Background: an optimization exercise with open tools, aiming at small area. Do not read the settings as production practice. RTL that was checked went through simulation tests only; none was proved equivalent to the original. Some runs may be left out. An edit can pass the tests and still lose a function that they never use. Function not checked in run 2: the RTL went through the layout flow alone. In runs 6 and 8 to 10 the design's own scripts or RTL, not TritonCTS, make the clock network. No driver is modelled on the clock port, so clock power and skew are understated where the tree is cut down; a real chip needs a root buffer or a tree. Power and IR drop assume default switching activity.

--- config.mk ---
export PLATFORM = sky130hd
export DESIGN_NAME = clock
export DESIGN_NICKNAME = clock
export VERILOG_FILES = /design/flow/design.v
export SDC_FILE = /design/flow/constraint.sdc
export NUM_CORES = 4
export LEC_CHECK = 0
export CAP_MARGIN = 20
export CORE_MARGIN = 2
export CORE_UTILIZATION = 40
export SLEW_MARGIN = 20
--- constraint.sdc ---
create_clock -name core_clock -period 10.0 [get_ports {clk}]
set_input_delay 2.0000 -clock core_clock [delete_from_list [all_inputs] [get_ports {clk}]]
set_output_delay 2.0000 -clock core_clock [all_outputs]
set_load 0.01 [all_outputs]
--- design.v ---
module clock(
input wire[0:1] sw,
input clk,
input clr,
input seth,
input setm,
output reg[3:0] an,
output reg[6:0] atog,
output wire[3:0] secondLow,
output wire[3:0] secondHigh
);
reg [9:0] counter;
wire step = counter[9] & counter[8] & counter[7] & counter[6] & counter[5] & counter[3];
reg [3:0] psl;
reg [2:0] psh;
reg showp, ones;
reg [3:0] ml, cl;      
reg [2:0] mh, ch;      
reg [7:0] hour, hourc;
reg [3:0] dml, dhl;    
reg [2:0] dmh;         
reg [1:0] dhh;         
wire sel = sw[1];
wire h12 = sw[0];
wire ps_l9 = (psl == 4'd9);
wire ps_58 = (psh == 3'd5) & (psl == 4'd8);    
wire m59 = (mh == 3'd5) & (ml == 4'd9);
wire c59 = (ch == 3'd5) & (cl == 4'd9);
wire wraph  = h12 ? (hour == 8'd11)  : (hour == 8'd23);
wire wraphc = h12 ? (hourc == 8'd11) : (hourc == 8'd23);
wire mroll = ps_58;                        
wire hbut  = seth & ~sel;
wire mbut  = setm & ~sel;
wire mzero = hbut & wraph & ~mroll;
wire minc  = (mroll | mbut) & ~mzero;
wire hinc  = (mbut & m59) | hbut | (mroll & m59);
wire [7:0] hsrc = sel ? hourc : hour;
wire [3:0] msl = sel ? cl : ml;
wire [2:0] msh = sel ? ch : mh;
wire hok = (hsrc < (h12 ? 8'd20 : 8'd30));
wire [1:0] hhi = (hsrc >= 8'd20) ? 2'd2 : (hsrc >= 8'd10) ? 2'd1 : 2'd0;
wire [7:0] hlo = hsrc - hhi * 8'd10;
wire blink = (mh == 3'd0 && ml == 4'd0) || (hourc == hour && mh == ch && ml == cl);
wire slz = ~ones & (~showp | (psl == 4'd0));
always @(posedge clk or posedge clr)
begin
	if (clr) begin
		counter <= 0;
		psl <= 4'd9; psh <= 3'd5;
		showp <= 0; ones <= 0;
		ml <= 0; mh <= 0; cl <= 0; ch <= 0;
		hour <= 0; hourc <= 0;
		dml <= 0; dmh <= 0; dhl <= 0; dhh <= 0;
	end else if (step) begin
		counter <= 0;
		if (ps_l9) begin
			psl <= 0;
			psh <= (psh == 3'd5) ? 3'd0 : psh + 3'd1;
		end else
			psl <= psl + 4'd1;
		if (blink) begin
			showp <= 0;
			ones <= slz;
		end else begin
			showp <= 1;
			ones <= 0;
		end
		if (mzero) begin
			ml <= 0; mh <= 0;
		end else if (minc) begin
			if (ml == 4'd9) begin
				ml <= 0;
				mh <= (mh == 3'd5) ? 3'd0 : mh + 3'd1;
			end else
				ml <= ml + 4'd1;
		end
		if (hinc)
			hour <= wraph ? 8'd0 : hour + 8'd1;
		if (setm & sel) begin
			if (cl == 4'd9) begin
				cl <= 0;
				ch <= (ch == 3'd5) ? 3'd0 : ch + 3'd1;
			end else
				cl <= cl + 4'd1;
		end
		if (seth & sel)
			hourc <= wraphc ? 8'd0 : hourc + 8'd1;
		dml <= msl; dmh <= msh;
		if (hok) begin
			dhl <= hlo[3:0];
			dhh <= hhi;
		end
	end else
		counter <= counter + 10'd1;
end
assign secondLow  = showp ? psl : {4{ones}};
assign secondHigh = showp ? {1'b0, psh} : {4{ones}};
reg [3:0] digit;
always @(*)
begin
	case (counter[5:4])
		2'd0: begin an = 4'b1110; digit = dml; end
		2'd1: begin an = 4'b1101; digit = {1'b0, dmh}; end
		2'd2: begin an = 4'b1011; digit = dhl; end
		default: begin an = 4'b0111; digit = {2'b00, dhh}; end
	endcase
	case (digit)
		4'd0: atog = 7'b0000001;
		4'd1: atog = 7'b1001111;
		4'd2: atog = 7'b0010010;
		4'd3: atog = 7'b0000110;
		4'd4: atog = 7'b1001100;
		4'd5: atog = 7'b0100100;
		4'd6: atog = 7'b0100000;
		4'd7: atog = 7'b0001111;
		4'd8: atog = 7'b0000000;
		4'd9: atog = 7'b0000100;
		default: atog = 7'b0000001;
	endcase
end
endmodule
--- run.sh ---
#!/bin/bash
# synth_recipe.tcl (not shown) runs the flow's synth.tcl, then flattens the netlist and writes it again
# the make line also repeats each setting of config.mk as NAME=value (left out here)
make -C /OpenROAD-flow-scripts/flow DESIGN_CONFIG=/design/flow/config.mk WORK_HOME=/design/flow/orfs CLKGATE_MAP_FILE= SYNTH_SCRIPT=/design/flow/synth_recipe.tcl finish
==> out/metrics.yaml, run 1 <==
clock_tree:
  cts_tree: "built"
  cts.sinks: 62
  cts_hold_buf: 0
  clock_latency_ps: 340
  cts_buffers: 9
  cts_max_level: 3
  clkTransAtPathRegs_ps: 80
  max-clock-path-buffers: 2
  post_cts_buffers: 0
min_path:
  hold_path_startpoint: "psh[2]$_DFFE_PP1P_"
  hold_end: "psh[2]$_DFFE_PP1P_"
finish:
  diodes: 0
  fillers: 885
  multi_input_area_mm2: 0.00208
  clockNetworkAreaShare_pct: 5.15
  nClkBuffers: 10
  inverters: 15
  multi_input_cells: 305
  final_area_mm2: 0.00433
  drive_gt1_share_pct: 9.69
  multi_input_area_share_pct: 48.1
  final_nets: 437
sta:
  fin_crit_ps: 4840
  rsz0062_at_grt: "false"
  setup-tns-final_ps: 0
  finClkSkew_ps: 10.7
synthesis:
  avgSynthCellArea_um2: 9.45
  synth_fa_ha_area_share_pct: 4.46
  synth_edf_count: 0
  synthArstFlopShare_pct: 100
  syn_nets: 423
  synth_cell_types: 58
  synth_compound_area_share_pct: 12.9
  syn_inst: 404
  synth.mux.area_fraction_pct: 8.52
  synth_top_area_share_pct: 38.0
  yosysSeqAreaShare_pct: 40.8
  synthFlopType: "dfrtp_1"
  synth_top_cell_by_area: "dfrtp_1"
  synth_area_mm2: 0.00382
  synth_top_family_by_area: "simple AND/OR/NAND/NOR gates"
  yosys-top-cells-area: "dfrtp_1 38%, xnor2_1 6.2%, nand2_1 5.7%"
power_and_ir_drop:
  power_density_mw_per_mm2: 122
  power.sequential.fraction_pct: 48.5
  ir_drop_mv: 0.0531
  combPwrFrac_pct: 4.9
  internal_power_mw: 0.410
  pwr.group.clock_mw: 0.247
  p_sw_mw: 0.120
  power_leakage_nw: 1.94
  comb-power_mw: 0.0260
  power.total_mw: 0.530
critical_path:
  crit_fanout: 20
  cp_slowest_stage_delay_ps: 1100
  r2r-end: "dhl[3]$_DFFE_PP0P_"
  reg2reg_slack_ps: 7520
  slowest_stage: "clkdlybuf4s50_1"
  path_cells: "clkdlybuf4s50_1 > mux2_2 > a211o_1 > a21oi_2 > ha_1 > inv_1 > fa_1 > xor2_1 > xnor2_1 > o21ai_0"
  path_class: "input pin to register"
  critical_path.top_delay_family: "buffers and inverters"
  cp.depth: 10
  crit_required_ps: 10260
  timing.rr.start: "hourc[3]$_DFFE_PP0P_"
  worstSetupStartpointType: "input pin"
  end_kind: "register"
global_route:
  antenna_found_initial: 0
  grt_pass1_wl_um: 13500
  grt_start_max_net_pins: 63
  grt_pass1_vias: 2773
  grt_busiest_layer: "met2"
place:
  dp_hpwl_um: 5580
  dpl_cell_area_mm2: 0.00411
  gp_routability_congestion: 0.817
route:
  avgViaCountPerCell: 5.26
  ant_nets: 0
  route.met3.wl_um: 253
  first_pass_iters: 6
  wl_per_cell_um: 13.9
  drtIter0Drc: 122
die:
  ioPinCount: 25
  taps: 129
  fp.dieW_um: 102
flow_run:
  cap_violations: 0
status:
  status: "finished clean"
### Sequential cells grouped by signal name, run 1

(4 px per um) Other sequential cells in the stronger grey, the rest of the logic in the fainter grey.
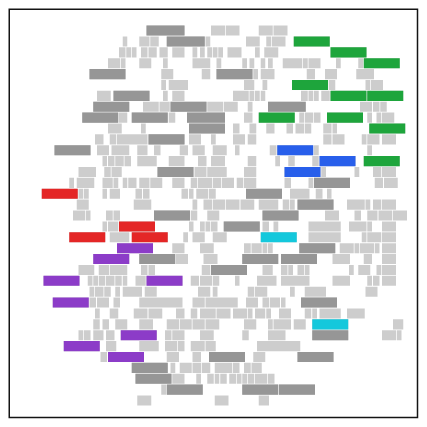
Red stands for ml, flops 4, where middle left. Blue stands for dmh, flops 3. Cyan stands for dhh, flops 2. Purple stands for hour, flops 8. Green stands for counter, flops 10, where upper right.
Another 35 sequential cells are not coloured.
register area: 0.00156 mm^2
fin util: 46.8%
seq pwr: 0.257 mW
sequential cell area share: 36.0%

### Wire density map, run 1

(4 px per um) 20 x 20 tiles, from white (low) to dark blue (high), scaled to the fullest tile. Values are wire area over tile area, all layers added.
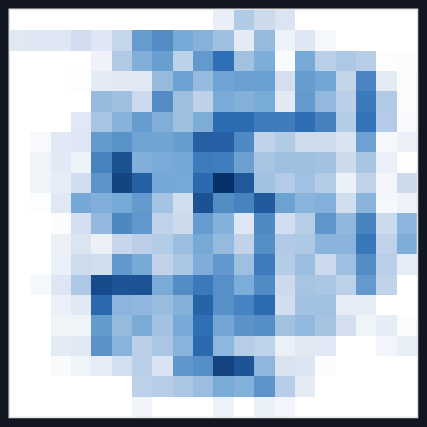
The fullest tile reaches 0.39. The densest ninth of the die: centre. The emptiest ninth of the die: lower right. The mean over all tiles is 0.11. 23% of the tiles are over half the peak. 24% of the tiles are nearly empty.
via count: 2901
gr usage total: 16.7%
final WL: 7670 um

### The metal 2 layer, run 1

(4 px per um)
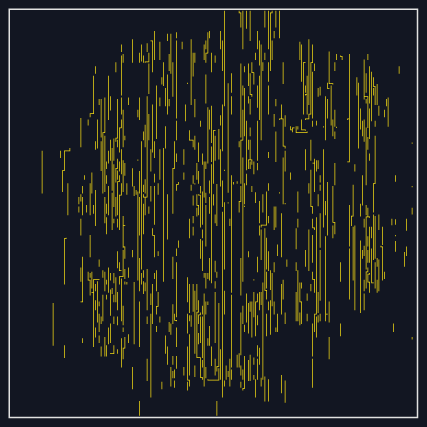
The wires run mostly vertical. 359 nets have wire on it. The layer holds 46% of the routed length. The layer carries 3530 um of wire.
GRT met2 Usage: 25.1%

## Run 2: what changed since run 1
==> design.v (replaced) <==
`timescale 1ns / 1ps
module clock(
input wire[0:1] sw,
input clk,
input clr,
input seth,	 
input setm,	 
output reg[3:0] an,
output reg[6:0] atog,
output reg[3:0] secondLow,	 
output reg[3:0] secondHigh	 
);
reg [3:0] hourLow;	 
reg [3:0] hourHigh;	 
reg [3:0] minuteLow; 
reg [3:0] minuteHigh; 
reg [26:0] counter;	 
reg [7:0] hour;		 
reg [7:0] minute;	 
reg [7:0] hourc;	 
reg [7:0] minutec;	 
reg [7:0] second;	 
reg [3:0] digit;	 
reg [1:0] s;
integer i;			 
always@(posedge clk or posedge clr)
begin
if (clr == 1)
	begin
	counter <= 0;
	hourLow <= 0;
	hourHigh <=0;
	minuteLow <= 0;
	minuteHigh <= 0;
	secondLow <= 0;
	secondHigh <= 0;
	hour <= 0;
	minute <= 0;
	second <= 0;
	hourc <= 0;
	minutec <= 0;
	end
else if(counter == 1000)
begin
	counter <= 0;
	if (setm == 1 && sw[1] == 0)	 
	begin
		if (minute == 59)
		begin
			minute <= 0;
			if (hour == 23 && sw[0] == 0)
			begin
			hour <= 0;
			end
			else if (hour == 11 && sw[0] == 1)
			begin
			hour <= 0;
			end
			else
			begin
			hour <= hour + 1;
			end
		end
		else if(minute < 59)
		begin
		minute <= minute + 1;
		end
	end
	if (setm == 1 && sw[1] == 1)	 
	begin
		if (minutec == 59)
		begin
		minutec <= 0;
		end
		else if (minutec < 59)
		begin
		minutec <= minutec + 1;
		end
	end
	if (seth ==1 && sw[1] == 0)	 
	begin
		if (hour == 23 && sw[0] == 0)
		begin
			hour <= 0;
			minute <= 0;
			second <= 0;
		end
		else if (hour == 11 && sw[0] == 1)
		begin
			hour <= 0;
			minute <= 0;
			second <= 0;
		end
		else
		begin
		hour <= hour + 1;
		end
	end
	if (seth == 1 && sw[1] == 1)  
	begin 
		if (hourc == 23 && sw[0] == 0)
		begin
		hourc <= 0;
		end
		else if (hourc == 11 && sw[0] == 1)
		begin
		hourc <= 0;
		end
		else
		begin
		hourc <= hourc + 1;
		end
	end
	if (second == 59)
	begin
		second <= 0;
		if (minute == 59)
		begin
			minute <= 0;
			if (hour == 23 && sw[0] == 0)
			begin
				hour <= 0;
				minute <= 0;
				second <= 0;
			end
			else if (hour == 11 && sw[0] == 1)
			begin
				hour <= 0;
				minute <= 0;
				second <= 0;
			end
			else
			begin
			hour <= hour + 1;
			end
		end
		else if (minute < 59)
		begin
		minute <= minute + 1;
		end	
	end
	else if(second < 59)
	begin
	second <= second + 1;
	end
	if (sw[0] == 0)
	begin
		if (sw[1] == 0)
		begin
			for (i=0; i<3; i=i+1) 
			begin
				if ((hour-i*10)<10)
				begin
					hourLow <= hour - i*10;
					hourHigh <= i;
				end
			end
		end
		else if(sw[1] == 1)
		begin
			for (i=0; i<3; i=i+1) 
			begin
				if ((hourc-i*10)<10)
				begin
					hourLow <= hourc - i*10;
					hourHigh <= i;
				end
			end		
		end
	end
	else if (sw[0] == 1)
	begin
		if (sw[1] == 0)
		begin
			for (i=0; i<2; i=i+1) 
			begin
				if ((hour-i*10)<10)
				begin
					hourLow <= hour - i*10;
					hourHigh <= i;
				end
			end	
		end
		else if (sw[1] == 1)
		begin
			for (i=0; i<2; i=i+1) 
			begin
				if ((hourc-i*10)<10)
				begin
					hourLow <= hourc - i*10;
					hourHigh <= i;
				end
			end	
		end
	end
	for (i=0; i<6; i=i+1) 
	begin
		if (sw[1] == 0)
		begin
			if((minute-i*10) < 10)
			begin
			minuteLow <= minute - i*10;
			minuteHigh <= i;
			end
		end
		else if (sw[1] == 1)
		begin
			if((minutec-i*10) < 10)
			begin
			minuteLow <= minutec - i*10;
			minuteHigh <= i;
			end
		end		
	end	
	if (minute == 0 || (hourc == hour && minute == minutec))
	begin
		if (secondLow == 0)
		begin
			secondLow <= 4'b1111;
			secondHigh <= 4'b1111;
		end
		else if (secondLow > 0)
		begin
			secondLow <= 4'b0000;
			secondHigh <= 4'b0000;
		end
	end
	else if (minute > 0)
	begin
	for(i=0; i<6; i=i+1) 
	begin
		if((second-i*10)<10)
		begin
		secondLow <= second - i*10;
		secondHigh <= i;
		end
	end
	end
end
else
begin
	counter <= counter+1;
end
end
always@(*)
begin
	an = 4'b1111;
	s=counter[5:4];
	an[s]=0;
	case(s)
		0:digit=minuteLow;
		1:digit=minuteHigh;
		2:digit=hourLow;
		3:digit=hourHigh;
	endcase
	case(digit)
       0:atog=7'b0000001;  
       1:atog=7'b1001111;  
       2:atog=7'b0010010;       
       3:atog=7'b0000110;  
       4:atog=7'b1001100;  
       5:atog=7'b0100100;  
       6:atog=7'b0100000;  
       7:atog=7'b0001111;  
       8:atog=7'b0000000;  
       9:atog=7'b0000100;  
       default:atog=7'b0000001; 
	endcase
end
endmodule
### M4 wires, run 2

(2 px per um) Supply wires on this layer in grey.
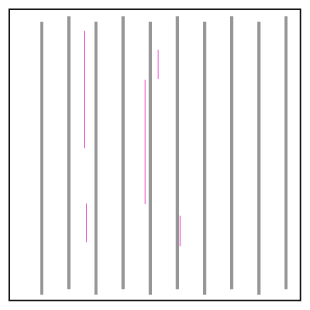
The layer carries 169 um of wire. 3 nets have wire on it. The wires run mostly vertical.
final WL: 19700 um
via count: 6893

### Clock nets, run 2

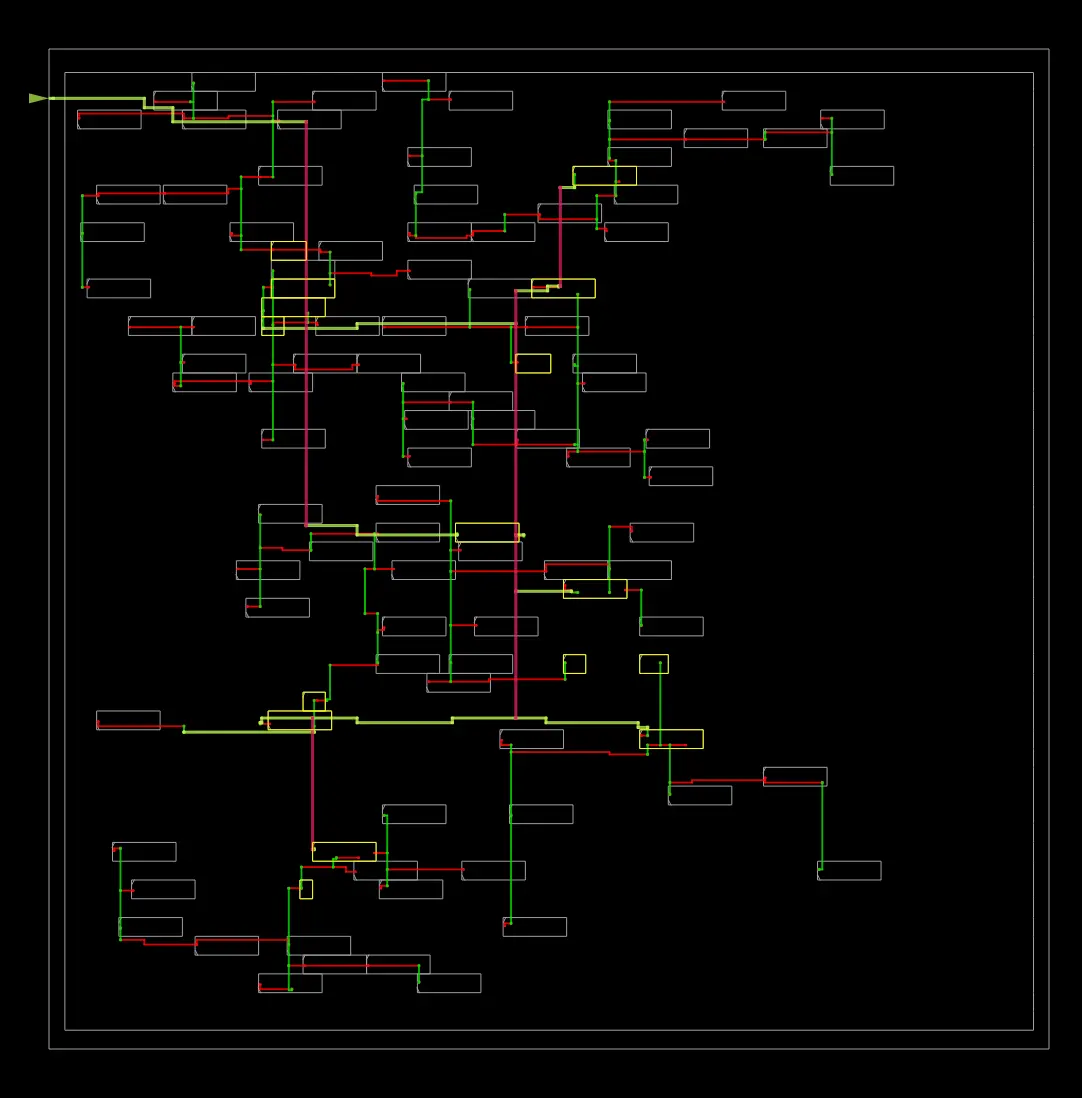
Seq cells: 91
Clock Sinks: 91
Clk power: 0.343 mW
CTS buffer count: 9

==> out/metrics.yaml, run 2 <==
route:
  wl_per_cell_um: 16.3
  avgViaCountPerCell: 5.69
  ant_nets: 0
  drtIter0Drc: 466
  route.met3.wl_um: 725
synthesis:
  synthArstFlopShare_pct: 100
  synth_top_cell_by_area: "dfrtp_1"
  syn_inst: 961
  syn_nets: 1028
  synth_cell_types: 79
  synth_area_mm2: 0.00794
  synthFlopType: "dfrtp_1"
  yosys-top-cells-area: "dfrtp_1 29%, ha_1 9.6%, nand2_1 4.4%"
  synth_top_family_by_area: "simple AND/OR/NAND/NOR gates"
  synth_edf_count: 0
  synth_top_area_share_pct: 28.7
  synth_compound_area_share_pct: 22.2
  synth_fa_ha_area_share_pct: 9.62
  avgSynthCellArea_um2: 8.26
  yosysSeqAreaShare_pct: 28.7
finish:
  postLayoutCoreUtil_pct: 44.1
  final_nets: 1008
  multi_input_cells: 764
  diodes: 0
  final_area_mm2: 0.00858
  regMostFlops: "counter"
  seq_share_pct: 26.5
  nClkBuffers: 11
  multi_input_area_share_pct: 60.9
  clockNetworkAreaShare_pct: 3.44
  inverters: 47
  drive_gt1_share_pct: 5.81
  fillers: 1927
power_and_ir_drop:
  swShare_pct: 24.3
  power_density_mw_per_mm2: 87.2
  power_leakage_nw: 3.64
  p_sw_mw: 0.182
  power.total_mw: 0.748
  comb-power_mw: 0.0329
  power.sequential.fraction_pct: 49.8
  internal_power_mw: 0.567
  power_frac_clock_pct: 45.8
critical_path:
  slowest_stage: "dfrtp_1"
  path_cells: "mux4_2 > ha_1 > nand2_1 > a21oi_1 > clkdlybuf4s50_1"
  cp.depth: 5
  crit_required_ps: 8000
  critical_path.top_delay_family: "flip-flops"
  end_kind: "output pin"
  cp_slowest_stage_delay_ps: 710
  path_class: "register to output pin"
  reg2reg_slack_ps: 6380
  worstSetupStartpointType: "register"
  timing.rr.start: "minute[3]$_DFFE_PP0N_"
clock_tree:
  post_cts_buffers: 0
  cts_tree: "built"
  max-clock-path-buffers: 2
  clkTransAtPathRegs_ps: 70
  clock_latency_ps: 350
  cts_hold_buf: 0
  cts_max_level: 3
global_route:
  grt_pass1_vias: 6436
  grt_start_max_net_pins: 49
  antenna_found_initial: 0
  globalRouteMet2Util_pct: 31.1
  track_usage_pct: 19.4
  grt_busiest_layer: "met2"
  grt_pass1_wl_um: 32900
status:
  status: "finished clean"
place:
  dpl_cell_area_mm2: 0.00828
  gp_routability_congestion: 0.840
  dp_hpwl_um: 14100
sta:
  final_hold_viol_count: 0
  finClkSkew_ps: 9.69
  fin_crit_ps: 4820
  rsz0062_at_grt: "false"
min_path:
  hold_end: "counter[26]$_DFF_PP0_"
  hold_path_startpoint: "counter[26]$_DFF_PP0_"
die:
  taps: 265
  fp.dieW_um: 145
flow_run:
  cap_violations: 0
### Sequential cells grouped by signal name, run 2

(3 px per um) Other sequential cells in the stronger grey, the rest of the logic in the fainter grey.
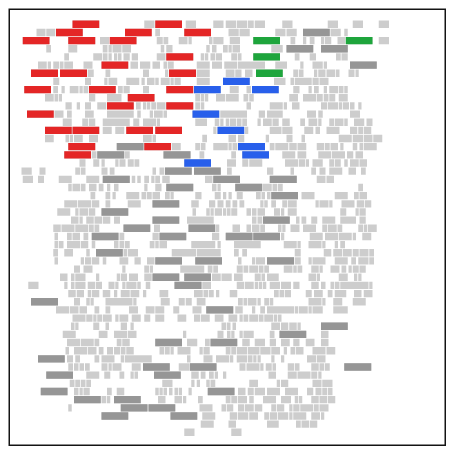
Green stands for secondHigh, flops 4, where top centre. Red stands for counter, flops 27, where upper left. Blue stands for second, flops 8, where top centre.
seq pwr: 0.372 mW
register area: 0.00228 mm^2

==> run 3: a larger rewrite; changed files in full <==
removed: run.sh
==> design.v <==
module clock(
input wire[0:1] sw,
input clk,
input clr,
input seth,
input setm,
output wire[3:0] an,
output wire[6:0] atog,
output wire[3:0] secondLow,
output wire[3:0] secondHigh
);
reg [9:0] c;
wire step = c[9] & c[8] & c[7] & c[6] & c[5] & c[3];
wire [9:0] ct;    
assign ct[0] = 1'b1;
genvar gi;
generate for (gi = 1; gi < 10; gi = gi + 1) begin : g_ct
	assign ct[gi] = ct[gi-1] & c[gi-1];
end endgenerate
wire [9:0] c_nx = (c ^ ct) & ~({10{step}} & 10'b1111101001);
reg [3:0] psl;
reg [2:0] psh;
reg showp, ones;
reg [3:0] ml, cl;      
reg [2:0] mh, ch;      
reg [7:0] hour, hourc;
reg [3:0] dml, dhl;    
reg [2:0] dmh;         
reg [1:0] dhh;         
wire sel = sw[1];
wire h12 = sw[0];
function [3:0] inc10;
	input [3:0] q;
	input en;
	begin
		inc10[0] = q[0] ^ en;
		inc10[1] = q[1] ^ (en & q[0] & ~q[3]);
		inc10[2] = q[2] ^ (en & q[0] & q[1]);
		inc10[3] = q[3] ^ (en & q[0] & (q[3] | (q[1] & q[2])));
	end
endfunction
function [2:0] inc6;
	input [2:0] q;
	input en;
	begin
		inc6[0] = q[0] ^ en;
		inc6[1] = q[1] ^ (en & q[0] & ~q[2]);
		inc6[2] = q[2] ^ (en & q[0] & (q[2] | q[1]));
	end
endfunction
function [7:0] inch;
	input [7:0] q;
	input en;
	input wrap;
	reg [7:0] t;
	integer k;
	begin
		t[0] = en;
		for (k = 1; k < 8; k = k + 1)
			t[k] = t[k-1] & q[k-1];
		inch = wrap ? (en ? 8'd0 : q) : (q ^ t);
	end
endfunction
wire psl9 = psl[0] & psl[3];
wire ps58 = psh[2] & psh[0] & psl[3] & ~psl[0];    
wire ml9 = ml[0] & ml[3];
wire cl9 = cl[0] & cl[3];
wire m59 = mh[2] & mh[0] & ml9;
wire wraph  = (hour[7:5] == 3'd0)  & (h12 ? (hour[4:0] == 5'd11)  : (hour[4:0] == 5'd23));
wire wraphc = (hourc[7:5] == 3'd0) & (h12 ? (hourc[4:0] == 5'd11) : (hourc[4:0] == 5'd23));
wire mroll = ps58;                         
wire hbut  = seth & ~sel;
wire mbut  = setm & ~sel;
wire mzero = hbut & wraph & ~mroll;
wire minc  = (mroll | mbut) & ~mzero;
wire hinc  = ((mbut | mroll) & m59) | hbut;
wire [7:0] hs = sel ? hourc : hour;
wire [3:0] msl = sel ? cl : ml;
wire [2:0] msh = sel ? ch : mh;
wire hok = (hs[7:5] == 3'd0) & ~(hs[4] & (h12 ? (hs[3] | hs[2]) : (hs[3] & hs[2] & hs[1])));
reg [3:0] hlo;
reg [1:0] hhi;
always @(*) begin
	case (hs[4:0])
		5'd0:  {hhi, hlo} = {2'd0, 4'd0};
		5'd1:  {hhi, hlo} = {2'd0, 4'd1};
		5'd2:  {hhi, hlo} = {2'd0, 4'd2};
		5'd3:  {hhi, hlo} = {2'd0, 4'd3};
		5'd4:  {hhi, hlo} = {2'd0, 4'd4};
		5'd5:  {hhi, hlo} = {2'd0, 4'd5};
		5'd6:  {hhi, hlo} = {2'd0, 4'd6};
		5'd7:  {hhi, hlo} = {2'd0, 4'd7};
		5'd8:  {hhi, hlo} = {2'd0, 4'd8};
		5'd9:  {hhi, hlo} = {2'd0, 4'd9};
		5'd10: {hhi, hlo} = {2'd1, 4'd0};
		5'd11: {hhi, hlo} = {2'd1, 4'd1};
		5'd12: {hhi, hlo} = {2'd1, 4'd2};
		5'd13: {hhi, hlo} = {2'd1, 4'd3};
		5'd14: {hhi, hlo} = {2'd1, 4'd4};
		5'd15: {hhi, hlo} = {2'd1, 4'd5};
		5'd16: {hhi, hlo} = {2'd1, 4'd6};
		5'd17: {hhi, hlo} = {2'd1, 4'd7};
		5'd18: {hhi, hlo} = {2'd1, 4'd8};
		5'd19: {hhi, hlo} = {2'd1, 4'd9};
		5'd20: {hhi, hlo} = {2'd2, 4'd0};
		5'd21: {hhi, hlo} = {2'd2, 4'd1};
		5'd22: {hhi, hlo} = {2'd2, 4'd2};
		5'd23: {hhi, hlo} = {2'd2, 4'd3};
		5'd24: {hhi, hlo} = {2'd2, 4'd4};
		5'd25: {hhi, hlo} = {2'd2, 4'd5};
		5'd26: {hhi, hlo} = {2'd2, 4'd6};
		5'd27: {hhi, hlo} = {2'd2, 4'd7};
		5'd28: {hhi, hlo} = {2'd2, 4'd8};
		5'd29: {hhi, hlo} = {2'd2, 4'd9};
		5'd30: {hhi, hlo} = {2'd2, 4'd10};
		default: {hhi, hlo} = {2'd2, 4'd11};
	endcase
end
wire blink = ~(mh[2] | mh[1] | mh[0] | ml[3] | ml[2] | ml[1] | ml[0]) |
             ((hourc == hour) & (mh == ch) & (ml == cl));
wire slz = ~ones & (~showp | (psl == 4'd0));
always @(posedge clk or posedge clr)
begin
	if (clr) begin
		c <= 0;
		psl <= 4'd9; psh <= 3'd5;
		showp <= 0; ones <= 0;
		ml <= 0; mh <= 0; cl <= 0; ch <= 0;
		hour <= 0; hourc <= 0;
		dml <= 0; dmh <= 0; dhl <= 0; dhh <= 0;
	end else begin
		c <= c_nx;
		psl <= inc10(psl, step);
		psh <= inc6(psh, step & psl9);
		if (step) begin
			showp <= ~blink;
			ones <= blink & slz;
		end
		if (step & mzero) begin
			ml <= 0; mh <= 0;
		end else begin
			ml <= inc10(ml, step & minc);
			mh <= inc6(mh, step & minc & ml9);
		end
		hour <= inch(hour, step & hinc, wraph);
		cl <= inc10(cl, step & setm & sel);
		ch <= inc6(ch, step & setm & sel & cl9);
		hourc <= inch(hourc, step & seth & sel, wraphc);
		if (step) begin
			dml <= msl; dmh <= msh;
		end
		if (step & hok) begin
			dhl <= hlo;
			dhh <= hhi;
		end
	end
end
assign secondLow  = {4{showp}} & psl | {4{ones}};
assign secondHigh = {ones, {3{showp}} & psh | {3{ones}}};
wire [1:0] s = c[5:4];
assign an = ~(4'b0001 << s);
wire [3:0] digit = (s == 2'd0) ? dml : (s == 2'd1) ? {1'b0, dmh} : (s == 2'd2) ? dhl : {2'b00, dhh};
wire A = digit[3], B = digit[2], C = digit[1], D = digit[0];
wire sa = A | C | (B & D) | (~B & ~D);
wire sb = ~B | (~C & ~D) | (C & D);
wire sc = B | ~C | D;
wire sd = (~B & ~D) | (C & ~B) | (B & ~C & D) | (C & ~D) | A;
wire se = (~B & ~D) | (C & ~D);
wire sf = A | (~C & ~D) | (B & ~C) | (B & ~D);
wire sg = A | (B & ~C) | (C & ~B) | (C & ~D);
assign atog = ~{sa, sb, sc, sd, se, sf, sg};
endmodule
==> flow/run.sh <==
#!/bin/bash
# Layout flow: the standard ORFS flow with
#  - the standard synthesis script, but an area-oriented ABC script and no
#    full-adder extraction (registers are mapped exactly as in the standard synthesis),
#  - minimum-size port buffers,
#  - a clock tree without dummy loads.
set -euo pipefail
W=$PWD
F=$W/flow
# synthesis script: the standard flow's own, with the ABC script swapped
{
  echo 'proc abc {args} {'
  echo '  set i [lsearch $args -script]'
  echo "  if {\$i >= 0} { lset args [expr {\$i+1}] $F/abc.script }"
  echo '  yosys abc {*}$args'
  echo '}'
  cat $W/synth_recipe.tcl
} > $W/synth_area.tcl

make -C $FLOW_HOME DESIGN_CONFIG=$FLOW_CONFIG WORK_HOME=$W/orfs CLKGATE_MAP_FILE= \
  SYNTH_SCRIPT=$W/synth_area.tcl ADDER_MAP_FILE= \
  "BUFFER_PORTS_ARGS=-buffer_cell sky130_fd_sc_hd__buf_1" \
  "CTS_ARGS=-sink_clustering_enable -repair_clock_nets -dont_use_dummy_load -buf_list sky130_fd_sc_hd__clkbuf_4 -root_buf sky130_fd_sc_hd__clkbuf_4" \
  finish > $W/make.log 2>&1

R=$W/orfs/results/sky130hd/clock/base
: # left out here: write the final layout as DEF
==> flow/abc.script <==
&get -n
&st
&deepsyn -T 20
&dch -f
&nf -p -F 10 -A 10 -R 1000 -C 32
&put
topo
==> standard.sh <==
#!/bin/bash
# synth_recipe.tcl (not shown) runs the flow's synth.tcl, then flattens the netlist and writes it again
# the make line also repeats each setting of config.mk as NAME=value (left out here)
make -C /OpenROAD-flow-scripts/flow DESIGN_CONFIG=/design/flow/config.mk WORK_HOME=/design/flow/orfs CLKGATE_MAP_FILE= SYNTH_SCRIPT=/design/flow/synth_recipe.tcl "${@:-finish}"
### Clock nets, run 3

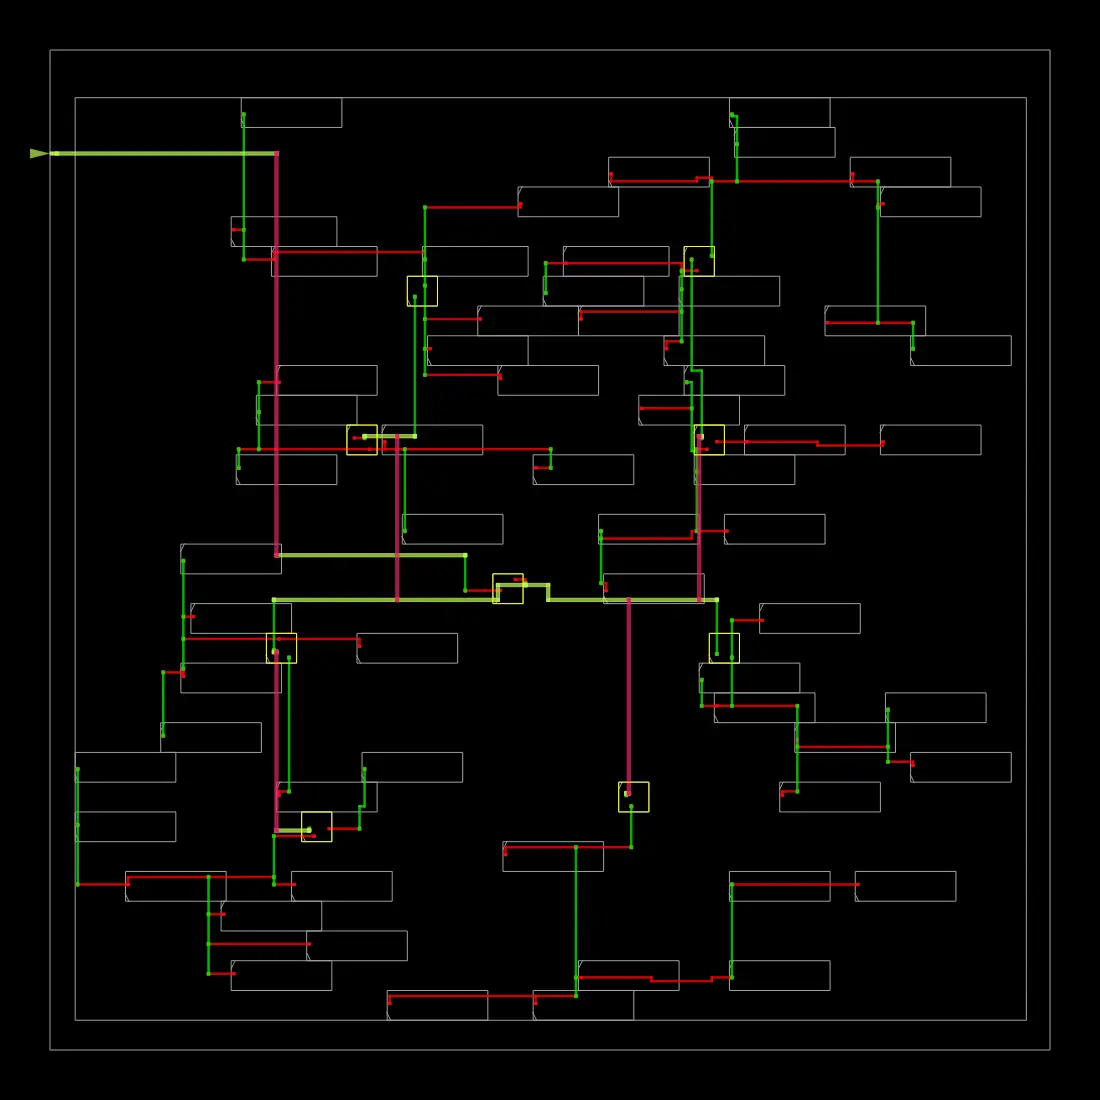
Seq cells: 62
Clock Sinks: 62
Worst-Skew Late Latency: 410 ps
Clk power: 0.118 mW

### Close-up of the layout, run 3

Window x 33 to 58, y 15 to 40 um. Cells in grey, sequential cells in the stronger grey; small squares are vias.
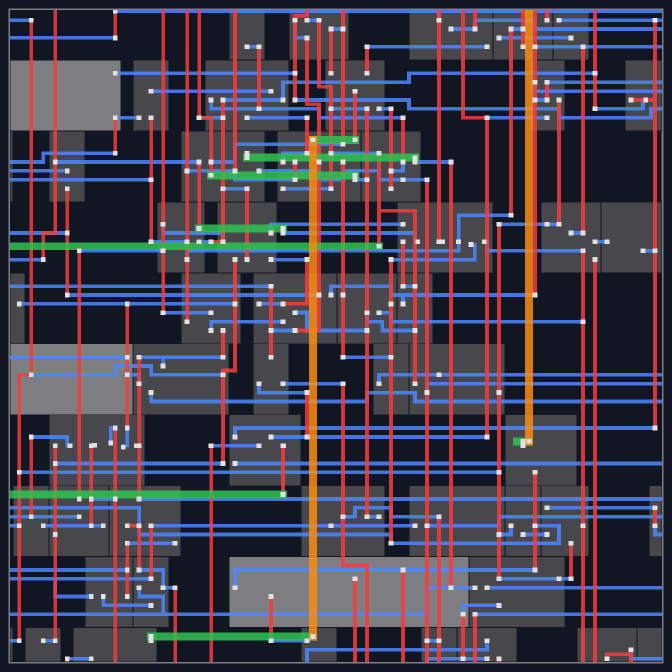
Blue stands for metal 1. Green stands for metal 3. Orange stands for metal 4. Red stands for metal 2.
Most frequent: clkinv_1 (7), o22ai_1 (5), mux2i_1 (4). Netlist names of flops here include hour (1), hourc (1). 41 logic cells have their middle in the window. Sequential cells in the window: 2.

==> out/metrics.yaml, run 3 <==
critical_path:
  path_class: "register to output pin"
  r2r-end: "hour[4]$_DFFE_PP0P_"
  worstSetupStartpointType: "register"
  path_cells: "nor2b_1 > clkinv_1 > o22ai_1 > nor3_1 > xnor2_1 > a21boi_0 > and2_0 > nor2b_1 > buf_1"
  crit_fanout: 7
  crit_required_ps: 8000
  slowest_stage: "nor3_1"
power_and_ir_drop:
  power.total_mw: 0.381
  power_leakage_nw: 1.52
  power_density_mw_per_mm2: 114
  p_sw_mw: 0.0853
  swShare_pct: 22.4
  power_frac_clock_pct: 31.0
  ir_drop_mv: 0.0506
synthesis:
  synth_top_family_by_area: "simple AND/OR/NAND/NOR gates"
  synth_top_cell_by_area: "dfrtp_1"
  synthArstFlopShare_pct: 100
  synth_top_area_share_pct: 47.5
  syn_inst: 322
  yosysSeqAreaShare_pct: 50.9
  synth.mux.area_fraction_pct: 2.05
  syn_nets: 328
  synth_compound_area_share_pct: 17.1
route:
  first_pass_iters: 5
  ant_nets: 0
  route.met3.wl_um: 206
  avgViaCountPerCell: 5.34
clock_tree:
  clkTransAtPathRegs_ps: 90
  cts_buffers: 9
  cts_tree: "built"
  max-clock-path-buffers: 2
  post_cts_buffers: 0
finish:
  seq_area_mm2: 0.00156
  seq_share_pct: 46.5
  multi_input_cells: 232
  multi_input_area_mm2: 0.00139
  final_nets: 364
  postLayoutCoreUtil_pct: 45.6
  fillers: 719
  multi_input_area_share_pct: 41.6
  regMostFlops: "c"
status:
  status: "finished clean"
flow_run:
  cap_violations: 0
sta:
  setup-tns-final_ps: 0
  rsz0062_at_grt: "false"
  final_hold_viol_count: 0
place:
  dpl_cell_area_mm2: 0.00328
  dp_hpwl_um: 4730
  gp_routability_congestion: 0.897
global_route:
  globalRouteMet2Util_pct: 24.8
die:
  ioPinCount: 25
### Wire density map, run 3

(4 px per um) 18 x 18 tiles, from white (low) to dark blue (high), scaled to the fullest tile. Values are wire area over tile area, all layers added.
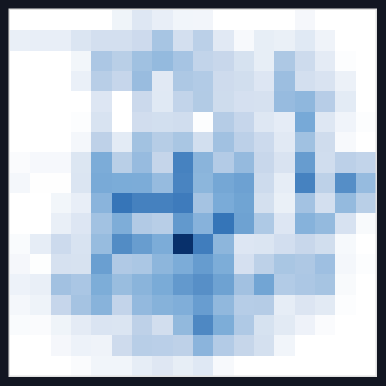
8.6% of the tiles are over half the peak. The fullest tile reaches 0.56. 22% of the tiles are nearly empty. The mean over all tiles is 0.12. The densest ninth of the die: centre. The emptiest ninth of the die: upper left.
per-cell routed wire length: 14.4 um
via count: 2431
final WL: 6560 um
gr usage total: 17.3%

## Run 4: what changed since run 3
--- a/config.mk
+++ b/config.mk
@@ -8,4 +8,5 @@
 export CAP_MARGIN = 20
 export CORE_MARGIN = 2
-export CORE_UTILIZATION = 40
+export CORE_UTILIZATION = 70
+export PLACE_DENSITY = 0.85
 export SLEW_MARGIN = 20
### Sequential cells grouped by signal name, run 4

(6 px per um) Other sequential cells in the stronger grey, the rest of the logic in the fainter grey.
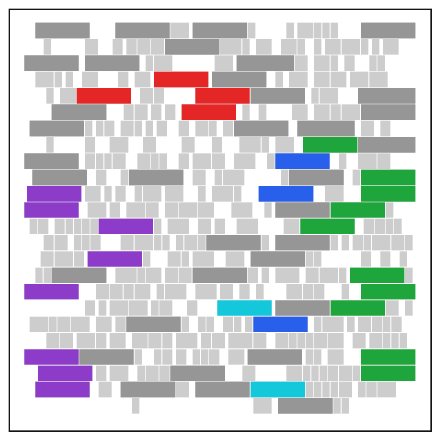
Red stands for ml, flops 4, where top centre. Blue stands for dmh, flops 3. Cyan stands for dhh, flops 2. Purple stands for hour, flops 8. Green stands for c, flops 10.
Another 35 sequential cells are not coloured.
seq pwr: 0.252 mW
sequential cell area share: 47.5%
register area: 0.00156 mm^2
fin util: 76.9%

### Close-up of the layout, run 4

Window x 23 to 48, y 9 to 34 um. Cells in grey, sequential cells in the stronger grey; small squares are vias.
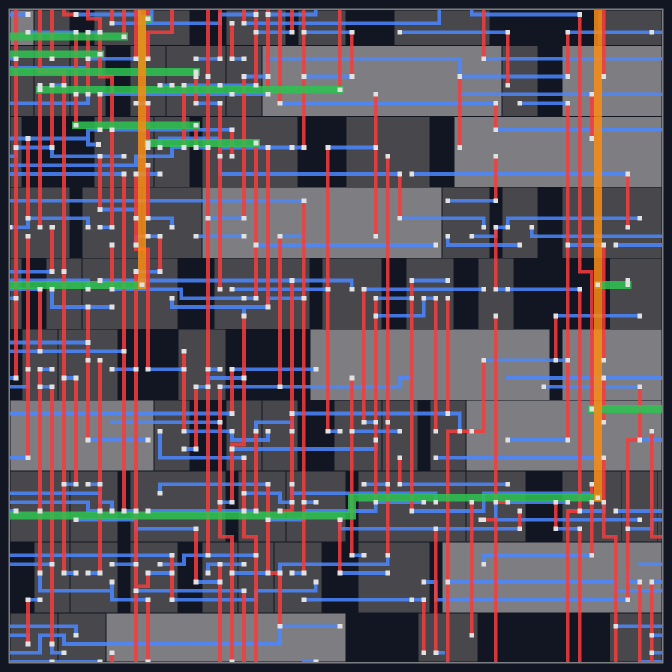
Green stands for metal 3. Red stands for metal 2. Orange stands for metal 4. Blue stands for metal 1.
Netlist names of flops here include hourc (3), dhl (2). Sequential cells in the window: 8. 60 logic cells have their middle in the window. Most frequent: clkinv_1 (8), dfrtp_1 (8), nor2_1 (7).

==> out/metrics.yaml, run 4 <==
die:
  taps: 52
  ioPinCount: 25
  fp.dieW_um: 70.1
min_path:
  hold_end: "c[1]$_DFF_PP0_"
  hold_path_startpoint: "c[1]$_DFF_PP0_"
synthesis:
  yosysSeqAreaShare_pct: 50.9
  synthFlopType: "dfrtp_1"
  syn_inst: 322
  synth_compound_area_share_pct: 17.1
  synth_fa_ha_area_share_pct: 0
  synth_top_cell_by_area: "dfrtp_1"
  avgSynthCellArea_um2: 9.49
  synthArstFlopShare_pct: 100
  synth_top_area_share_pct: 47.5
  synth_area_mm2: 0.00306
  synth.mux.area_fraction_pct: 2.05
  yosys-top-cells-area: "dfrtp_1 48%, nor2_1 5.3%, xnor2_1 4.3%"
  synth_top_family_by_area: "simple AND/OR/NAND/NOR gates"
critical_path:
  cp_slowest_stage_delay_ps: 520
  worstSetupStartpointType: "register"
  critical_path.top_delay_family: "simple AND/OR/NAND/NOR gates"
  path_cells: "nor2b_1 > clkinv_1 > o22ai_1 > nor3_1 > xnor2_1 > a21boi_0 > and2_0 > nor2b_1 > buf_1"
  reg2reg_slack_ps: 6910
  crit_fanout: 7
  end_kind: "output pin"
  slowest_stage: "nor3_1"
  timing.rr.start: "c[7]$_DFF_PP0_"
global_route:
  grt_start_max_net_pins: 63
  track_usage_pct: 29.5
  antenna_found_initial: 0
  grt_busiest_layer: "met2"
  grt_pass1_wl_um: 11200
  globalRouteMet2Util_pct: 46.2
  grt_pass1_vias: 2372
clock_tree:
  post_cts_buffers: 0
  cts_tree: "built"
  clkTransAtPathRegs_ps: 90
  max-clock-path-buffers: 2
  cts_max_level: 3
  cts_hold_buf: 0
finish:
  fillers: 305
  diodes: 0
  multi_input_area_mm2: 0.00139
  seq_cell_count: 62
  final_nets: 363
  regMostFlops: "c"
  clockNetworkAreaShare_pct: 2.06
  inverters: 27
  multi_input_cells: 232
power_and_ir_drop:
  power_frac_clock_pct: 30.5
  p_sw_mw: 0.0825
  power.total_mw: 0.378
  ir_drop_mv: 0.105
  pwr.group.clock_mw: 0.115
  power_leakage_nw: 1.52
  power_density_mw_per_mm2: 115
  swShare_pct: 21.8
  internal_power_mw: 0.296
  combPwrFrac_pct: 2.7
flow_run:
  cap_violations: 0
route:
  dr_total_vias: 2538
  route.met3.wl_um: 347
  wl_per_cell_um: 16.4
  first_pass_iters: 5
  avgViaCountPerCell: 6.24
  wl_um: 6690
  drtIter0Drc: 225
status:
  status: "finished clean"
sta:
  setup-tns-final_ps: 0
  final_hold_viol_count: 0
  fin_crit_ps: 4700
  maxSlewViolCount: 0
  finClkSkew_ps: 23.3
  rsz0062_at_grt: "false"
place:
  dp_hpwl_um: 4910
  gp_routability_congestion: 0.937
  dpl_cell_area_mm2: 0.00321
### Clock nets, run 4

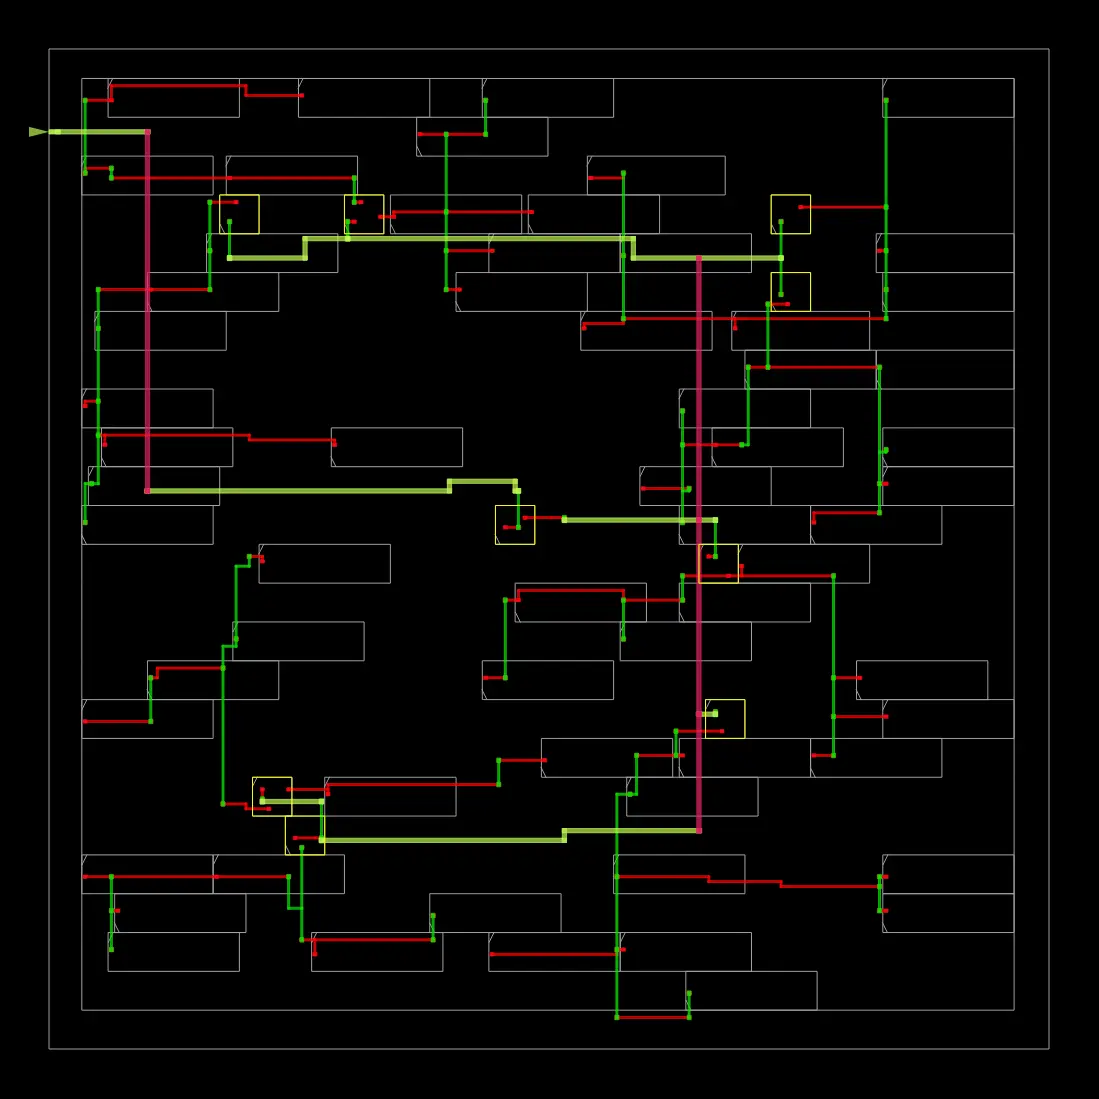
Worst-Skew Late Latency: 390 ps
final-layout clock buffer total: 9

## Run 5: what changed since run 4
--- a/design.v
+++ b/design.v
@@ -25,7 +25,7 @@
 reg [2:0] mh, ch;      
 reg [7:0] hour, hourc;
-reg [3:0] dml, dhl;    
+reg [3:0] dml;         
 reg [2:0] dmh;         
-reg [1:0] dhh;         
+reg [4:0] dh;          
 wire sel = sw[1];
 wire h12 = sw[0];
@@ -79,42 +79,4 @@
 wire [2:0] msh = sel ? ch : mh;
 wire hok = (hs[7:5] == 3'd0) & ~(hs[4] & (h12 ? (hs[3] | hs[2]) : (hs[3] & hs[2] & hs[1])));
-reg [3:0] hlo;
-reg [1:0] hhi;
-always @(*) begin
-	case (hs[4:0])
-		5'd0:  {hhi, hlo} = {2'd0, 4'd0};
-		5'd1:  {hhi, hlo} = {2'd0, 4'd1};
-		5'd2:  {hhi, hlo} = {2'd0, 4'd2};
-		5'd3:  {hhi, hlo} = {2'd0, 4'd3};
-		5'd4:  {hhi, hlo} = {2'd0, 4'd4};
-		5'd5:  {hhi, hlo} = {2'd0, 4'd5};
-		5'd6:  {hhi, hlo} = {2'd0, 4'd6};
-		5'd7:  {hhi, hlo} = {2'd0, 4'd7};
-		5'd8:  {hhi, hlo} = {2'd0, 4'd8};
-		5'd9:  {hhi, hlo} = {2'd0, 4'd9};
-		5'd10: {hhi, hlo} = {2'd1, 4'd0};
-		5'd11: {hhi, hlo} = {2'd1, 4'd1};
-		5'd12: {hhi, hlo} = {2'd1, 4'd2};
-		5'd13: {hhi, hlo} = {2'd1, 4'd3};
-		5'd14: {hhi, hlo} = {2'd1, 4'd4};
-		5'd15: {hhi, hlo} = {2'd1, 4'd5};
-		5'd16: {hhi, hlo} = {2'd1, 4'd6};
-		5'd17: {hhi, hlo} = {2'd1, 4'd7};
-		5'd18: {hhi, hlo} = {2'd1, 4'd8};
-		5'd19: {hhi, hlo} = {2'd1, 4'd9};
-		5'd20: {hhi, hlo} = {2'd2, 4'd0};
-		5'd21: {hhi, hlo} = {2'd2, 4'd1};
-		5'd22: {hhi, hlo} = {2'd2, 4'd2};
-		5'd23: {hhi, hlo} = {2'd2, 4'd3};
-		5'd24: {hhi, hlo} = {2'd2, 4'd4};
-		5'd25: {hhi, hlo} = {2'd2, 4'd5};
-		5'd26: {hhi, hlo} = {2'd2, 4'd6};
-		5'd27: {hhi, hlo} = {2'd2, 4'd7};
-		5'd28: {hhi, hlo} = {2'd2, 4'd8};
-		5'd29: {hhi, hlo} = {2'd2, 4'd9};
-		5'd30: {hhi, hlo} = {2'd2, 4'd10};
-		default: {hhi, hlo} = {2'd2, 4'd11};
-	endcase
-end
 wire blink = ~(mh[2] | mh[1] | mh[0] | ml[3] | ml[2] | ml[1] | ml[0]) |
              ((hourc == hour) & (mh == ch) & (ml == cl));
@@ -128,5 +90,5 @@
 		ml <= 0; mh <= 0; cl <= 0; ch <= 0;
 		hour <= 0; hourc <= 0;
-		dml <= 0; dmh <= 0; dhl <= 0; dhh <= 0;
+		dml <= 0; dmh <= 0; dh <= 0;
 	end else begin
 		c <= c_nx;
@@ -151,6 +113,5 @@
 		end
 		if (step & hok) begin
-			dhl <= hlo;
-			dhh <= hhi;
+			dh <= hs[4:0];
 		end
 	end
@@ -160,4 +121,27 @@
 wire [1:0] s = c[5:4];
 assign an = ~(4'b0001 << s);
+reg [1:0] dhh;
+reg [2:0] dhl3;
+always @(*) begin
+	case (dh[4:1])
+		4'd0:  {dhh, dhl3} = {2'd0, 3'd0};
+		4'd1:  {dhh, dhl3} = {2'd0, 3'd1};
+		4'd2:  {dhh, dhl3} = {2'd0, 3'd2};
+		4'd3:  {dhh, dhl3} = {2'd0, 3'd3};
+		4'd4:  {dhh, dhl3} = {2'd0, 3'd4};
+		4'd5:  {dhh, dhl3} = {2'd1, 3'd0};
+		4'd6:  {dhh, dhl3} = {2'd1, 3'd1};
+		4'd7:  {dhh, dhl3} = {2'd1, 3'd2};
+		4'd8:  {dhh, dhl3} = {2'd1, 3'd3};
+		4'd9:  {dhh, dhl3} = {2'd1, 3'd4};
+		4'd10: {dhh, dhl3} = {2'd2, 3'd0};
+		4'd11: {dhh, dhl3} = {2'd2, 3'd1};
+		4'd12: {dhh, dhl3} = {2'd2, 3'd2};
+		4'd13: {dhh, dhl3} = {2'd2, 3'd3};
+		4'd14: {dhh, dhl3} = {2'd2, 3'd4};
+		default: {dhh, dhl3} = {2'd3, 3'd0};
+	endcase
+end
+wire [3:0] dhl = {dhl3, dh[0]};
 wire [3:0] digit = (s == 2'd0) ? dml : (s == 2'd1) ? {1'b0, dmh} : (s == 2'd2) ? dhl : {2'b00, dhh};
 wire A = digit[3], B = digit[2], C = digit[1], D = digit[0];
### Wire density map, run 5

(6 px per um) 14 x 14 tiles, from white (low) to dark blue (high), scaled to the fullest tile. Values are wire area over tile area, all layers added.
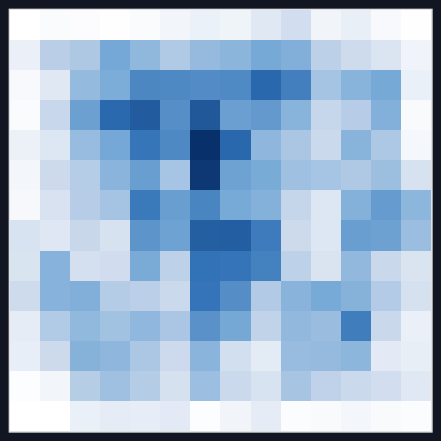
The fullest tile reaches 0.60. 23% of the tiles are over half the peak. The mean over all tiles is 0.20. The densest ninth of the die: centre. 4.6% of the tiles are nearly empty.
final WL: 6260 um
gr usage total: 27.7%
per-cell routed wire length: 15.0 um
via count: 2537

### Clock nets, run 5

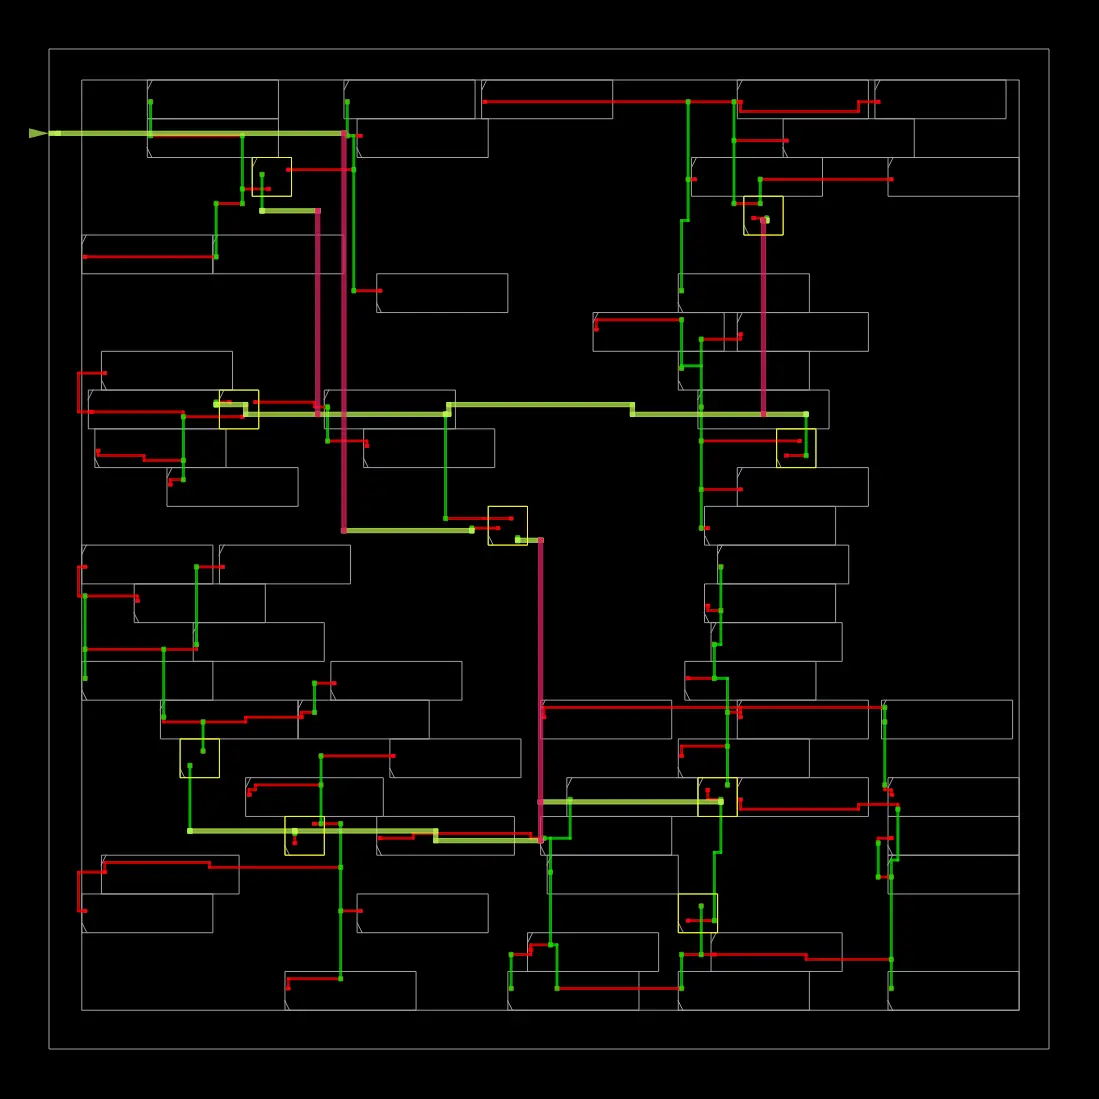
Seq cells: 61
Clock Sinks: 61

==> out/metrics.yaml, run 5 <==
global_route:
  grt_pass1_vias: 2285
  antenna_found_initial: 0
  grt_busiest_layer: "met2"
  grt_pass1_wl_um: 10500
  grt-ovfl-total: 0
  globalRouteMet2Util_pct: 42.4
  grt_start_max_net_pins: 62
route:
  drtIter0Drc: 179
  ant_nets: 0
  maxUsedRoutingLayer: "met4"
  route.met3.wl_um: 303
  avgViaCountPerCell: 6.07
  first_pass_iters: 4
finish:
  postLayoutCoreUtil_pct: 76.7
  clockNetworkAreaShare_pct: 2.05
  multi_input_area_mm2: 0.00143
  seq_share_pct: 46.5
  inverters: 25
  multi_input_cells: 245
  final_nets: 374
  nClkBuffers: 9
  diodes: 0
  multi_input_area_share_pct: 43.5
  final_area_mm2: 0.00330
  final_cell_mix: "57 x dfrtp_1, 47 x nor2_1, 30 x nand2_1"
  regMostFlops: "c"
  drive_gt1_share_pct: 4.37
  fillers: 323
  area_growth_pct: 7.51
synthesis:
  avgSynthCellArea_um2: 9.23
  yosysSeqAreaShare_pct: 50.0
  synth.mux.area_fraction_pct: 1.71
  yosys-top-cells-area: "dfrtp_1 47%, nor2_1 5.8%, a21oi_1 4.7%"
  synthArstFlopShare_pct: 100
  synth_cell_types: 42
  synth_top_family_by_area: "simple AND/OR/NAND/NOR gates"
  synth_warnings: 1
  syn_nets: 338
  synth_area_mm2: 0.00307
  synth_top_cell_by_area: "dfrtp_1"
  synthFlopType: "dfrtp_1"
  synth_top_area_share_pct: 46.5
  synth_compound_area_share_pct: 17.2
  synth_fa_ha_area_share_pct: 0
  syn_inst: 332
  synth_edf_count: 0
sta:
  rsz0062_at_grt: "false"
  final_hold_viol_count: 0
  worstMarginPinSlew_ps: 1050
  setup-tns-final_ps: 0
  maxSlewViolCount: 0
  fin_crit_ps: 4580
  finClkSkew_ps: 40.7
critical_path:
  worstSetupStartpointType: "register"
  cp.depth: 9
  timing.rr.start: "c[3]$_DFF_PP0_"
  end_kind: "output pin"
  critical_path.top_delay_family: "simple AND/OR/NAND/NOR gates"
  critical_path_arrival_ps: 2580
  cp_slowest_stage_delay_ps: 420
  slowest_stage: "dfrtp_1"
  crit_fanout: 5
  path_cells: "nor2b_1 > or3_1 > a21oi_1 > a221oi_1 > or2_0 > xnor2_1 > nor2_1 > nor3_1 > buf_1"
  r2r-end: "hour[7]$_DFFE_PP0P_"
  path_class: "register to output pin"
  reg2reg_slack_ps: 6670
  crit_required_ps: 8000
place:
  io_buffers: 24
  dp_hpwl_um: 4610
  dpl_cell_area_mm2: 0.00323
  gp_routability_congestion: 0.955
die:
  taps: 52
  ioPinCount: 25
  fp.dieW_um: 70.2
  die-height_um: 70.2
flow_run:
  cap_violations: 0
power_and_ir_drop:
  power_leakage_nw: 1.50
  comb-power_mw: 0.0206
  swShare_pct: 23.3
  p_sw_mw: 0.0898
  power_density_mw_per_mm2: 117
  power.sequential.fraction_pct: 64.8
  combPwrFrac_pct: 5.3
  pwr.group.clock_mw: 0.116
  power_frac_clock_pct: 29.9
  seq_cell_power_mw: 0.250
  power.total_mw: 0.386
  ir_drop_mv: 0.0897
  internal_power_mw: 0.296
clock_tree:
  cts_max_level: 3
  max-clock-path-buffers: 2
  cts_hold_buf: 0
  cts_root_buf: "clkbuf_4"
  clock_latency_ps: 420
  post_cts_buffers: 0
  clkTransAtPathRegs_ps: 120
  cts_buffers: 9
  cts_tree: "built"
min_path:
  hold_path_startpoint: "c[1]$_DFF_PP0_"
  hold_end: "c[1]$_DFF_PP0_"
status:
  status: "finished clean"
### Close-up of the layout, run 5

Window x 23 to 48, y 9 to 34 um. Cells in grey, sequential cells in the stronger grey; small squares are vias.
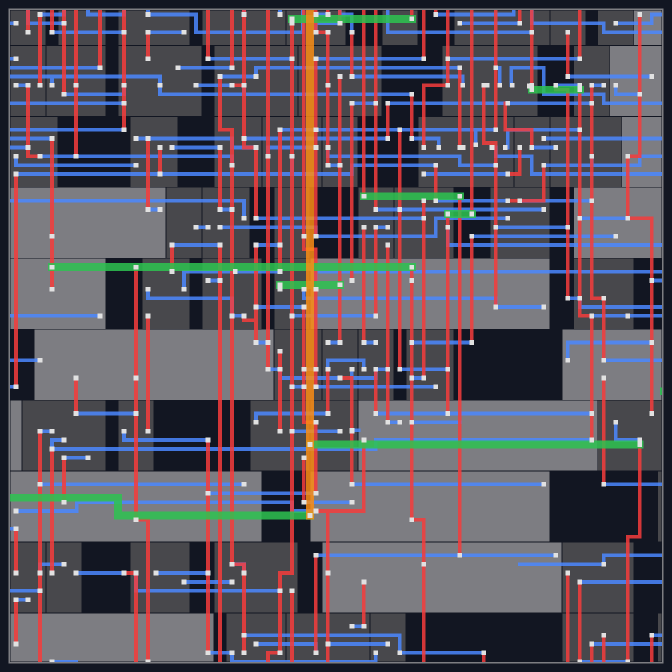
Orange stands for metal 4. Red stands for metal 2. Blue stands for metal 1. Green stands for metal 3.
51 logic cells have their middle in the window. Most frequent: dfrtp_1 (7), nand2_1 (6). Netlist names of flops here include ch (3), cl (2). Sequential cells in the window: 8.

## Run 6: what changed since run 5
--- a/flow/run.sh
+++ b/flow/run.sh
@@ -21,5 +21,5 @@
   SYNTH_SCRIPT=$W/synth_area.tcl ADDER_MAP_FILE= \
   "BUFFER_PORTS_ARGS=-buffer_cell sky130_fd_sc_hd__buf_1" \
-  "CTS_ARGS=-sink_clustering_enable -repair_clock_nets -dont_use_dummy_load -buf_list sky130_fd_sc_hd__clkbuf_4 -root_buf sky130_fd_sc_hd__clkbuf_4" \
+  PRE_CTS_TCL=$F/manual_cts.tcl MCTS_CELL=sky130_fd_sc_hd__clkbuf_8 MCTS_NBUF=4 MCTS_NX=2 \
   finish > $W/make.log 2>&1
 
==> flow/manual_cts.tcl (new file) <==
# Manual clock tree: the clock port drives NBUF clock buffers (cell CLKCELL), each
# driving the flip-flops nearest to it (split by x coordinate).
proc manual_clock_tree {} {
  set cell [expr {[info exists ::env(MCTS_CELL)] ? $::env(MCTS_CELL) : "sky130_fd_sc_hd__clkbuf_16"}]
  set nbuf [expr {[info exists ::env(MCTS_NBUF)] ? $::env(MCTS_NBUF) : 1}]
  set block [ord::get_db_block]
  set master [[ord::get_db] findMaster $cell]
  set clknet [$block findNet clk]
  set sinks {}
  foreach it [$clknet getITerms] {
    set inst [$it getInst]
    set b [$inst getBBox]
    lappend sinks [list $it [expr {([$b xMin] + [$b xMax]) / 2}] [expr {([$b yMin] + [$b yMax]) / 2}]]
  }
  # groups: split by x into NX columns, each column by y into NY rows
  set nx [expr {[info exists ::env(MCTS_NX)] ? $::env(MCTS_NX) : 1}]
  set ny [expr {$nbuf / $nx}]
  set sinks [lsort -integer -index 1 $sinks]
  set n [llength $sinks]
  set groups {}
  for {set i 0} {$i < $nx} {incr i} {
    set col [lsort -integer -index 2 [lrange $sinks [expr {$i * $n / $nx}] [expr {($i + 1) * $n / $nx - 1}]]]
    set m [llength $col]
    for {set j 0} {$j < $ny} {incr j} {
      lappend groups [lrange $col [expr {$j * $m / $ny}] [expr {($j + 1) * $m / $ny - 1}]]
    }
  }
  set k 0
  foreach grp $groups {
    set buf [odb::dbInst_create $block $master "clkbuf_m_$k"]
    set net [odb::dbNet_create $block "clknet_m_$k"]
    $net setSigType CLOCK
    set sx 0; set sy 0
    foreach s $grp {
      set it [lindex $s 0]
      $it disconnect
      $it connect $net
      incr sx [lindex $s 1]; incr sy [lindex $s 2]
    }
    [$buf findITerm A] connect $clknet
    [$buf findITerm X] connect $net
    set g [llength $grp]
    $buf setLocation [expr {$sx / $g}] [expr {$sy / $g}]
    $buf setPlacementStatus PLACED
    incr k
  }
  set_propagated_clock [all_clocks]
}
# replace TritonCTS for this run: the cts step calls clock_tree_synthesis after this file is sourced
rename clock_tree_synthesis triton_clock_tree_synthesis
proc clock_tree_synthesis {args} { manual_clock_tree }
### Wire density map, run 6

(6 px per um) 14 x 14 tiles, from white (low) to dark blue (high), scaled to the fullest tile. Values are wire area over tile area, all layers added.
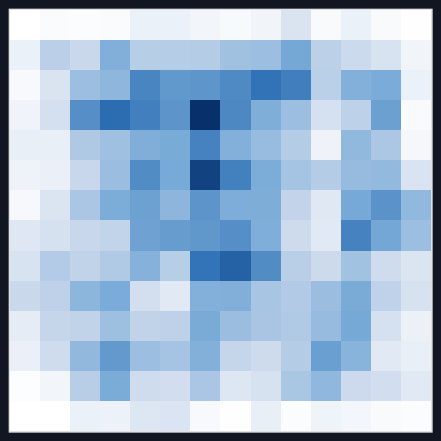
The fullest tile reaches 0.63. The densest ninth of the die: centre. 4.1% of the tiles are nearly empty.
per-cell routed wire length: 15.0 um
gr usage total: 26.1%
via count: 2494
final WL: 6180 um

### Sequential cells grouped by signal name, run 6

(6 px per um) Other sequential cells in the stronger grey, the rest of the logic in the fainter grey.
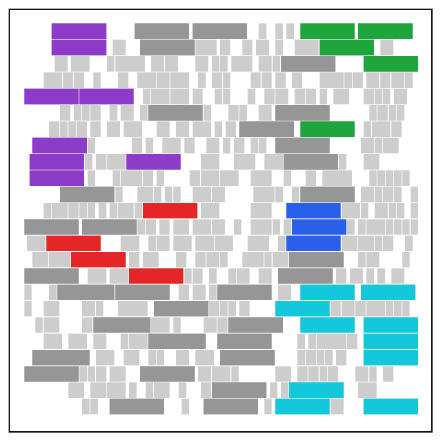
Blue stands for dmh, flops 3. Red stands for ml, flops 4, where middle left. Cyan stands for c, flops 10, where lower right. Green stands for dh, flops 5, where upper right. Purple stands for hour, flops 8.
Another 31 sequential cells are not coloured.
register area: 0.00153 mm^2
fin util: 76.5%
sequential cell area share: 46.6%
seq pwr: 0.250 mW

==> out/metrics.yaml, run 6 <==
synthesis:
  yosys-top-cells-area: "dfrtp_1 47%, nor2_1 5.8%, a21oi_1 4.7%"
  synth_cell_types: 42
  synth_area_mm2: 0.00307
  synth_top_cell_by_area: "dfrtp_1"
  synth_top_family_by_area: "simple AND/OR/NAND/NOR gates"
  synthArstFlopShare_pct: 100
  synth_fa_ha_area_share_pct: 0
  synth_compound_area_share_pct: 17.2
  synth_warnings: 1
  syn_nets: 338
global_route:
  grt_start_max_net_pins: 62
  grt_busiest_layer: "met2"
  grt_pass1_vias: 2291
finish:
  area_growth_pct: 7.10
  multi_input_cells: 245
  drive_gt1_share_pct: 3.05
  multi_input_area_share_pct: 43.6
  inverters: 25
  regMostFlops: "c"
  fillers: 325
die:
  ioPinCount: 25
  taps: 52
  die-height_um: 70.2
critical_path:
  critical_path.top_delay_family: "simple AND/OR/NAND/NOR gates"
  crit_required_ps: 10040
  cp_slowest_stage_delay_ps: 450
  path_class: "input pin to register"
  crit_fanout: 11
sta:
  fin_crit_ps: 4520
  setup-tns-final_ps: 0
status:
  status: "finished clean"
power_and_ir_drop:
  power_density_mw_per_mm2: 111
  combPwrFrac_pct: 5.6
  swShare_pct: 20.2
  power.sequential.fraction_pct: 68.4
route:
  route.met3.wl_um: 286
  avgViaCountPerCell: 6.04
place:
  io_buffers: 24
  gp_routability_congestion: 0.955
  dp_hpwl_um: 4610
clock_tree:
  clock_latency_ps: 150
min_path:
  hold_end: "c[1]$_DFF_PP0_"
### Close-up of the layout, run 6

Window x 23 to 48, y 9 to 34 um. Cells in grey, sequential cells in the stronger grey; small squares are vias.
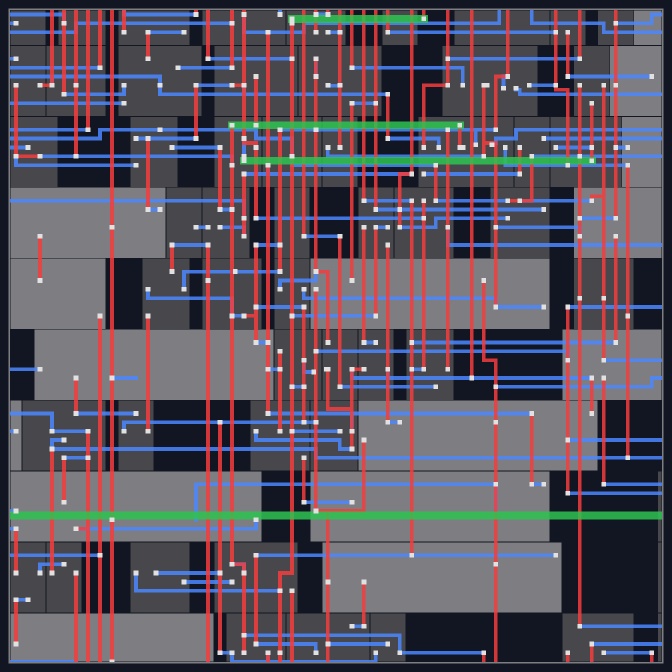
Red stands for metal 2. Blue stands for metal 1. Green stands for metal 3.
49 logic cells have their middle in the window. Netlist names of flops here include ch (3), cl (2). Sequential cells in the window: 8. Most frequent: dfrtp_1 (7), nand2_1 (6).

## Run 7: what changed since run 6
==> flow/run.sh (replaced) <==
#!/bin/bash
# Layout flow: the standard ORFS flow with
#  - the standard synthesis script (registers mapped exactly as there), but no
#    full-adder extraction and area-oriented ABC runs: the logic is mapped with each
#    flow/abc*.script and the smallest result is kept,
#  - minimum-size port buffers,
#  - a clock tree of four clkbuf_8, each driving the flip-flops of one quadrant
#    (flow/manual_cts.tcl), in place of TritonCTS.
set -euo pipefail
W=$PWD
F=$W/flow
LIB=$FLOW_HOME/platforms/sky130hd/lib/sky130_fd_sc_hd__tt_025C_1v80.lib
# synthesis script: the standard flow's own, with ABC run once per script and the smallest mapping kept
{
  cat <<'EOT'
proc abc {args} {
  set i [lsearch $args -script]
  set best_area 1e18
  yosys design -save pre_abc
  foreach s [lsort [glob $::env(MY_ABC_DIR)/abc*.script]] {
    yosys design -load pre_abc
    set a $args
    lset a [expr {$i+1}] $s
    yosys abc {*}$a
    set st [yosys tee -q -s result.string stat -liberty $::env(MY_LIB)]
    regexp {Chip area for module '\\clock': ([0-9.]+)} $st -> area
    puts "ABCTRY $s $area"
    if {$area < $best_area} { set best_area $area; yosys design -save best_abc }
  }
  puts "ABCBEST $best_area"
  yosys design -load best_abc
}
EOT
  cat $W/synth_recipe.tcl
} > $W/synth_area.tcl

export MY_ABC_DIR=$F MY_LIB=$LIB
make -C $FLOW_HOME DESIGN_CONFIG=$FLOW_CONFIG WORK_HOME=$W/orfs CLKGATE_MAP_FILE= \
  SYNTH_SCRIPT=$W/synth_area.tcl ADDER_MAP_FILE= \
  "BUFFER_PORTS_ARGS=-buffer_cell sky130_fd_sc_hd__buf_1" \
  PRE_CTS_TCL=$F/manual_cts.tcl MCTS_CELL=sky130_fd_sc_hd__clkbuf_4 MCTS_NBUF=4 MCTS_NX=2 \
  finish > $W/make.log 2>&1

R=$W/orfs/results/sky130hd/clock/base
: # left out here: write the final layout as DEF
==> flow/abc1.script (new file) <==
&get -n
&st
&deepsyn -T 20
&dch -f
&nf -p -F 10 -A 10 -R 1000 -C 32
&put
topo
==> flow/abc2.script (new file) <==
&get -n
&st
&deepsyn -T 20
&dch -f -C 32
&nf -p -F 10 -A 10 -R 1000 -C 32 -E 50
&put
topo
==> flow/abc3.script (new file) <==
&get -n
&st
&deepsyn -T 20 -S 7
&dch -f
&nf -p -F 10 -A 10 -R 1000 -C 32
&put
topo
==> flow/abc4.script (new file) <==
&get -n
&st
&deepsyn -T 20 -S 3
&dch -f -C 32
&nf -p -F 10 -A 10 -R 1000 -C 32 -E 50
&put
topo
==> flow/abc5.script (new file) <==
&get -n
&st
&dch -f
&nf -a -R 1000
&st
&syn2
&dch -f
&nf -a -R 1000
&st
&syn2
&dch -f
&nf -a -R 1000
&put
topo
--- a/config.mk
+++ b/config.mk
@@ -8,5 +8,5 @@
 export CAP_MARGIN = 20
 export CORE_MARGIN = 2
-export CORE_UTILIZATION = 70
-export PLACE_DENSITY = 0.85
+export CORE_UTILIZATION = 85
+export PLACE_DENSITY = 0.92
 export SLEW_MARGIN = 20
removed: flow/abc.script
==> out/metrics.yaml, run 7 <==
synthesis:
  synthMostInstantiatedCell: "dfrtp_1"
  yosysSeqAreaShare_pct: 50.4
  synthXorXnorAreaFrac_pct: 5.48
  synthFlopType: "dfrtp_1"
  synth_top_cell_by_area: "dfrtp_1"
  synthSimpleGateAreaFrac_pct: 20.9
  syn_nets: 336
  avgSynthCellArea_um2: 9.21
  synth_common_cells: "57 x dfrtp_1, 42 x nor2_1, 31 x nand2_1"
  ys_seq_elements: 61
  synth_edf_count: 0
  syn_inst: 330
  synth_warnings: 1
  synthArstFlopShare_pct: 100
  synth_compound_area_share_pct: 18.8
  synth_top_family_by_area: "simple AND/OR/NAND/NOR gates"
  yosys-top-cells-area: "dfrtp_1 47%, nor2_1 5.2%, a21oi_1 4.3%"
  synth_cell_types: 46
  synth.mux.area_fraction_pct: 0.741
  synth_fa_ha_area_share_pct: 0
  synth_area_mm2: 0.00304
  synth_top_area_share_pct: 46.9
status:
  stop_error: "[ERROR GPL-0301] Utilization 100.881 % exceeds 100%."
  stop_stage: "3_1_place_gp_skip_io"
  status: "did not finish"
die:
  die-height_um: 63.8
  rows: 21
  fp.dieW_um: 63.8
  start_util_pct: 89.7
## Run 8: what changed since run 7
--- a/flow/run.sh
+++ b/flow/run.sh
@@ -39,5 +39,5 @@
   SYNTH_SCRIPT=$W/synth_area.tcl ADDER_MAP_FILE= \
   "BUFFER_PORTS_ARGS=-buffer_cell sky130_fd_sc_hd__buf_1" \
-  PRE_CTS_TCL=$F/manual_cts.tcl MCTS_CELL=sky130_fd_sc_hd__clkbuf_4 MCTS_NBUF=4 MCTS_NX=2 \
+  PRE_CTS_TCL=$F/manual_cts.tcl MCTS_CELL=sky130_fd_sc_hd__clkbuf_8 MCTS_NBUF=4 MCTS_NX=2 \
   finish > $W/make.log 2>&1
 
--- a/config.mk
+++ b/config.mk
@@ -8,5 +8,5 @@
 export CAP_MARGIN = 20
 export CORE_MARGIN = 2
-export CORE_UTILIZATION = 85
-export PLACE_DENSITY = 0.92
+export CORE_UTILIZATION = 70
+export PLACE_DENSITY = 0.85
 export SLEW_MARGIN = 20
### Sequential cells grouped by signal name, run 8

(6 px per um) Other sequential cells in the stronger grey, the rest of the logic in the fainter grey.
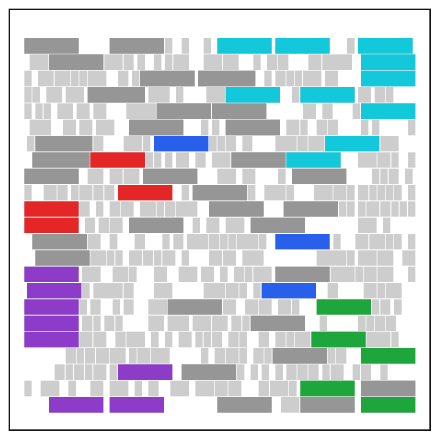
Green stands for dh, flops 5, where lower right. Red stands for ml, flops 4, where middle left. Blue stands for dmh, flops 3. Purple stands for hour, flops 8, where lower left. Cyan stands for c, flops 10, where upper right.
Another 31 sequential cells are not coloured.
seq pwr: 0.248 mW
fin util: 79.5%

### Close-up of the layout, run 8

Window x 22 to 47, y 8 to 33 um. Cells in grey, sequential cells in the stronger grey; small squares are vias.
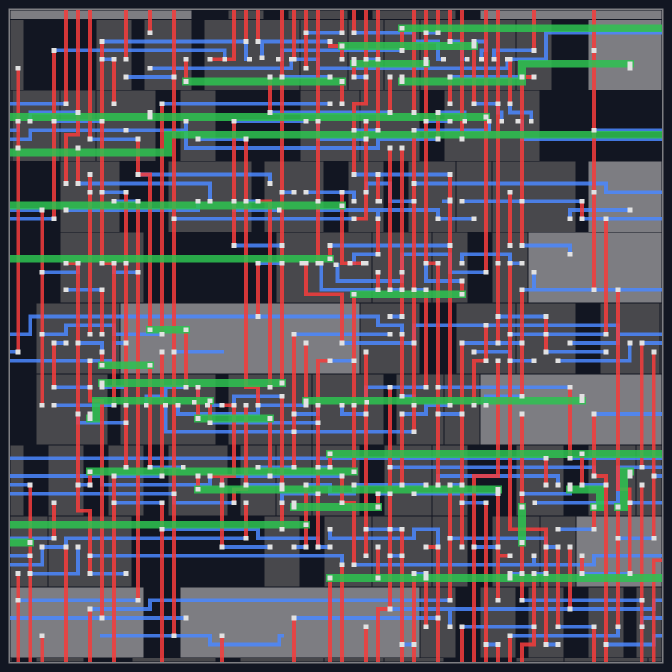
Green stands for metal 3. Red stands for metal 2. Blue stands for metal 1.
67 logic cells have their middle in the window. Sequential cells in the window: 5. Most frequent: clkinv_1 (9), nand2_1 (8), a21oi_1 (7). Netlist names of flops here include hourc (3).

==> out/metrics.yaml, run 8 <==
min_path:
  hold_end: "psh[1]$_DFF_PP0_"
  hold_path_startpoint: "psh[1]$_DFF_PP0_"
synthesis:
  synth_cell_types: 46
  synth_top_cell_by_area: "dfrtp_1"
  yosysSeqAreaShare_pct: 50.4
  syn_nets: 336
  synth_common_cells: "57 x dfrtp_1, 42 x nor2_1, 31 x nand2_1"
  synthFlopType: "dfrtp_1"
  ys_seq_elements: 61
  yosys-top-cells-area: "dfrtp_1 47%, nor2_1 5.2%, a21oi_1 4.3%"
  synth.mux.area_fraction_pct: 0.741
  synth_top_area_share_pct: 46.9
  synthSimpleGateAreaFrac_pct: 20.9
  synth_fa_ha_area_share_pct: 0
  synth_top_family_by_area: "simple AND/OR/NAND/NOR gates"
  synthArstFlopShare_pct: 100
  avgSynthCellArea_um2: 9.21
  synth_area_mm2: 0.00304
  syn_inst: 330
  synthMostInstantiatedCell: "dfrtp_1"
  synth_edf_count: 0
finish:
  regMostFlops: "c"
  final_cell_mix: "57 x dfrtp_1, 42 x nor2_1, 31 x nand2_1"
  multi_input_area_mm2: 0.00140
  multi_input_cells: 240
  drive_gt1_share_pct: 2.79
  diodes: 0
  seq_share_pct: 47.2
  seq_cell_count: 61
  final_area_mm2: 0.00325
  area_growth_pct: 6.83
  multi_input_area_share_pct: 43.0
  fillers: 290
power_and_ir_drop:
  swShare_pct: 19.3
  combPwrFrac_pct: 3.1
  p_sw_mw: 0.0686
  power_density_mw_per_mm2: 109
  internal_power_mw: 0.287
sta:
  setup-tns-final_ps: 0
  fin_crit_ps: 4460
  maxSlewViolCount: 0
  final_hold_viol_count: 0
  rsz0062_at_grt: "false"
place:
  gp_routability_congestion: 0.905
  io_buffers: 24
  dpl_cell_area_mm2: 0.00319
die:
  die-height_um: 69.9
  ioPinCount: 25
  taps: 50
  rows: 23
global_route:
  grt_pass1_vias: 2355
  grt_start_max_net_pins: 62
  grt-ovfl-total: 0
  globalRouteMet2Util_pct: 43.0
  antenna_found_initial: 0
clock_tree:
  cts_hold_buf: 0
  clkTransAtPathRegs_ps: 90
  post_cts_buffers: 0
status:
  status: "finished clean"
route:
  ant_nets: 0
  route.met3.wl_um: 487
  dr_total_vias: 2631
  maxUsedRoutingLayer: "met4"
  drtIter0Drc: 285
  wl_um: 6480
  avgViaCountPerCell: 6.45
  first_pass_iters: 5
critical_path:
  r2r-end: "hour[6]$_DFFE_PP0P_"
  crit_required_ps: 8000
  slowest_stage: "dfrtp_1"
  critical_path.top_delay_family: "simple AND/OR/NAND/NOR gates"
  critical_path_arrival_ps: 2460
  cp.depth: 11
  timing.rr.start: "c[5]$_DFF_PP0_"
  end_kind: "output pin"
  crit_fanout: 4
  reg2reg_slack_ps: 6520
flow_run:
  cap_violations: 0
### Clock nets, run 8

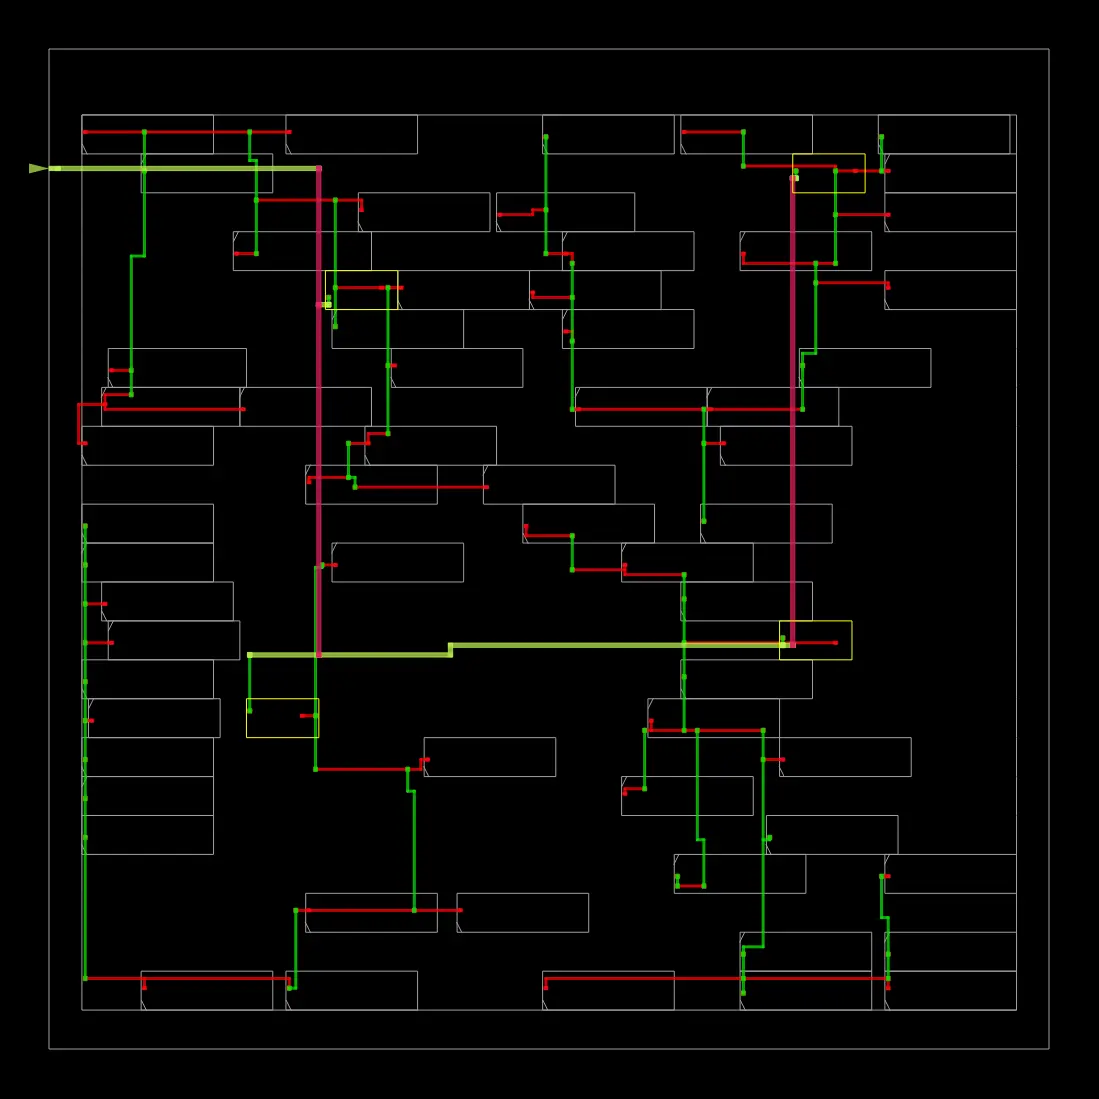
Clk power: 0.0962 mW
Clock Skews: 6.83 ps
Worst-Skew Late Latency: 150 ps

## Run 9: what changed since run 8
--- a/design.v
+++ b/design.v
@@ -19,6 +19,8 @@
 end endgenerate
 wire [9:0] c_nx = (c ^ ct) & ~({10{step}} & 10'b1111101001);
-reg [3:0] psl;
-reg [2:0] psh;
+reg [3:0] psl_r;
+reg [2:0] psh_r;
+wire [3:0] psl = psl_r ^ 4'b1001;
+wire [2:0] psh = psh_r ^ 3'b101;
 reg showp, ones;
 reg [3:0] ml, cl;      
@@ -59,5 +61,5 @@
 		for (k = 1; k < 8; k = k + 1)
 			t[k] = t[k-1] & q[k-1];
-		inch = wrap ? (en ? 8'd0 : q) : (q ^ t);
+		inch = (q ^ t) & ~({8{en & wrap}} & 8'b00011100);    
 	end
 endfunction
@@ -75,8 +77,9 @@
 wire minc  = (mroll | mbut) & ~mzero;
 wire hinc  = ((mbut | mroll) & m59) | hbut;
-wire [7:0] hs = sel ? hourc : hour;
+wire [4:0] hs = sel ? hourc[4:0] : hour[4:0];
+wire hz = sel ? (hourc[7:5] == 3'd0) : (hour[7:5] == 3'd0);
 wire [3:0] msl = sel ? cl : ml;
 wire [2:0] msh = sel ? ch : mh;
-wire hok = (hs[7:5] == 3'd0) & ~(hs[4] & (h12 ? (hs[3] | hs[2]) : (hs[3] & hs[2] & hs[1])));
+wire hok = hz & ~(hs[4] & (h12 ? (hs[3] | hs[2]) : (hs[3] & hs[2] & hs[1])));
 wire blink = ~(mh[2] | mh[1] | mh[0] | ml[3] | ml[2] | ml[1] | ml[0]) |
              ((hourc == hour) & (mh == ch) & (ml == cl));
@@ -86,5 +89,5 @@
 	if (clr) begin
 		c <= 0;
-		psl <= 4'd9; psh <= 3'd5;
+		psl_r <= 4'd0; psh_r <= 3'd0;
 		showp <= 0; ones <= 0;
 		ml <= 0; mh <= 0; cl <= 0; ch <= 0;
@@ -93,6 +96,6 @@
 	end else begin
 		c <= c_nx;
-		psl <= inc10(psl, step);
-		psh <= inc6(psh, step & psl9);
+		psl_r <= inc10(psl, step) ^ 4'b1001;
+		psh_r <= inc6(psh, step & psl9) ^ 3'b101;
 		if (step) begin
 			showp <= ~blink;
--- a/flow/run.sh
+++ b/flow/run.sh
@@ -2,6 +2,7 @@
 # Layout flow: the standard ORFS flow with
 #  - the standard synthesis script (registers mapped exactly as there), but no
-#    full-adder extraction and area-oriented ABC runs: the logic is mapped with each
-#    flow/abc*.script and the smallest result is kept,
+#    full-adder extraction and area-oriented ABC runs: the logic is mapped with 24
+#    ABC scripts (two mapping recipes after &deepsyn with 12 seeds each) and the
+#    smallest result is kept,
 #  - minimum-size port buffers,
 #  - a clock tree of four clkbuf_8, each driving the flip-flops of one quadrant
@@ -11,4 +12,10 @@
 F=$W/flow
 LIB=$FLOW_HOME/platforms/sky130hd/lib/sky130_fd_sc_hd__tt_025C_1v80.lib
+# the ABC scripts
+mkdir -p $W/abc
+for S in 1 2 3 4 5 6 7 8 9 10 11 12; do
+  printf '&get -n\n&st\n&deepsyn -T 10 -S %d\n&dch -f\n&nf -p -F 10 -A 10 -R 1000 -C 32\n&put\ntopo\n' $S > $W/abc/abc_d$S.script
+  printf '&get -n\n&st\n&deepsyn -T 10 -S %d\n&dch -f -C 32\n&nf -p -F 10 -A 10 -R 1000 -C 32 -E 50\n&put\ntopo\n' $S > $W/abc/abc_e$S.script
+done
 # synthesis script: the standard flow's own, with ABC run once per script and the smallest mapping kept
 {
@@ -35,5 +42,5 @@
 } > $W/synth_area.tcl
 
-export MY_ABC_DIR=$F MY_LIB=$LIB
+export MY_ABC_DIR=$W/abc MY_LIB=$LIB
 make -C $FLOW_HOME DESIGN_CONFIG=$FLOW_CONFIG WORK_HOME=$W/orfs CLKGATE_MAP_FILE= \
   SYNTH_SCRIPT=$W/synth_area.tcl ADDER_MAP_FILE= \
removed: flow/abc1.script
removed: flow/abc2.script
removed: flow/abc3.script
removed: flow/abc4.script
removed: flow/abc5.script
### Wire density map, run 9

(6 px per um) 14 x 14 tiles, from white (low) to dark blue (high), scaled to the fullest tile. Values are wire area over tile area, all layers added.
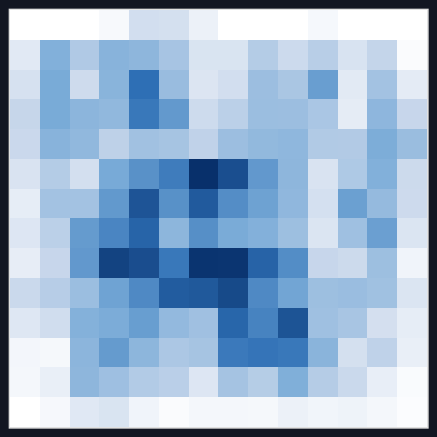
The densest ninth of the die: centre. The fullest tile reaches 0.62. The mean over all tiles is 0.22.
via count: 2573
final WL: 6640 um
per-cell routed wire length: 16.2 um
gr usage total: 28.8%

### The metal 2 layer, run 9

(6 px per um)
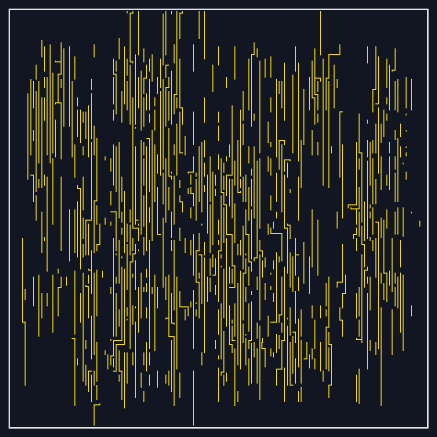
310 nets have wire on it. The wires run mostly vertical. The layer carries 3140 um of wire. The longest straight run is 21.8 um. The layer holds 47% of the routed length.
GRT met2 Usage: 45.8%

==> out/metrics.yaml, run 9 <==
finish:
  multi_input_cells: 241
  final_nets: 367
  seq_cell_count: 61
  diodes: 0
  multi_input_area_share_pct: 42.5
  final_area_mm2: 0.00322
  multi_input_area_mm2: 0.00137
  fillers: 288
  drive_gt1_share_pct: 1.95
  final_cell_mix: "61 x dfrtp_1, 41 x nor2_1, 33 x a21oi_1"
  regMostFlops: "c"
  area_growth_pct: 7.16
  postLayoutCoreUtil_pct: 79.4
  seq_share_pct: 47.4
  seq_area_mm2: 0.00153
  inverters: 27
route:
  maxUsedRoutingLayer: "met4"
  route.met3.wl_um: 410
  drtIter0Drc: 227
  avgViaCountPerCell: 6.29
  ant_nets: 0
  first_pass_iters: 4
power_and_ir_drop:
  swShare_pct: 18.5
  power_leakage_nw: 1.40
  internal_power_mw: 0.286
  power.sequential.fraction_pct: 70.6
  p_sw_mw: 0.0650
  comb-power_mw: 0.00955
  power_density_mw_per_mm2: 109
  power_frac_clock_pct: 26.7
  power.total_mw: 0.351
  ir_drop_mv: 0.123
critical_path:
  reg2reg_slack_ps: 6910
  cp_slowest_stage_delay_ps: 390
  timing.rr.start: "psh_r[2]$_DFF_PP0_"
  slowest_stage: "dfrtp_1"
  critical_path.top_delay_family: "compound AO/OA/AOI/OAI gates"
  worstSetupStartpointType: "register"
  r2r-end: "hour[6]$_DFF_PP0_"
  path_class: "register to output pin"
  end_kind: "output pin"
  path_cells: "clkinv_1 > nor2_1 > o21ai_0 > o21a_1 > a31oi_1 > o221ai_1 > nor2_1 > xor2_1 > nor2_1 > nor3_1 > buf_1"
  critical_path_arrival_ps: 2370
  crit_required_ps: 8000
  crit_fanout: 4
  cp.depth: 11
global_route:
  grt_busiest_layer: "met2"
  antenna_found_initial: 0
  grt-ovfl-total: 0
  grt_pass1_wl_um: 11600
  grt_start_max_net_pins: 62
min_path:
  hold_path_startpoint: "c[1]$_DFF_PP0_"
  hold_end: "c[1]$_DFF_PP0_"
synthesis:
  synthArstFlopShare_pct: 100
  synth_area_mm2: 0.00301
  synth.mux.area_fraction_pct: 1.04
  synthMostInstantiatedCell: "dfrtp_1"
  synth_cell_types: 38
  synth_compound_area_share_pct: 17.0
  ys_seq_elements: 61
  synth_common_cells: "61 x dfrtp_1, 41 x nor2_1, 33 x a21oi_1"
  synthXorXnorAreaFrac_pct: 5.83
  synth_top_family_by_area: "simple AND/OR/NAND/NOR gates"
  synth_warnings: 1
  syn_nets: 336
  synth_fa_ha_area_share_pct: 0
  synth_edf_count: 0
  synth_top_area_share_pct: 50.8
die:
  taps: 50
  die-height_um: 69.5
  start_util_pct: 74.1
  ioPinCount: 25
  rows: 23
sta:
  rsz0062_at_grt: "false"
  final_hold_viol_count: 0
  worstMarginPinSlew_ps: 854
  setup-tns-final_ps: 0
  fin_crit_ps: 4370
  maxSlewViolCount: 0
clock_tree:
  clock_latency_ps: 150
  post_cts_buffers: 0
  cts_hold_buf: 0
status:
  status: "finished clean"
place:
  dpl_cell_area_mm2: 0.00317
  gp_routability_congestion: 0.924
  io_buffers: 24
flow_run:
  cap_violations: 0
### Clock nets, run 9

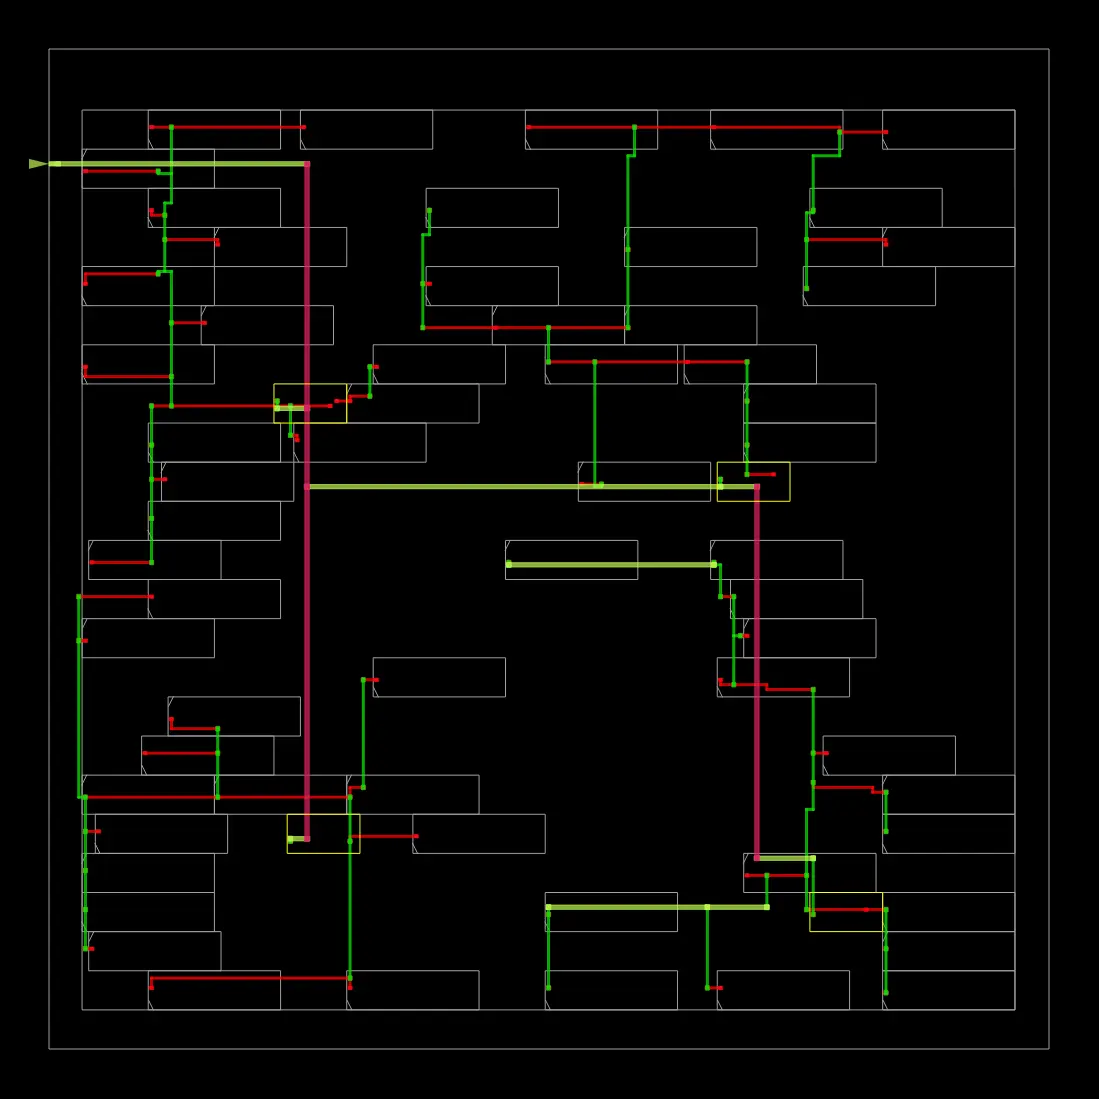
Clock Skews: 7.97 ps
Clk power: 0.0936 mW

## Run 10: what changed since run 9
--- a/design.v
+++ b/design.v
@@ -30,4 +30,5 @@
 reg [2:0] dmh;         
 reg [4:0] dh;          
+reg shown;             
 wire sel = sw[1];
 wire h12 = sw[0];
@@ -93,5 +94,5 @@
 		ml <= 0; mh <= 0; cl <= 0; ch <= 0;
 		hour <= 0; hourc <= 0;
-		dml <= 0; dmh <= 0; dh <= 0;
+		shown <= 0;
 	end else begin
 		c <= c_nx;
@@ -112,11 +113,18 @@
 		ch <= inc6(ch, step & setm & sel & cl9);
 		hourc <= inch(hourc, step & seth & sel, wraphc);
-		if (step) begin
-			dml <= msl; dmh <= msh;
-		end
-		if (step & hok) begin
-			dh <= hs[4:0];
-		end
+		if (step)
+			shown <= 1;
 	end
+end
+wire ldm_c = step & sel;
+wire ldm_m = step & ~sel;
+wire ldh = step & hok;
+wire ldh_c = ldh & sel;
+wire ldh_m = ldh & ~sel;
+always @(posedge clk)
+begin
+	dml <= ({4{ldm_c}} & cl) | ({4{ldm_m}} & ml) | ({4{~step}} & dml);
+	dmh <= ({3{ldm_c}} & ch) | ({3{ldm_m}} & mh) | ({3{~step}} & dmh);
+	dh <= ({5{ldh_c}} & hourc[4:0]) | ({5{ldh_m}} & hour[4:0]) | ({5{~ldh}} & dh);
 end
 assign secondLow  = {4{showp}} & psl | {4{ones}};
@@ -124,28 +132,36 @@
 wire [1:0] s = c[5:4];
 assign an = ~(4'b0001 << s);
-reg [1:0] dhh;
-reg [2:0] dhl3;
-always @(*) begin
-	case (dh[4:1])
-		4'd0:  {dhh, dhl3} = {2'd0, 3'd0};
-		4'd1:  {dhh, dhl3} = {2'd0, 3'd1};
-		4'd2:  {dhh, dhl3} = {2'd0, 3'd2};
-		4'd3:  {dhh, dhl3} = {2'd0, 3'd3};
-		4'd4:  {dhh, dhl3} = {2'd0, 3'd4};
-		4'd5:  {dhh, dhl3} = {2'd1, 3'd0};
-		4'd6:  {dhh, dhl3} = {2'd1, 3'd1};
-		4'd7:  {dhh, dhl3} = {2'd1, 3'd2};
-		4'd8:  {dhh, dhl3} = {2'd1, 3'd3};
-		4'd9:  {dhh, dhl3} = {2'd1, 3'd4};
-		4'd10: {dhh, dhl3} = {2'd2, 3'd0};
-		4'd11: {dhh, dhl3} = {2'd2, 3'd1};
-		4'd12: {dhh, dhl3} = {2'd2, 3'd2};
-		4'd13: {dhh, dhl3} = {2'd2, 3'd3};
-		4'd14: {dhh, dhl3} = {2'd2, 3'd4};
-		default: {dhh, dhl3} = {2'd3, 3'd0};
-	endcase
-end
+wire [3:0] dv = dh[4:1];
+wire [1:0] dhh;    
+wire [2:0] dhl3;   
+assign dhl3[0] = (~dv[3] & ~dv[2] & ~dv[1] & dv[0]) |
+	(~dv[3] & ~dv[2] & dv[1] & dv[0]) |
+	(~dv[3] & dv[2] & dv[1] & ~dv[0]) |
+	(dv[3] & ~dv[2] & ~dv[1] & ~dv[0]) |
+	(dv[3] & ~dv[2] & dv[1] & dv[0]) |
+	(dv[3] & dv[2] & ~dv[1] & dv[0]);
+assign dhl3[1] = (~dv[3] & ~dv[2] & dv[1] & ~dv[0]) |
+	(~dv[3] & ~dv[2] & dv[1] & dv[0]) |
+	(~dv[3] & dv[2] & dv[1] & dv[0]) |
+	(dv[3] & ~dv[2] & ~dv[1] & ~dv[0]) |
+	(dv[3] & dv[2] & ~dv[1] & ~dv[0]) |
+	(dv[3] & dv[2] & ~dv[1] & dv[0]);
+assign dhl3[2] = (~dv[3] & dv[2] & ~dv[1] & ~dv[0]) |
+	(dv[3] & ~dv[2] & ~dv[1] & dv[0]) |
+	(dv[3] & dv[2] & dv[1] & ~dv[0]);
+assign dhh[0] = (~dv[3] & dv[2] & ~dv[1] & dv[0]) |
+	(~dv[3] & dv[2] & dv[1] & ~dv[0]) |
+	(~dv[3] & dv[2] & dv[1] & dv[0]) |
+	(dv[3] & ~dv[2] & ~dv[1] & ~dv[0]) |
+	(dv[3] & ~dv[2] & ~dv[1] & dv[0]) |
+	(dv[3] & dv[2] & dv[1] & dv[0]);
+assign dhh[1] = (dv[3] & ~dv[2] & dv[1] & ~dv[0]) |
+	(dv[3] & ~dv[2] & dv[1] & dv[0]) |
+	(dv[3] & dv[2] & ~dv[1] & ~dv[0]) |
+	(dv[3] & dv[2] & ~dv[1] & dv[0]) |
+	(dv[3] & dv[2] & dv[1] & ~dv[0]) |
+	(dv[3] & dv[2] & dv[1] & dv[0]);
 wire [3:0] dhl = {dhl3, dh[0]};
-wire [3:0] digit = (s == 2'd0) ? dml : (s == 2'd1) ? {1'b0, dmh} : (s == 2'd2) ? dhl : {2'b00, dhh};
+wire [3:0] digit = ~shown ? 4'd0 : (s == 2'd0) ? dml : (s == 2'd1) ? {1'b0, dmh} : (s == 2'd2) ? dhl : {2'b00, dhh};
 wire A = digit[3], B = digit[2], C = digit[1], D = digit[0];
 wire sa = A | C | (B & D) | (~B & ~D);
### The metal 2 layer, run 10

(6 px per um)
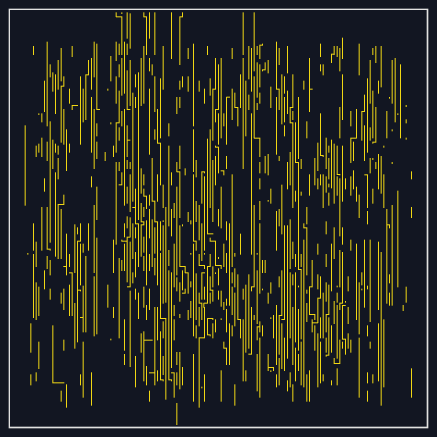
The longest straight run is 25.5 um. 309 nets have wire on it.
via count: 2553
GRT met2 Usage: 44.4%
final WL: 6430 um

### Clock nets, run 10

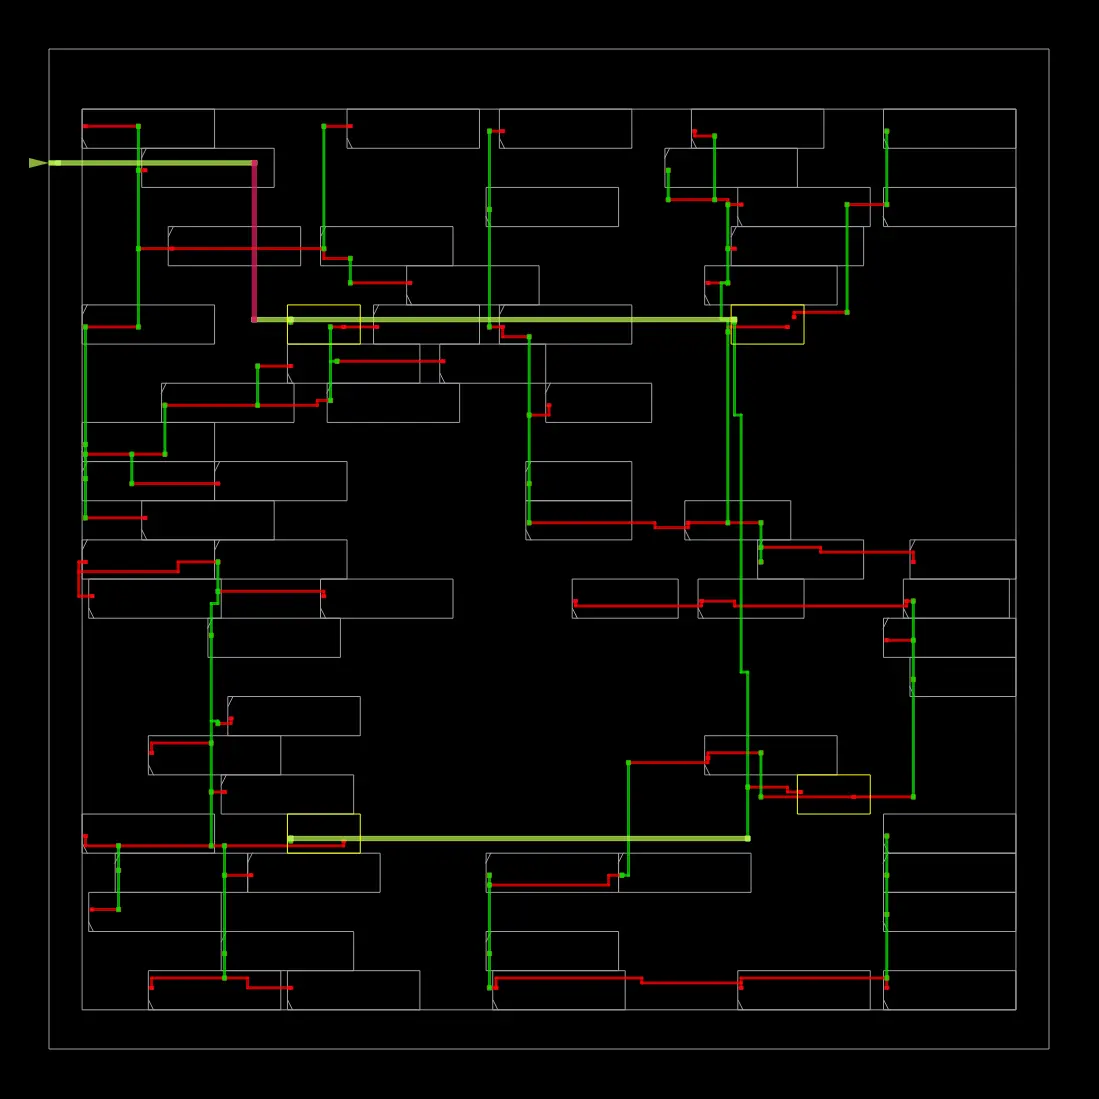
Worst-Skew Late Latency: 160 ps
Clock Skews: 8.85 ps
Seq cells: 62
Clk power: 0.0983 mW

==> out/metrics.yaml, run 10 <==
sta:
  maxSlewViolCount: 0
  fin_crit_ps: 4450
  setup-tns-final_ps: 0
  worstMarginPinSlew_ps: 871
route:
  drtIter0Drc: 223
  ant_nets: 0
  maxUsedRoutingLayer: "met4"
  avgViaCountPerCell: 6.27
  route.met3.wl_um: 448
die:
  die-height_um: 69.5
  fp.dieW_um: 69.5
  taps: 50
  start_util_pct: 73.9
finish:
  drive_gt1_share_pct: 1.96
  multi_input_area_share_pct: 44.1
  multi_input_cells: 243
  fillers: 305
  regMostFlops: "c"
  seq_area_mm2: 0.00149
  postLayoutCoreUtil_pct: 79.2
  final_nets: 365
  inverters: 22
  final_cell_mix: "50 x dfrtp_1, 36 x nor2_1, 27 x a21oi_1"
  multi_input_area_mm2: 0.00142
  area_growth_pct: 7.22
critical_path:
  timing.rr.start: "c[5]$_DFF_PP0_"
  slowest_stage: "o32ai_1"
  reg2reg_slack_ps: 6800
  end_kind: "output pin"
  r2r-end: "hour[6]$_DFF_PP0_"
  cp_slowest_stage_delay_ps: 450
  path_class: "register to output pin"
  cp.depth: 10
  critical_path_arrival_ps: 2450
clock_tree:
  cts_hold_buf: 0
  clkTransAtPathRegs_ps: 100
global_route:
  grt_busiest_layer: "met2"
  grt-ovfl-total: 0
  grt_pass1_wl_um: 11200
  grt_pass1_vias: 2459
  grt_start_max_net_pins: 51
synthesis:
  syn_nets: 334
  synth_cell_types: 41
  synth.mux.area_fraction_pct: 1.75
  yosysSeqAreaShare_pct: 49.7
  yosys-top-cells-area: "dfrtp_1 42%, dfxtp_1 8.0%, a21oi_1 4.5%"
  ys_seq_elements: 62
  synth_top_cell_by_area: "dfrtp_1"
  synthArstFlopShare_pct: 80.6
  synthMostInstantiatedCell: "dfrtp_1"
  synth_area_mm2: 0.00300
  synth_fa_ha_area_share_pct: 0
  synth_edf_count: 0
  synthSimpleGateAreaFrac_pct: 22.1
  synth_compound_area_share_pct: 17.3
  avgSynthCellArea_um2: 9.14
  syn_inst: 328
  synth_warnings: 1
  synthXorXnorAreaFrac_pct: 6.13
  synthFlopType: "dfrtp_1"
  synth_common_cells: "50 x dfrtp_1, 36 x nor2_1, 27 x a21oi_1"
  synth_top_area_share_pct: 41.7
power_and_ir_drop:
  swShare_pct: 19.6
  power.total_mw: 0.361
  p_sw_mw: 0.0707
  power_frac_clock_pct: 27.2
  ir_drop_mv: 0.108
  internal_power_mw: 0.291
  power.sequential.fraction_pct: 69.9
  comb-power_mw: 0.0106
  combPwrFrac_pct: 2.9
place:
  io_buffers: 24
  gp_routability_congestion: 0.968
  dp_hpwl_um: 4740
status:
  status: "finished clean"
min_path:
  hold_end: "dh[0]$_DFF_P_"
  hold_path_startpoint: "dh[0]$_DFF_P_"
flow_run:
  cap_violations: 0
### Wire density map, run 10

(6 px per um) 14 x 14 tiles, from white (low) to dark blue (high), scaled to the fullest tile. Values are wire area over tile area, all layers added.
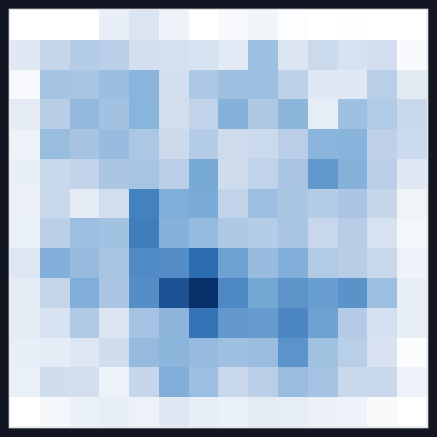
6.1% of the tiles are nearly empty. The mean over all tiles is 0.22. 11% of the tiles are over half the peak. The fullest tile reaches 0.75.
per-cell routed wire length: 15.8 um
gr usage total: 27.4%

[afterwards: timing with drivers on the ports]
In the flow no input, the clock included, has a driving cell. The finished layouts below were timed again as built, in two steps.
Step 1 assumes that a clkbuf_16 drives the clock port and a buf_2 every other input.
Step 2 moves the port delays by t, midway between the first and last clock arrival at a register: inputs arrive t later, outputs are due t later. That takes back most of the time a late clock gives input paths.
Three values: ideal, step 1, step 2; two values: the first two.
run | shift t [ns] | setup WS [ns] | latest minus earliest clock arrival (ns) | worst slew at a driven data input, ns
run 1 | 0.369 | 5.162 / 5.171 / 4.802 | 0.010 / 0.011 | 0.04
run 2 | 0.390 | 5.184 / 5.140 / 4.949 | 0.009 / 0.010 | 0.04
run 3 | 0.420 | 5.405 / 5.376 / 5.582 | 0.039 / 0.039 | 0.03
run 4 | 0.406 | 5.300 / 5.273 / 5.568 | 0.024 / 0.024 | 0.04
run 5 | 0.428 | 5.424 / 5.398 / 5.284 | 0.041 / 0.040 | 0.03
run 6 | 0.205 | 5.479 / 5.516 / 5.311 | 0.004 / 0.003 | 0.03
run 8 | 0.207 | 5.537 / 5.478 / 5.385 | 0.007 / 0.007 | 0.03
run 9 | 0.207 | 5.631 / 5.572 / 5.527 | 0.008 / 0.008 | 0.03
run 10 | 0.208 | 5.555 / 5.497 / 5.548 | 0.009 / 0.009 | 0.03
After both steps setup and hold are still met in every run listed. For run 1, which loses most, drivers alone change the setup slack by +0.009 ns; drivers and shift together by -0.360 ns.
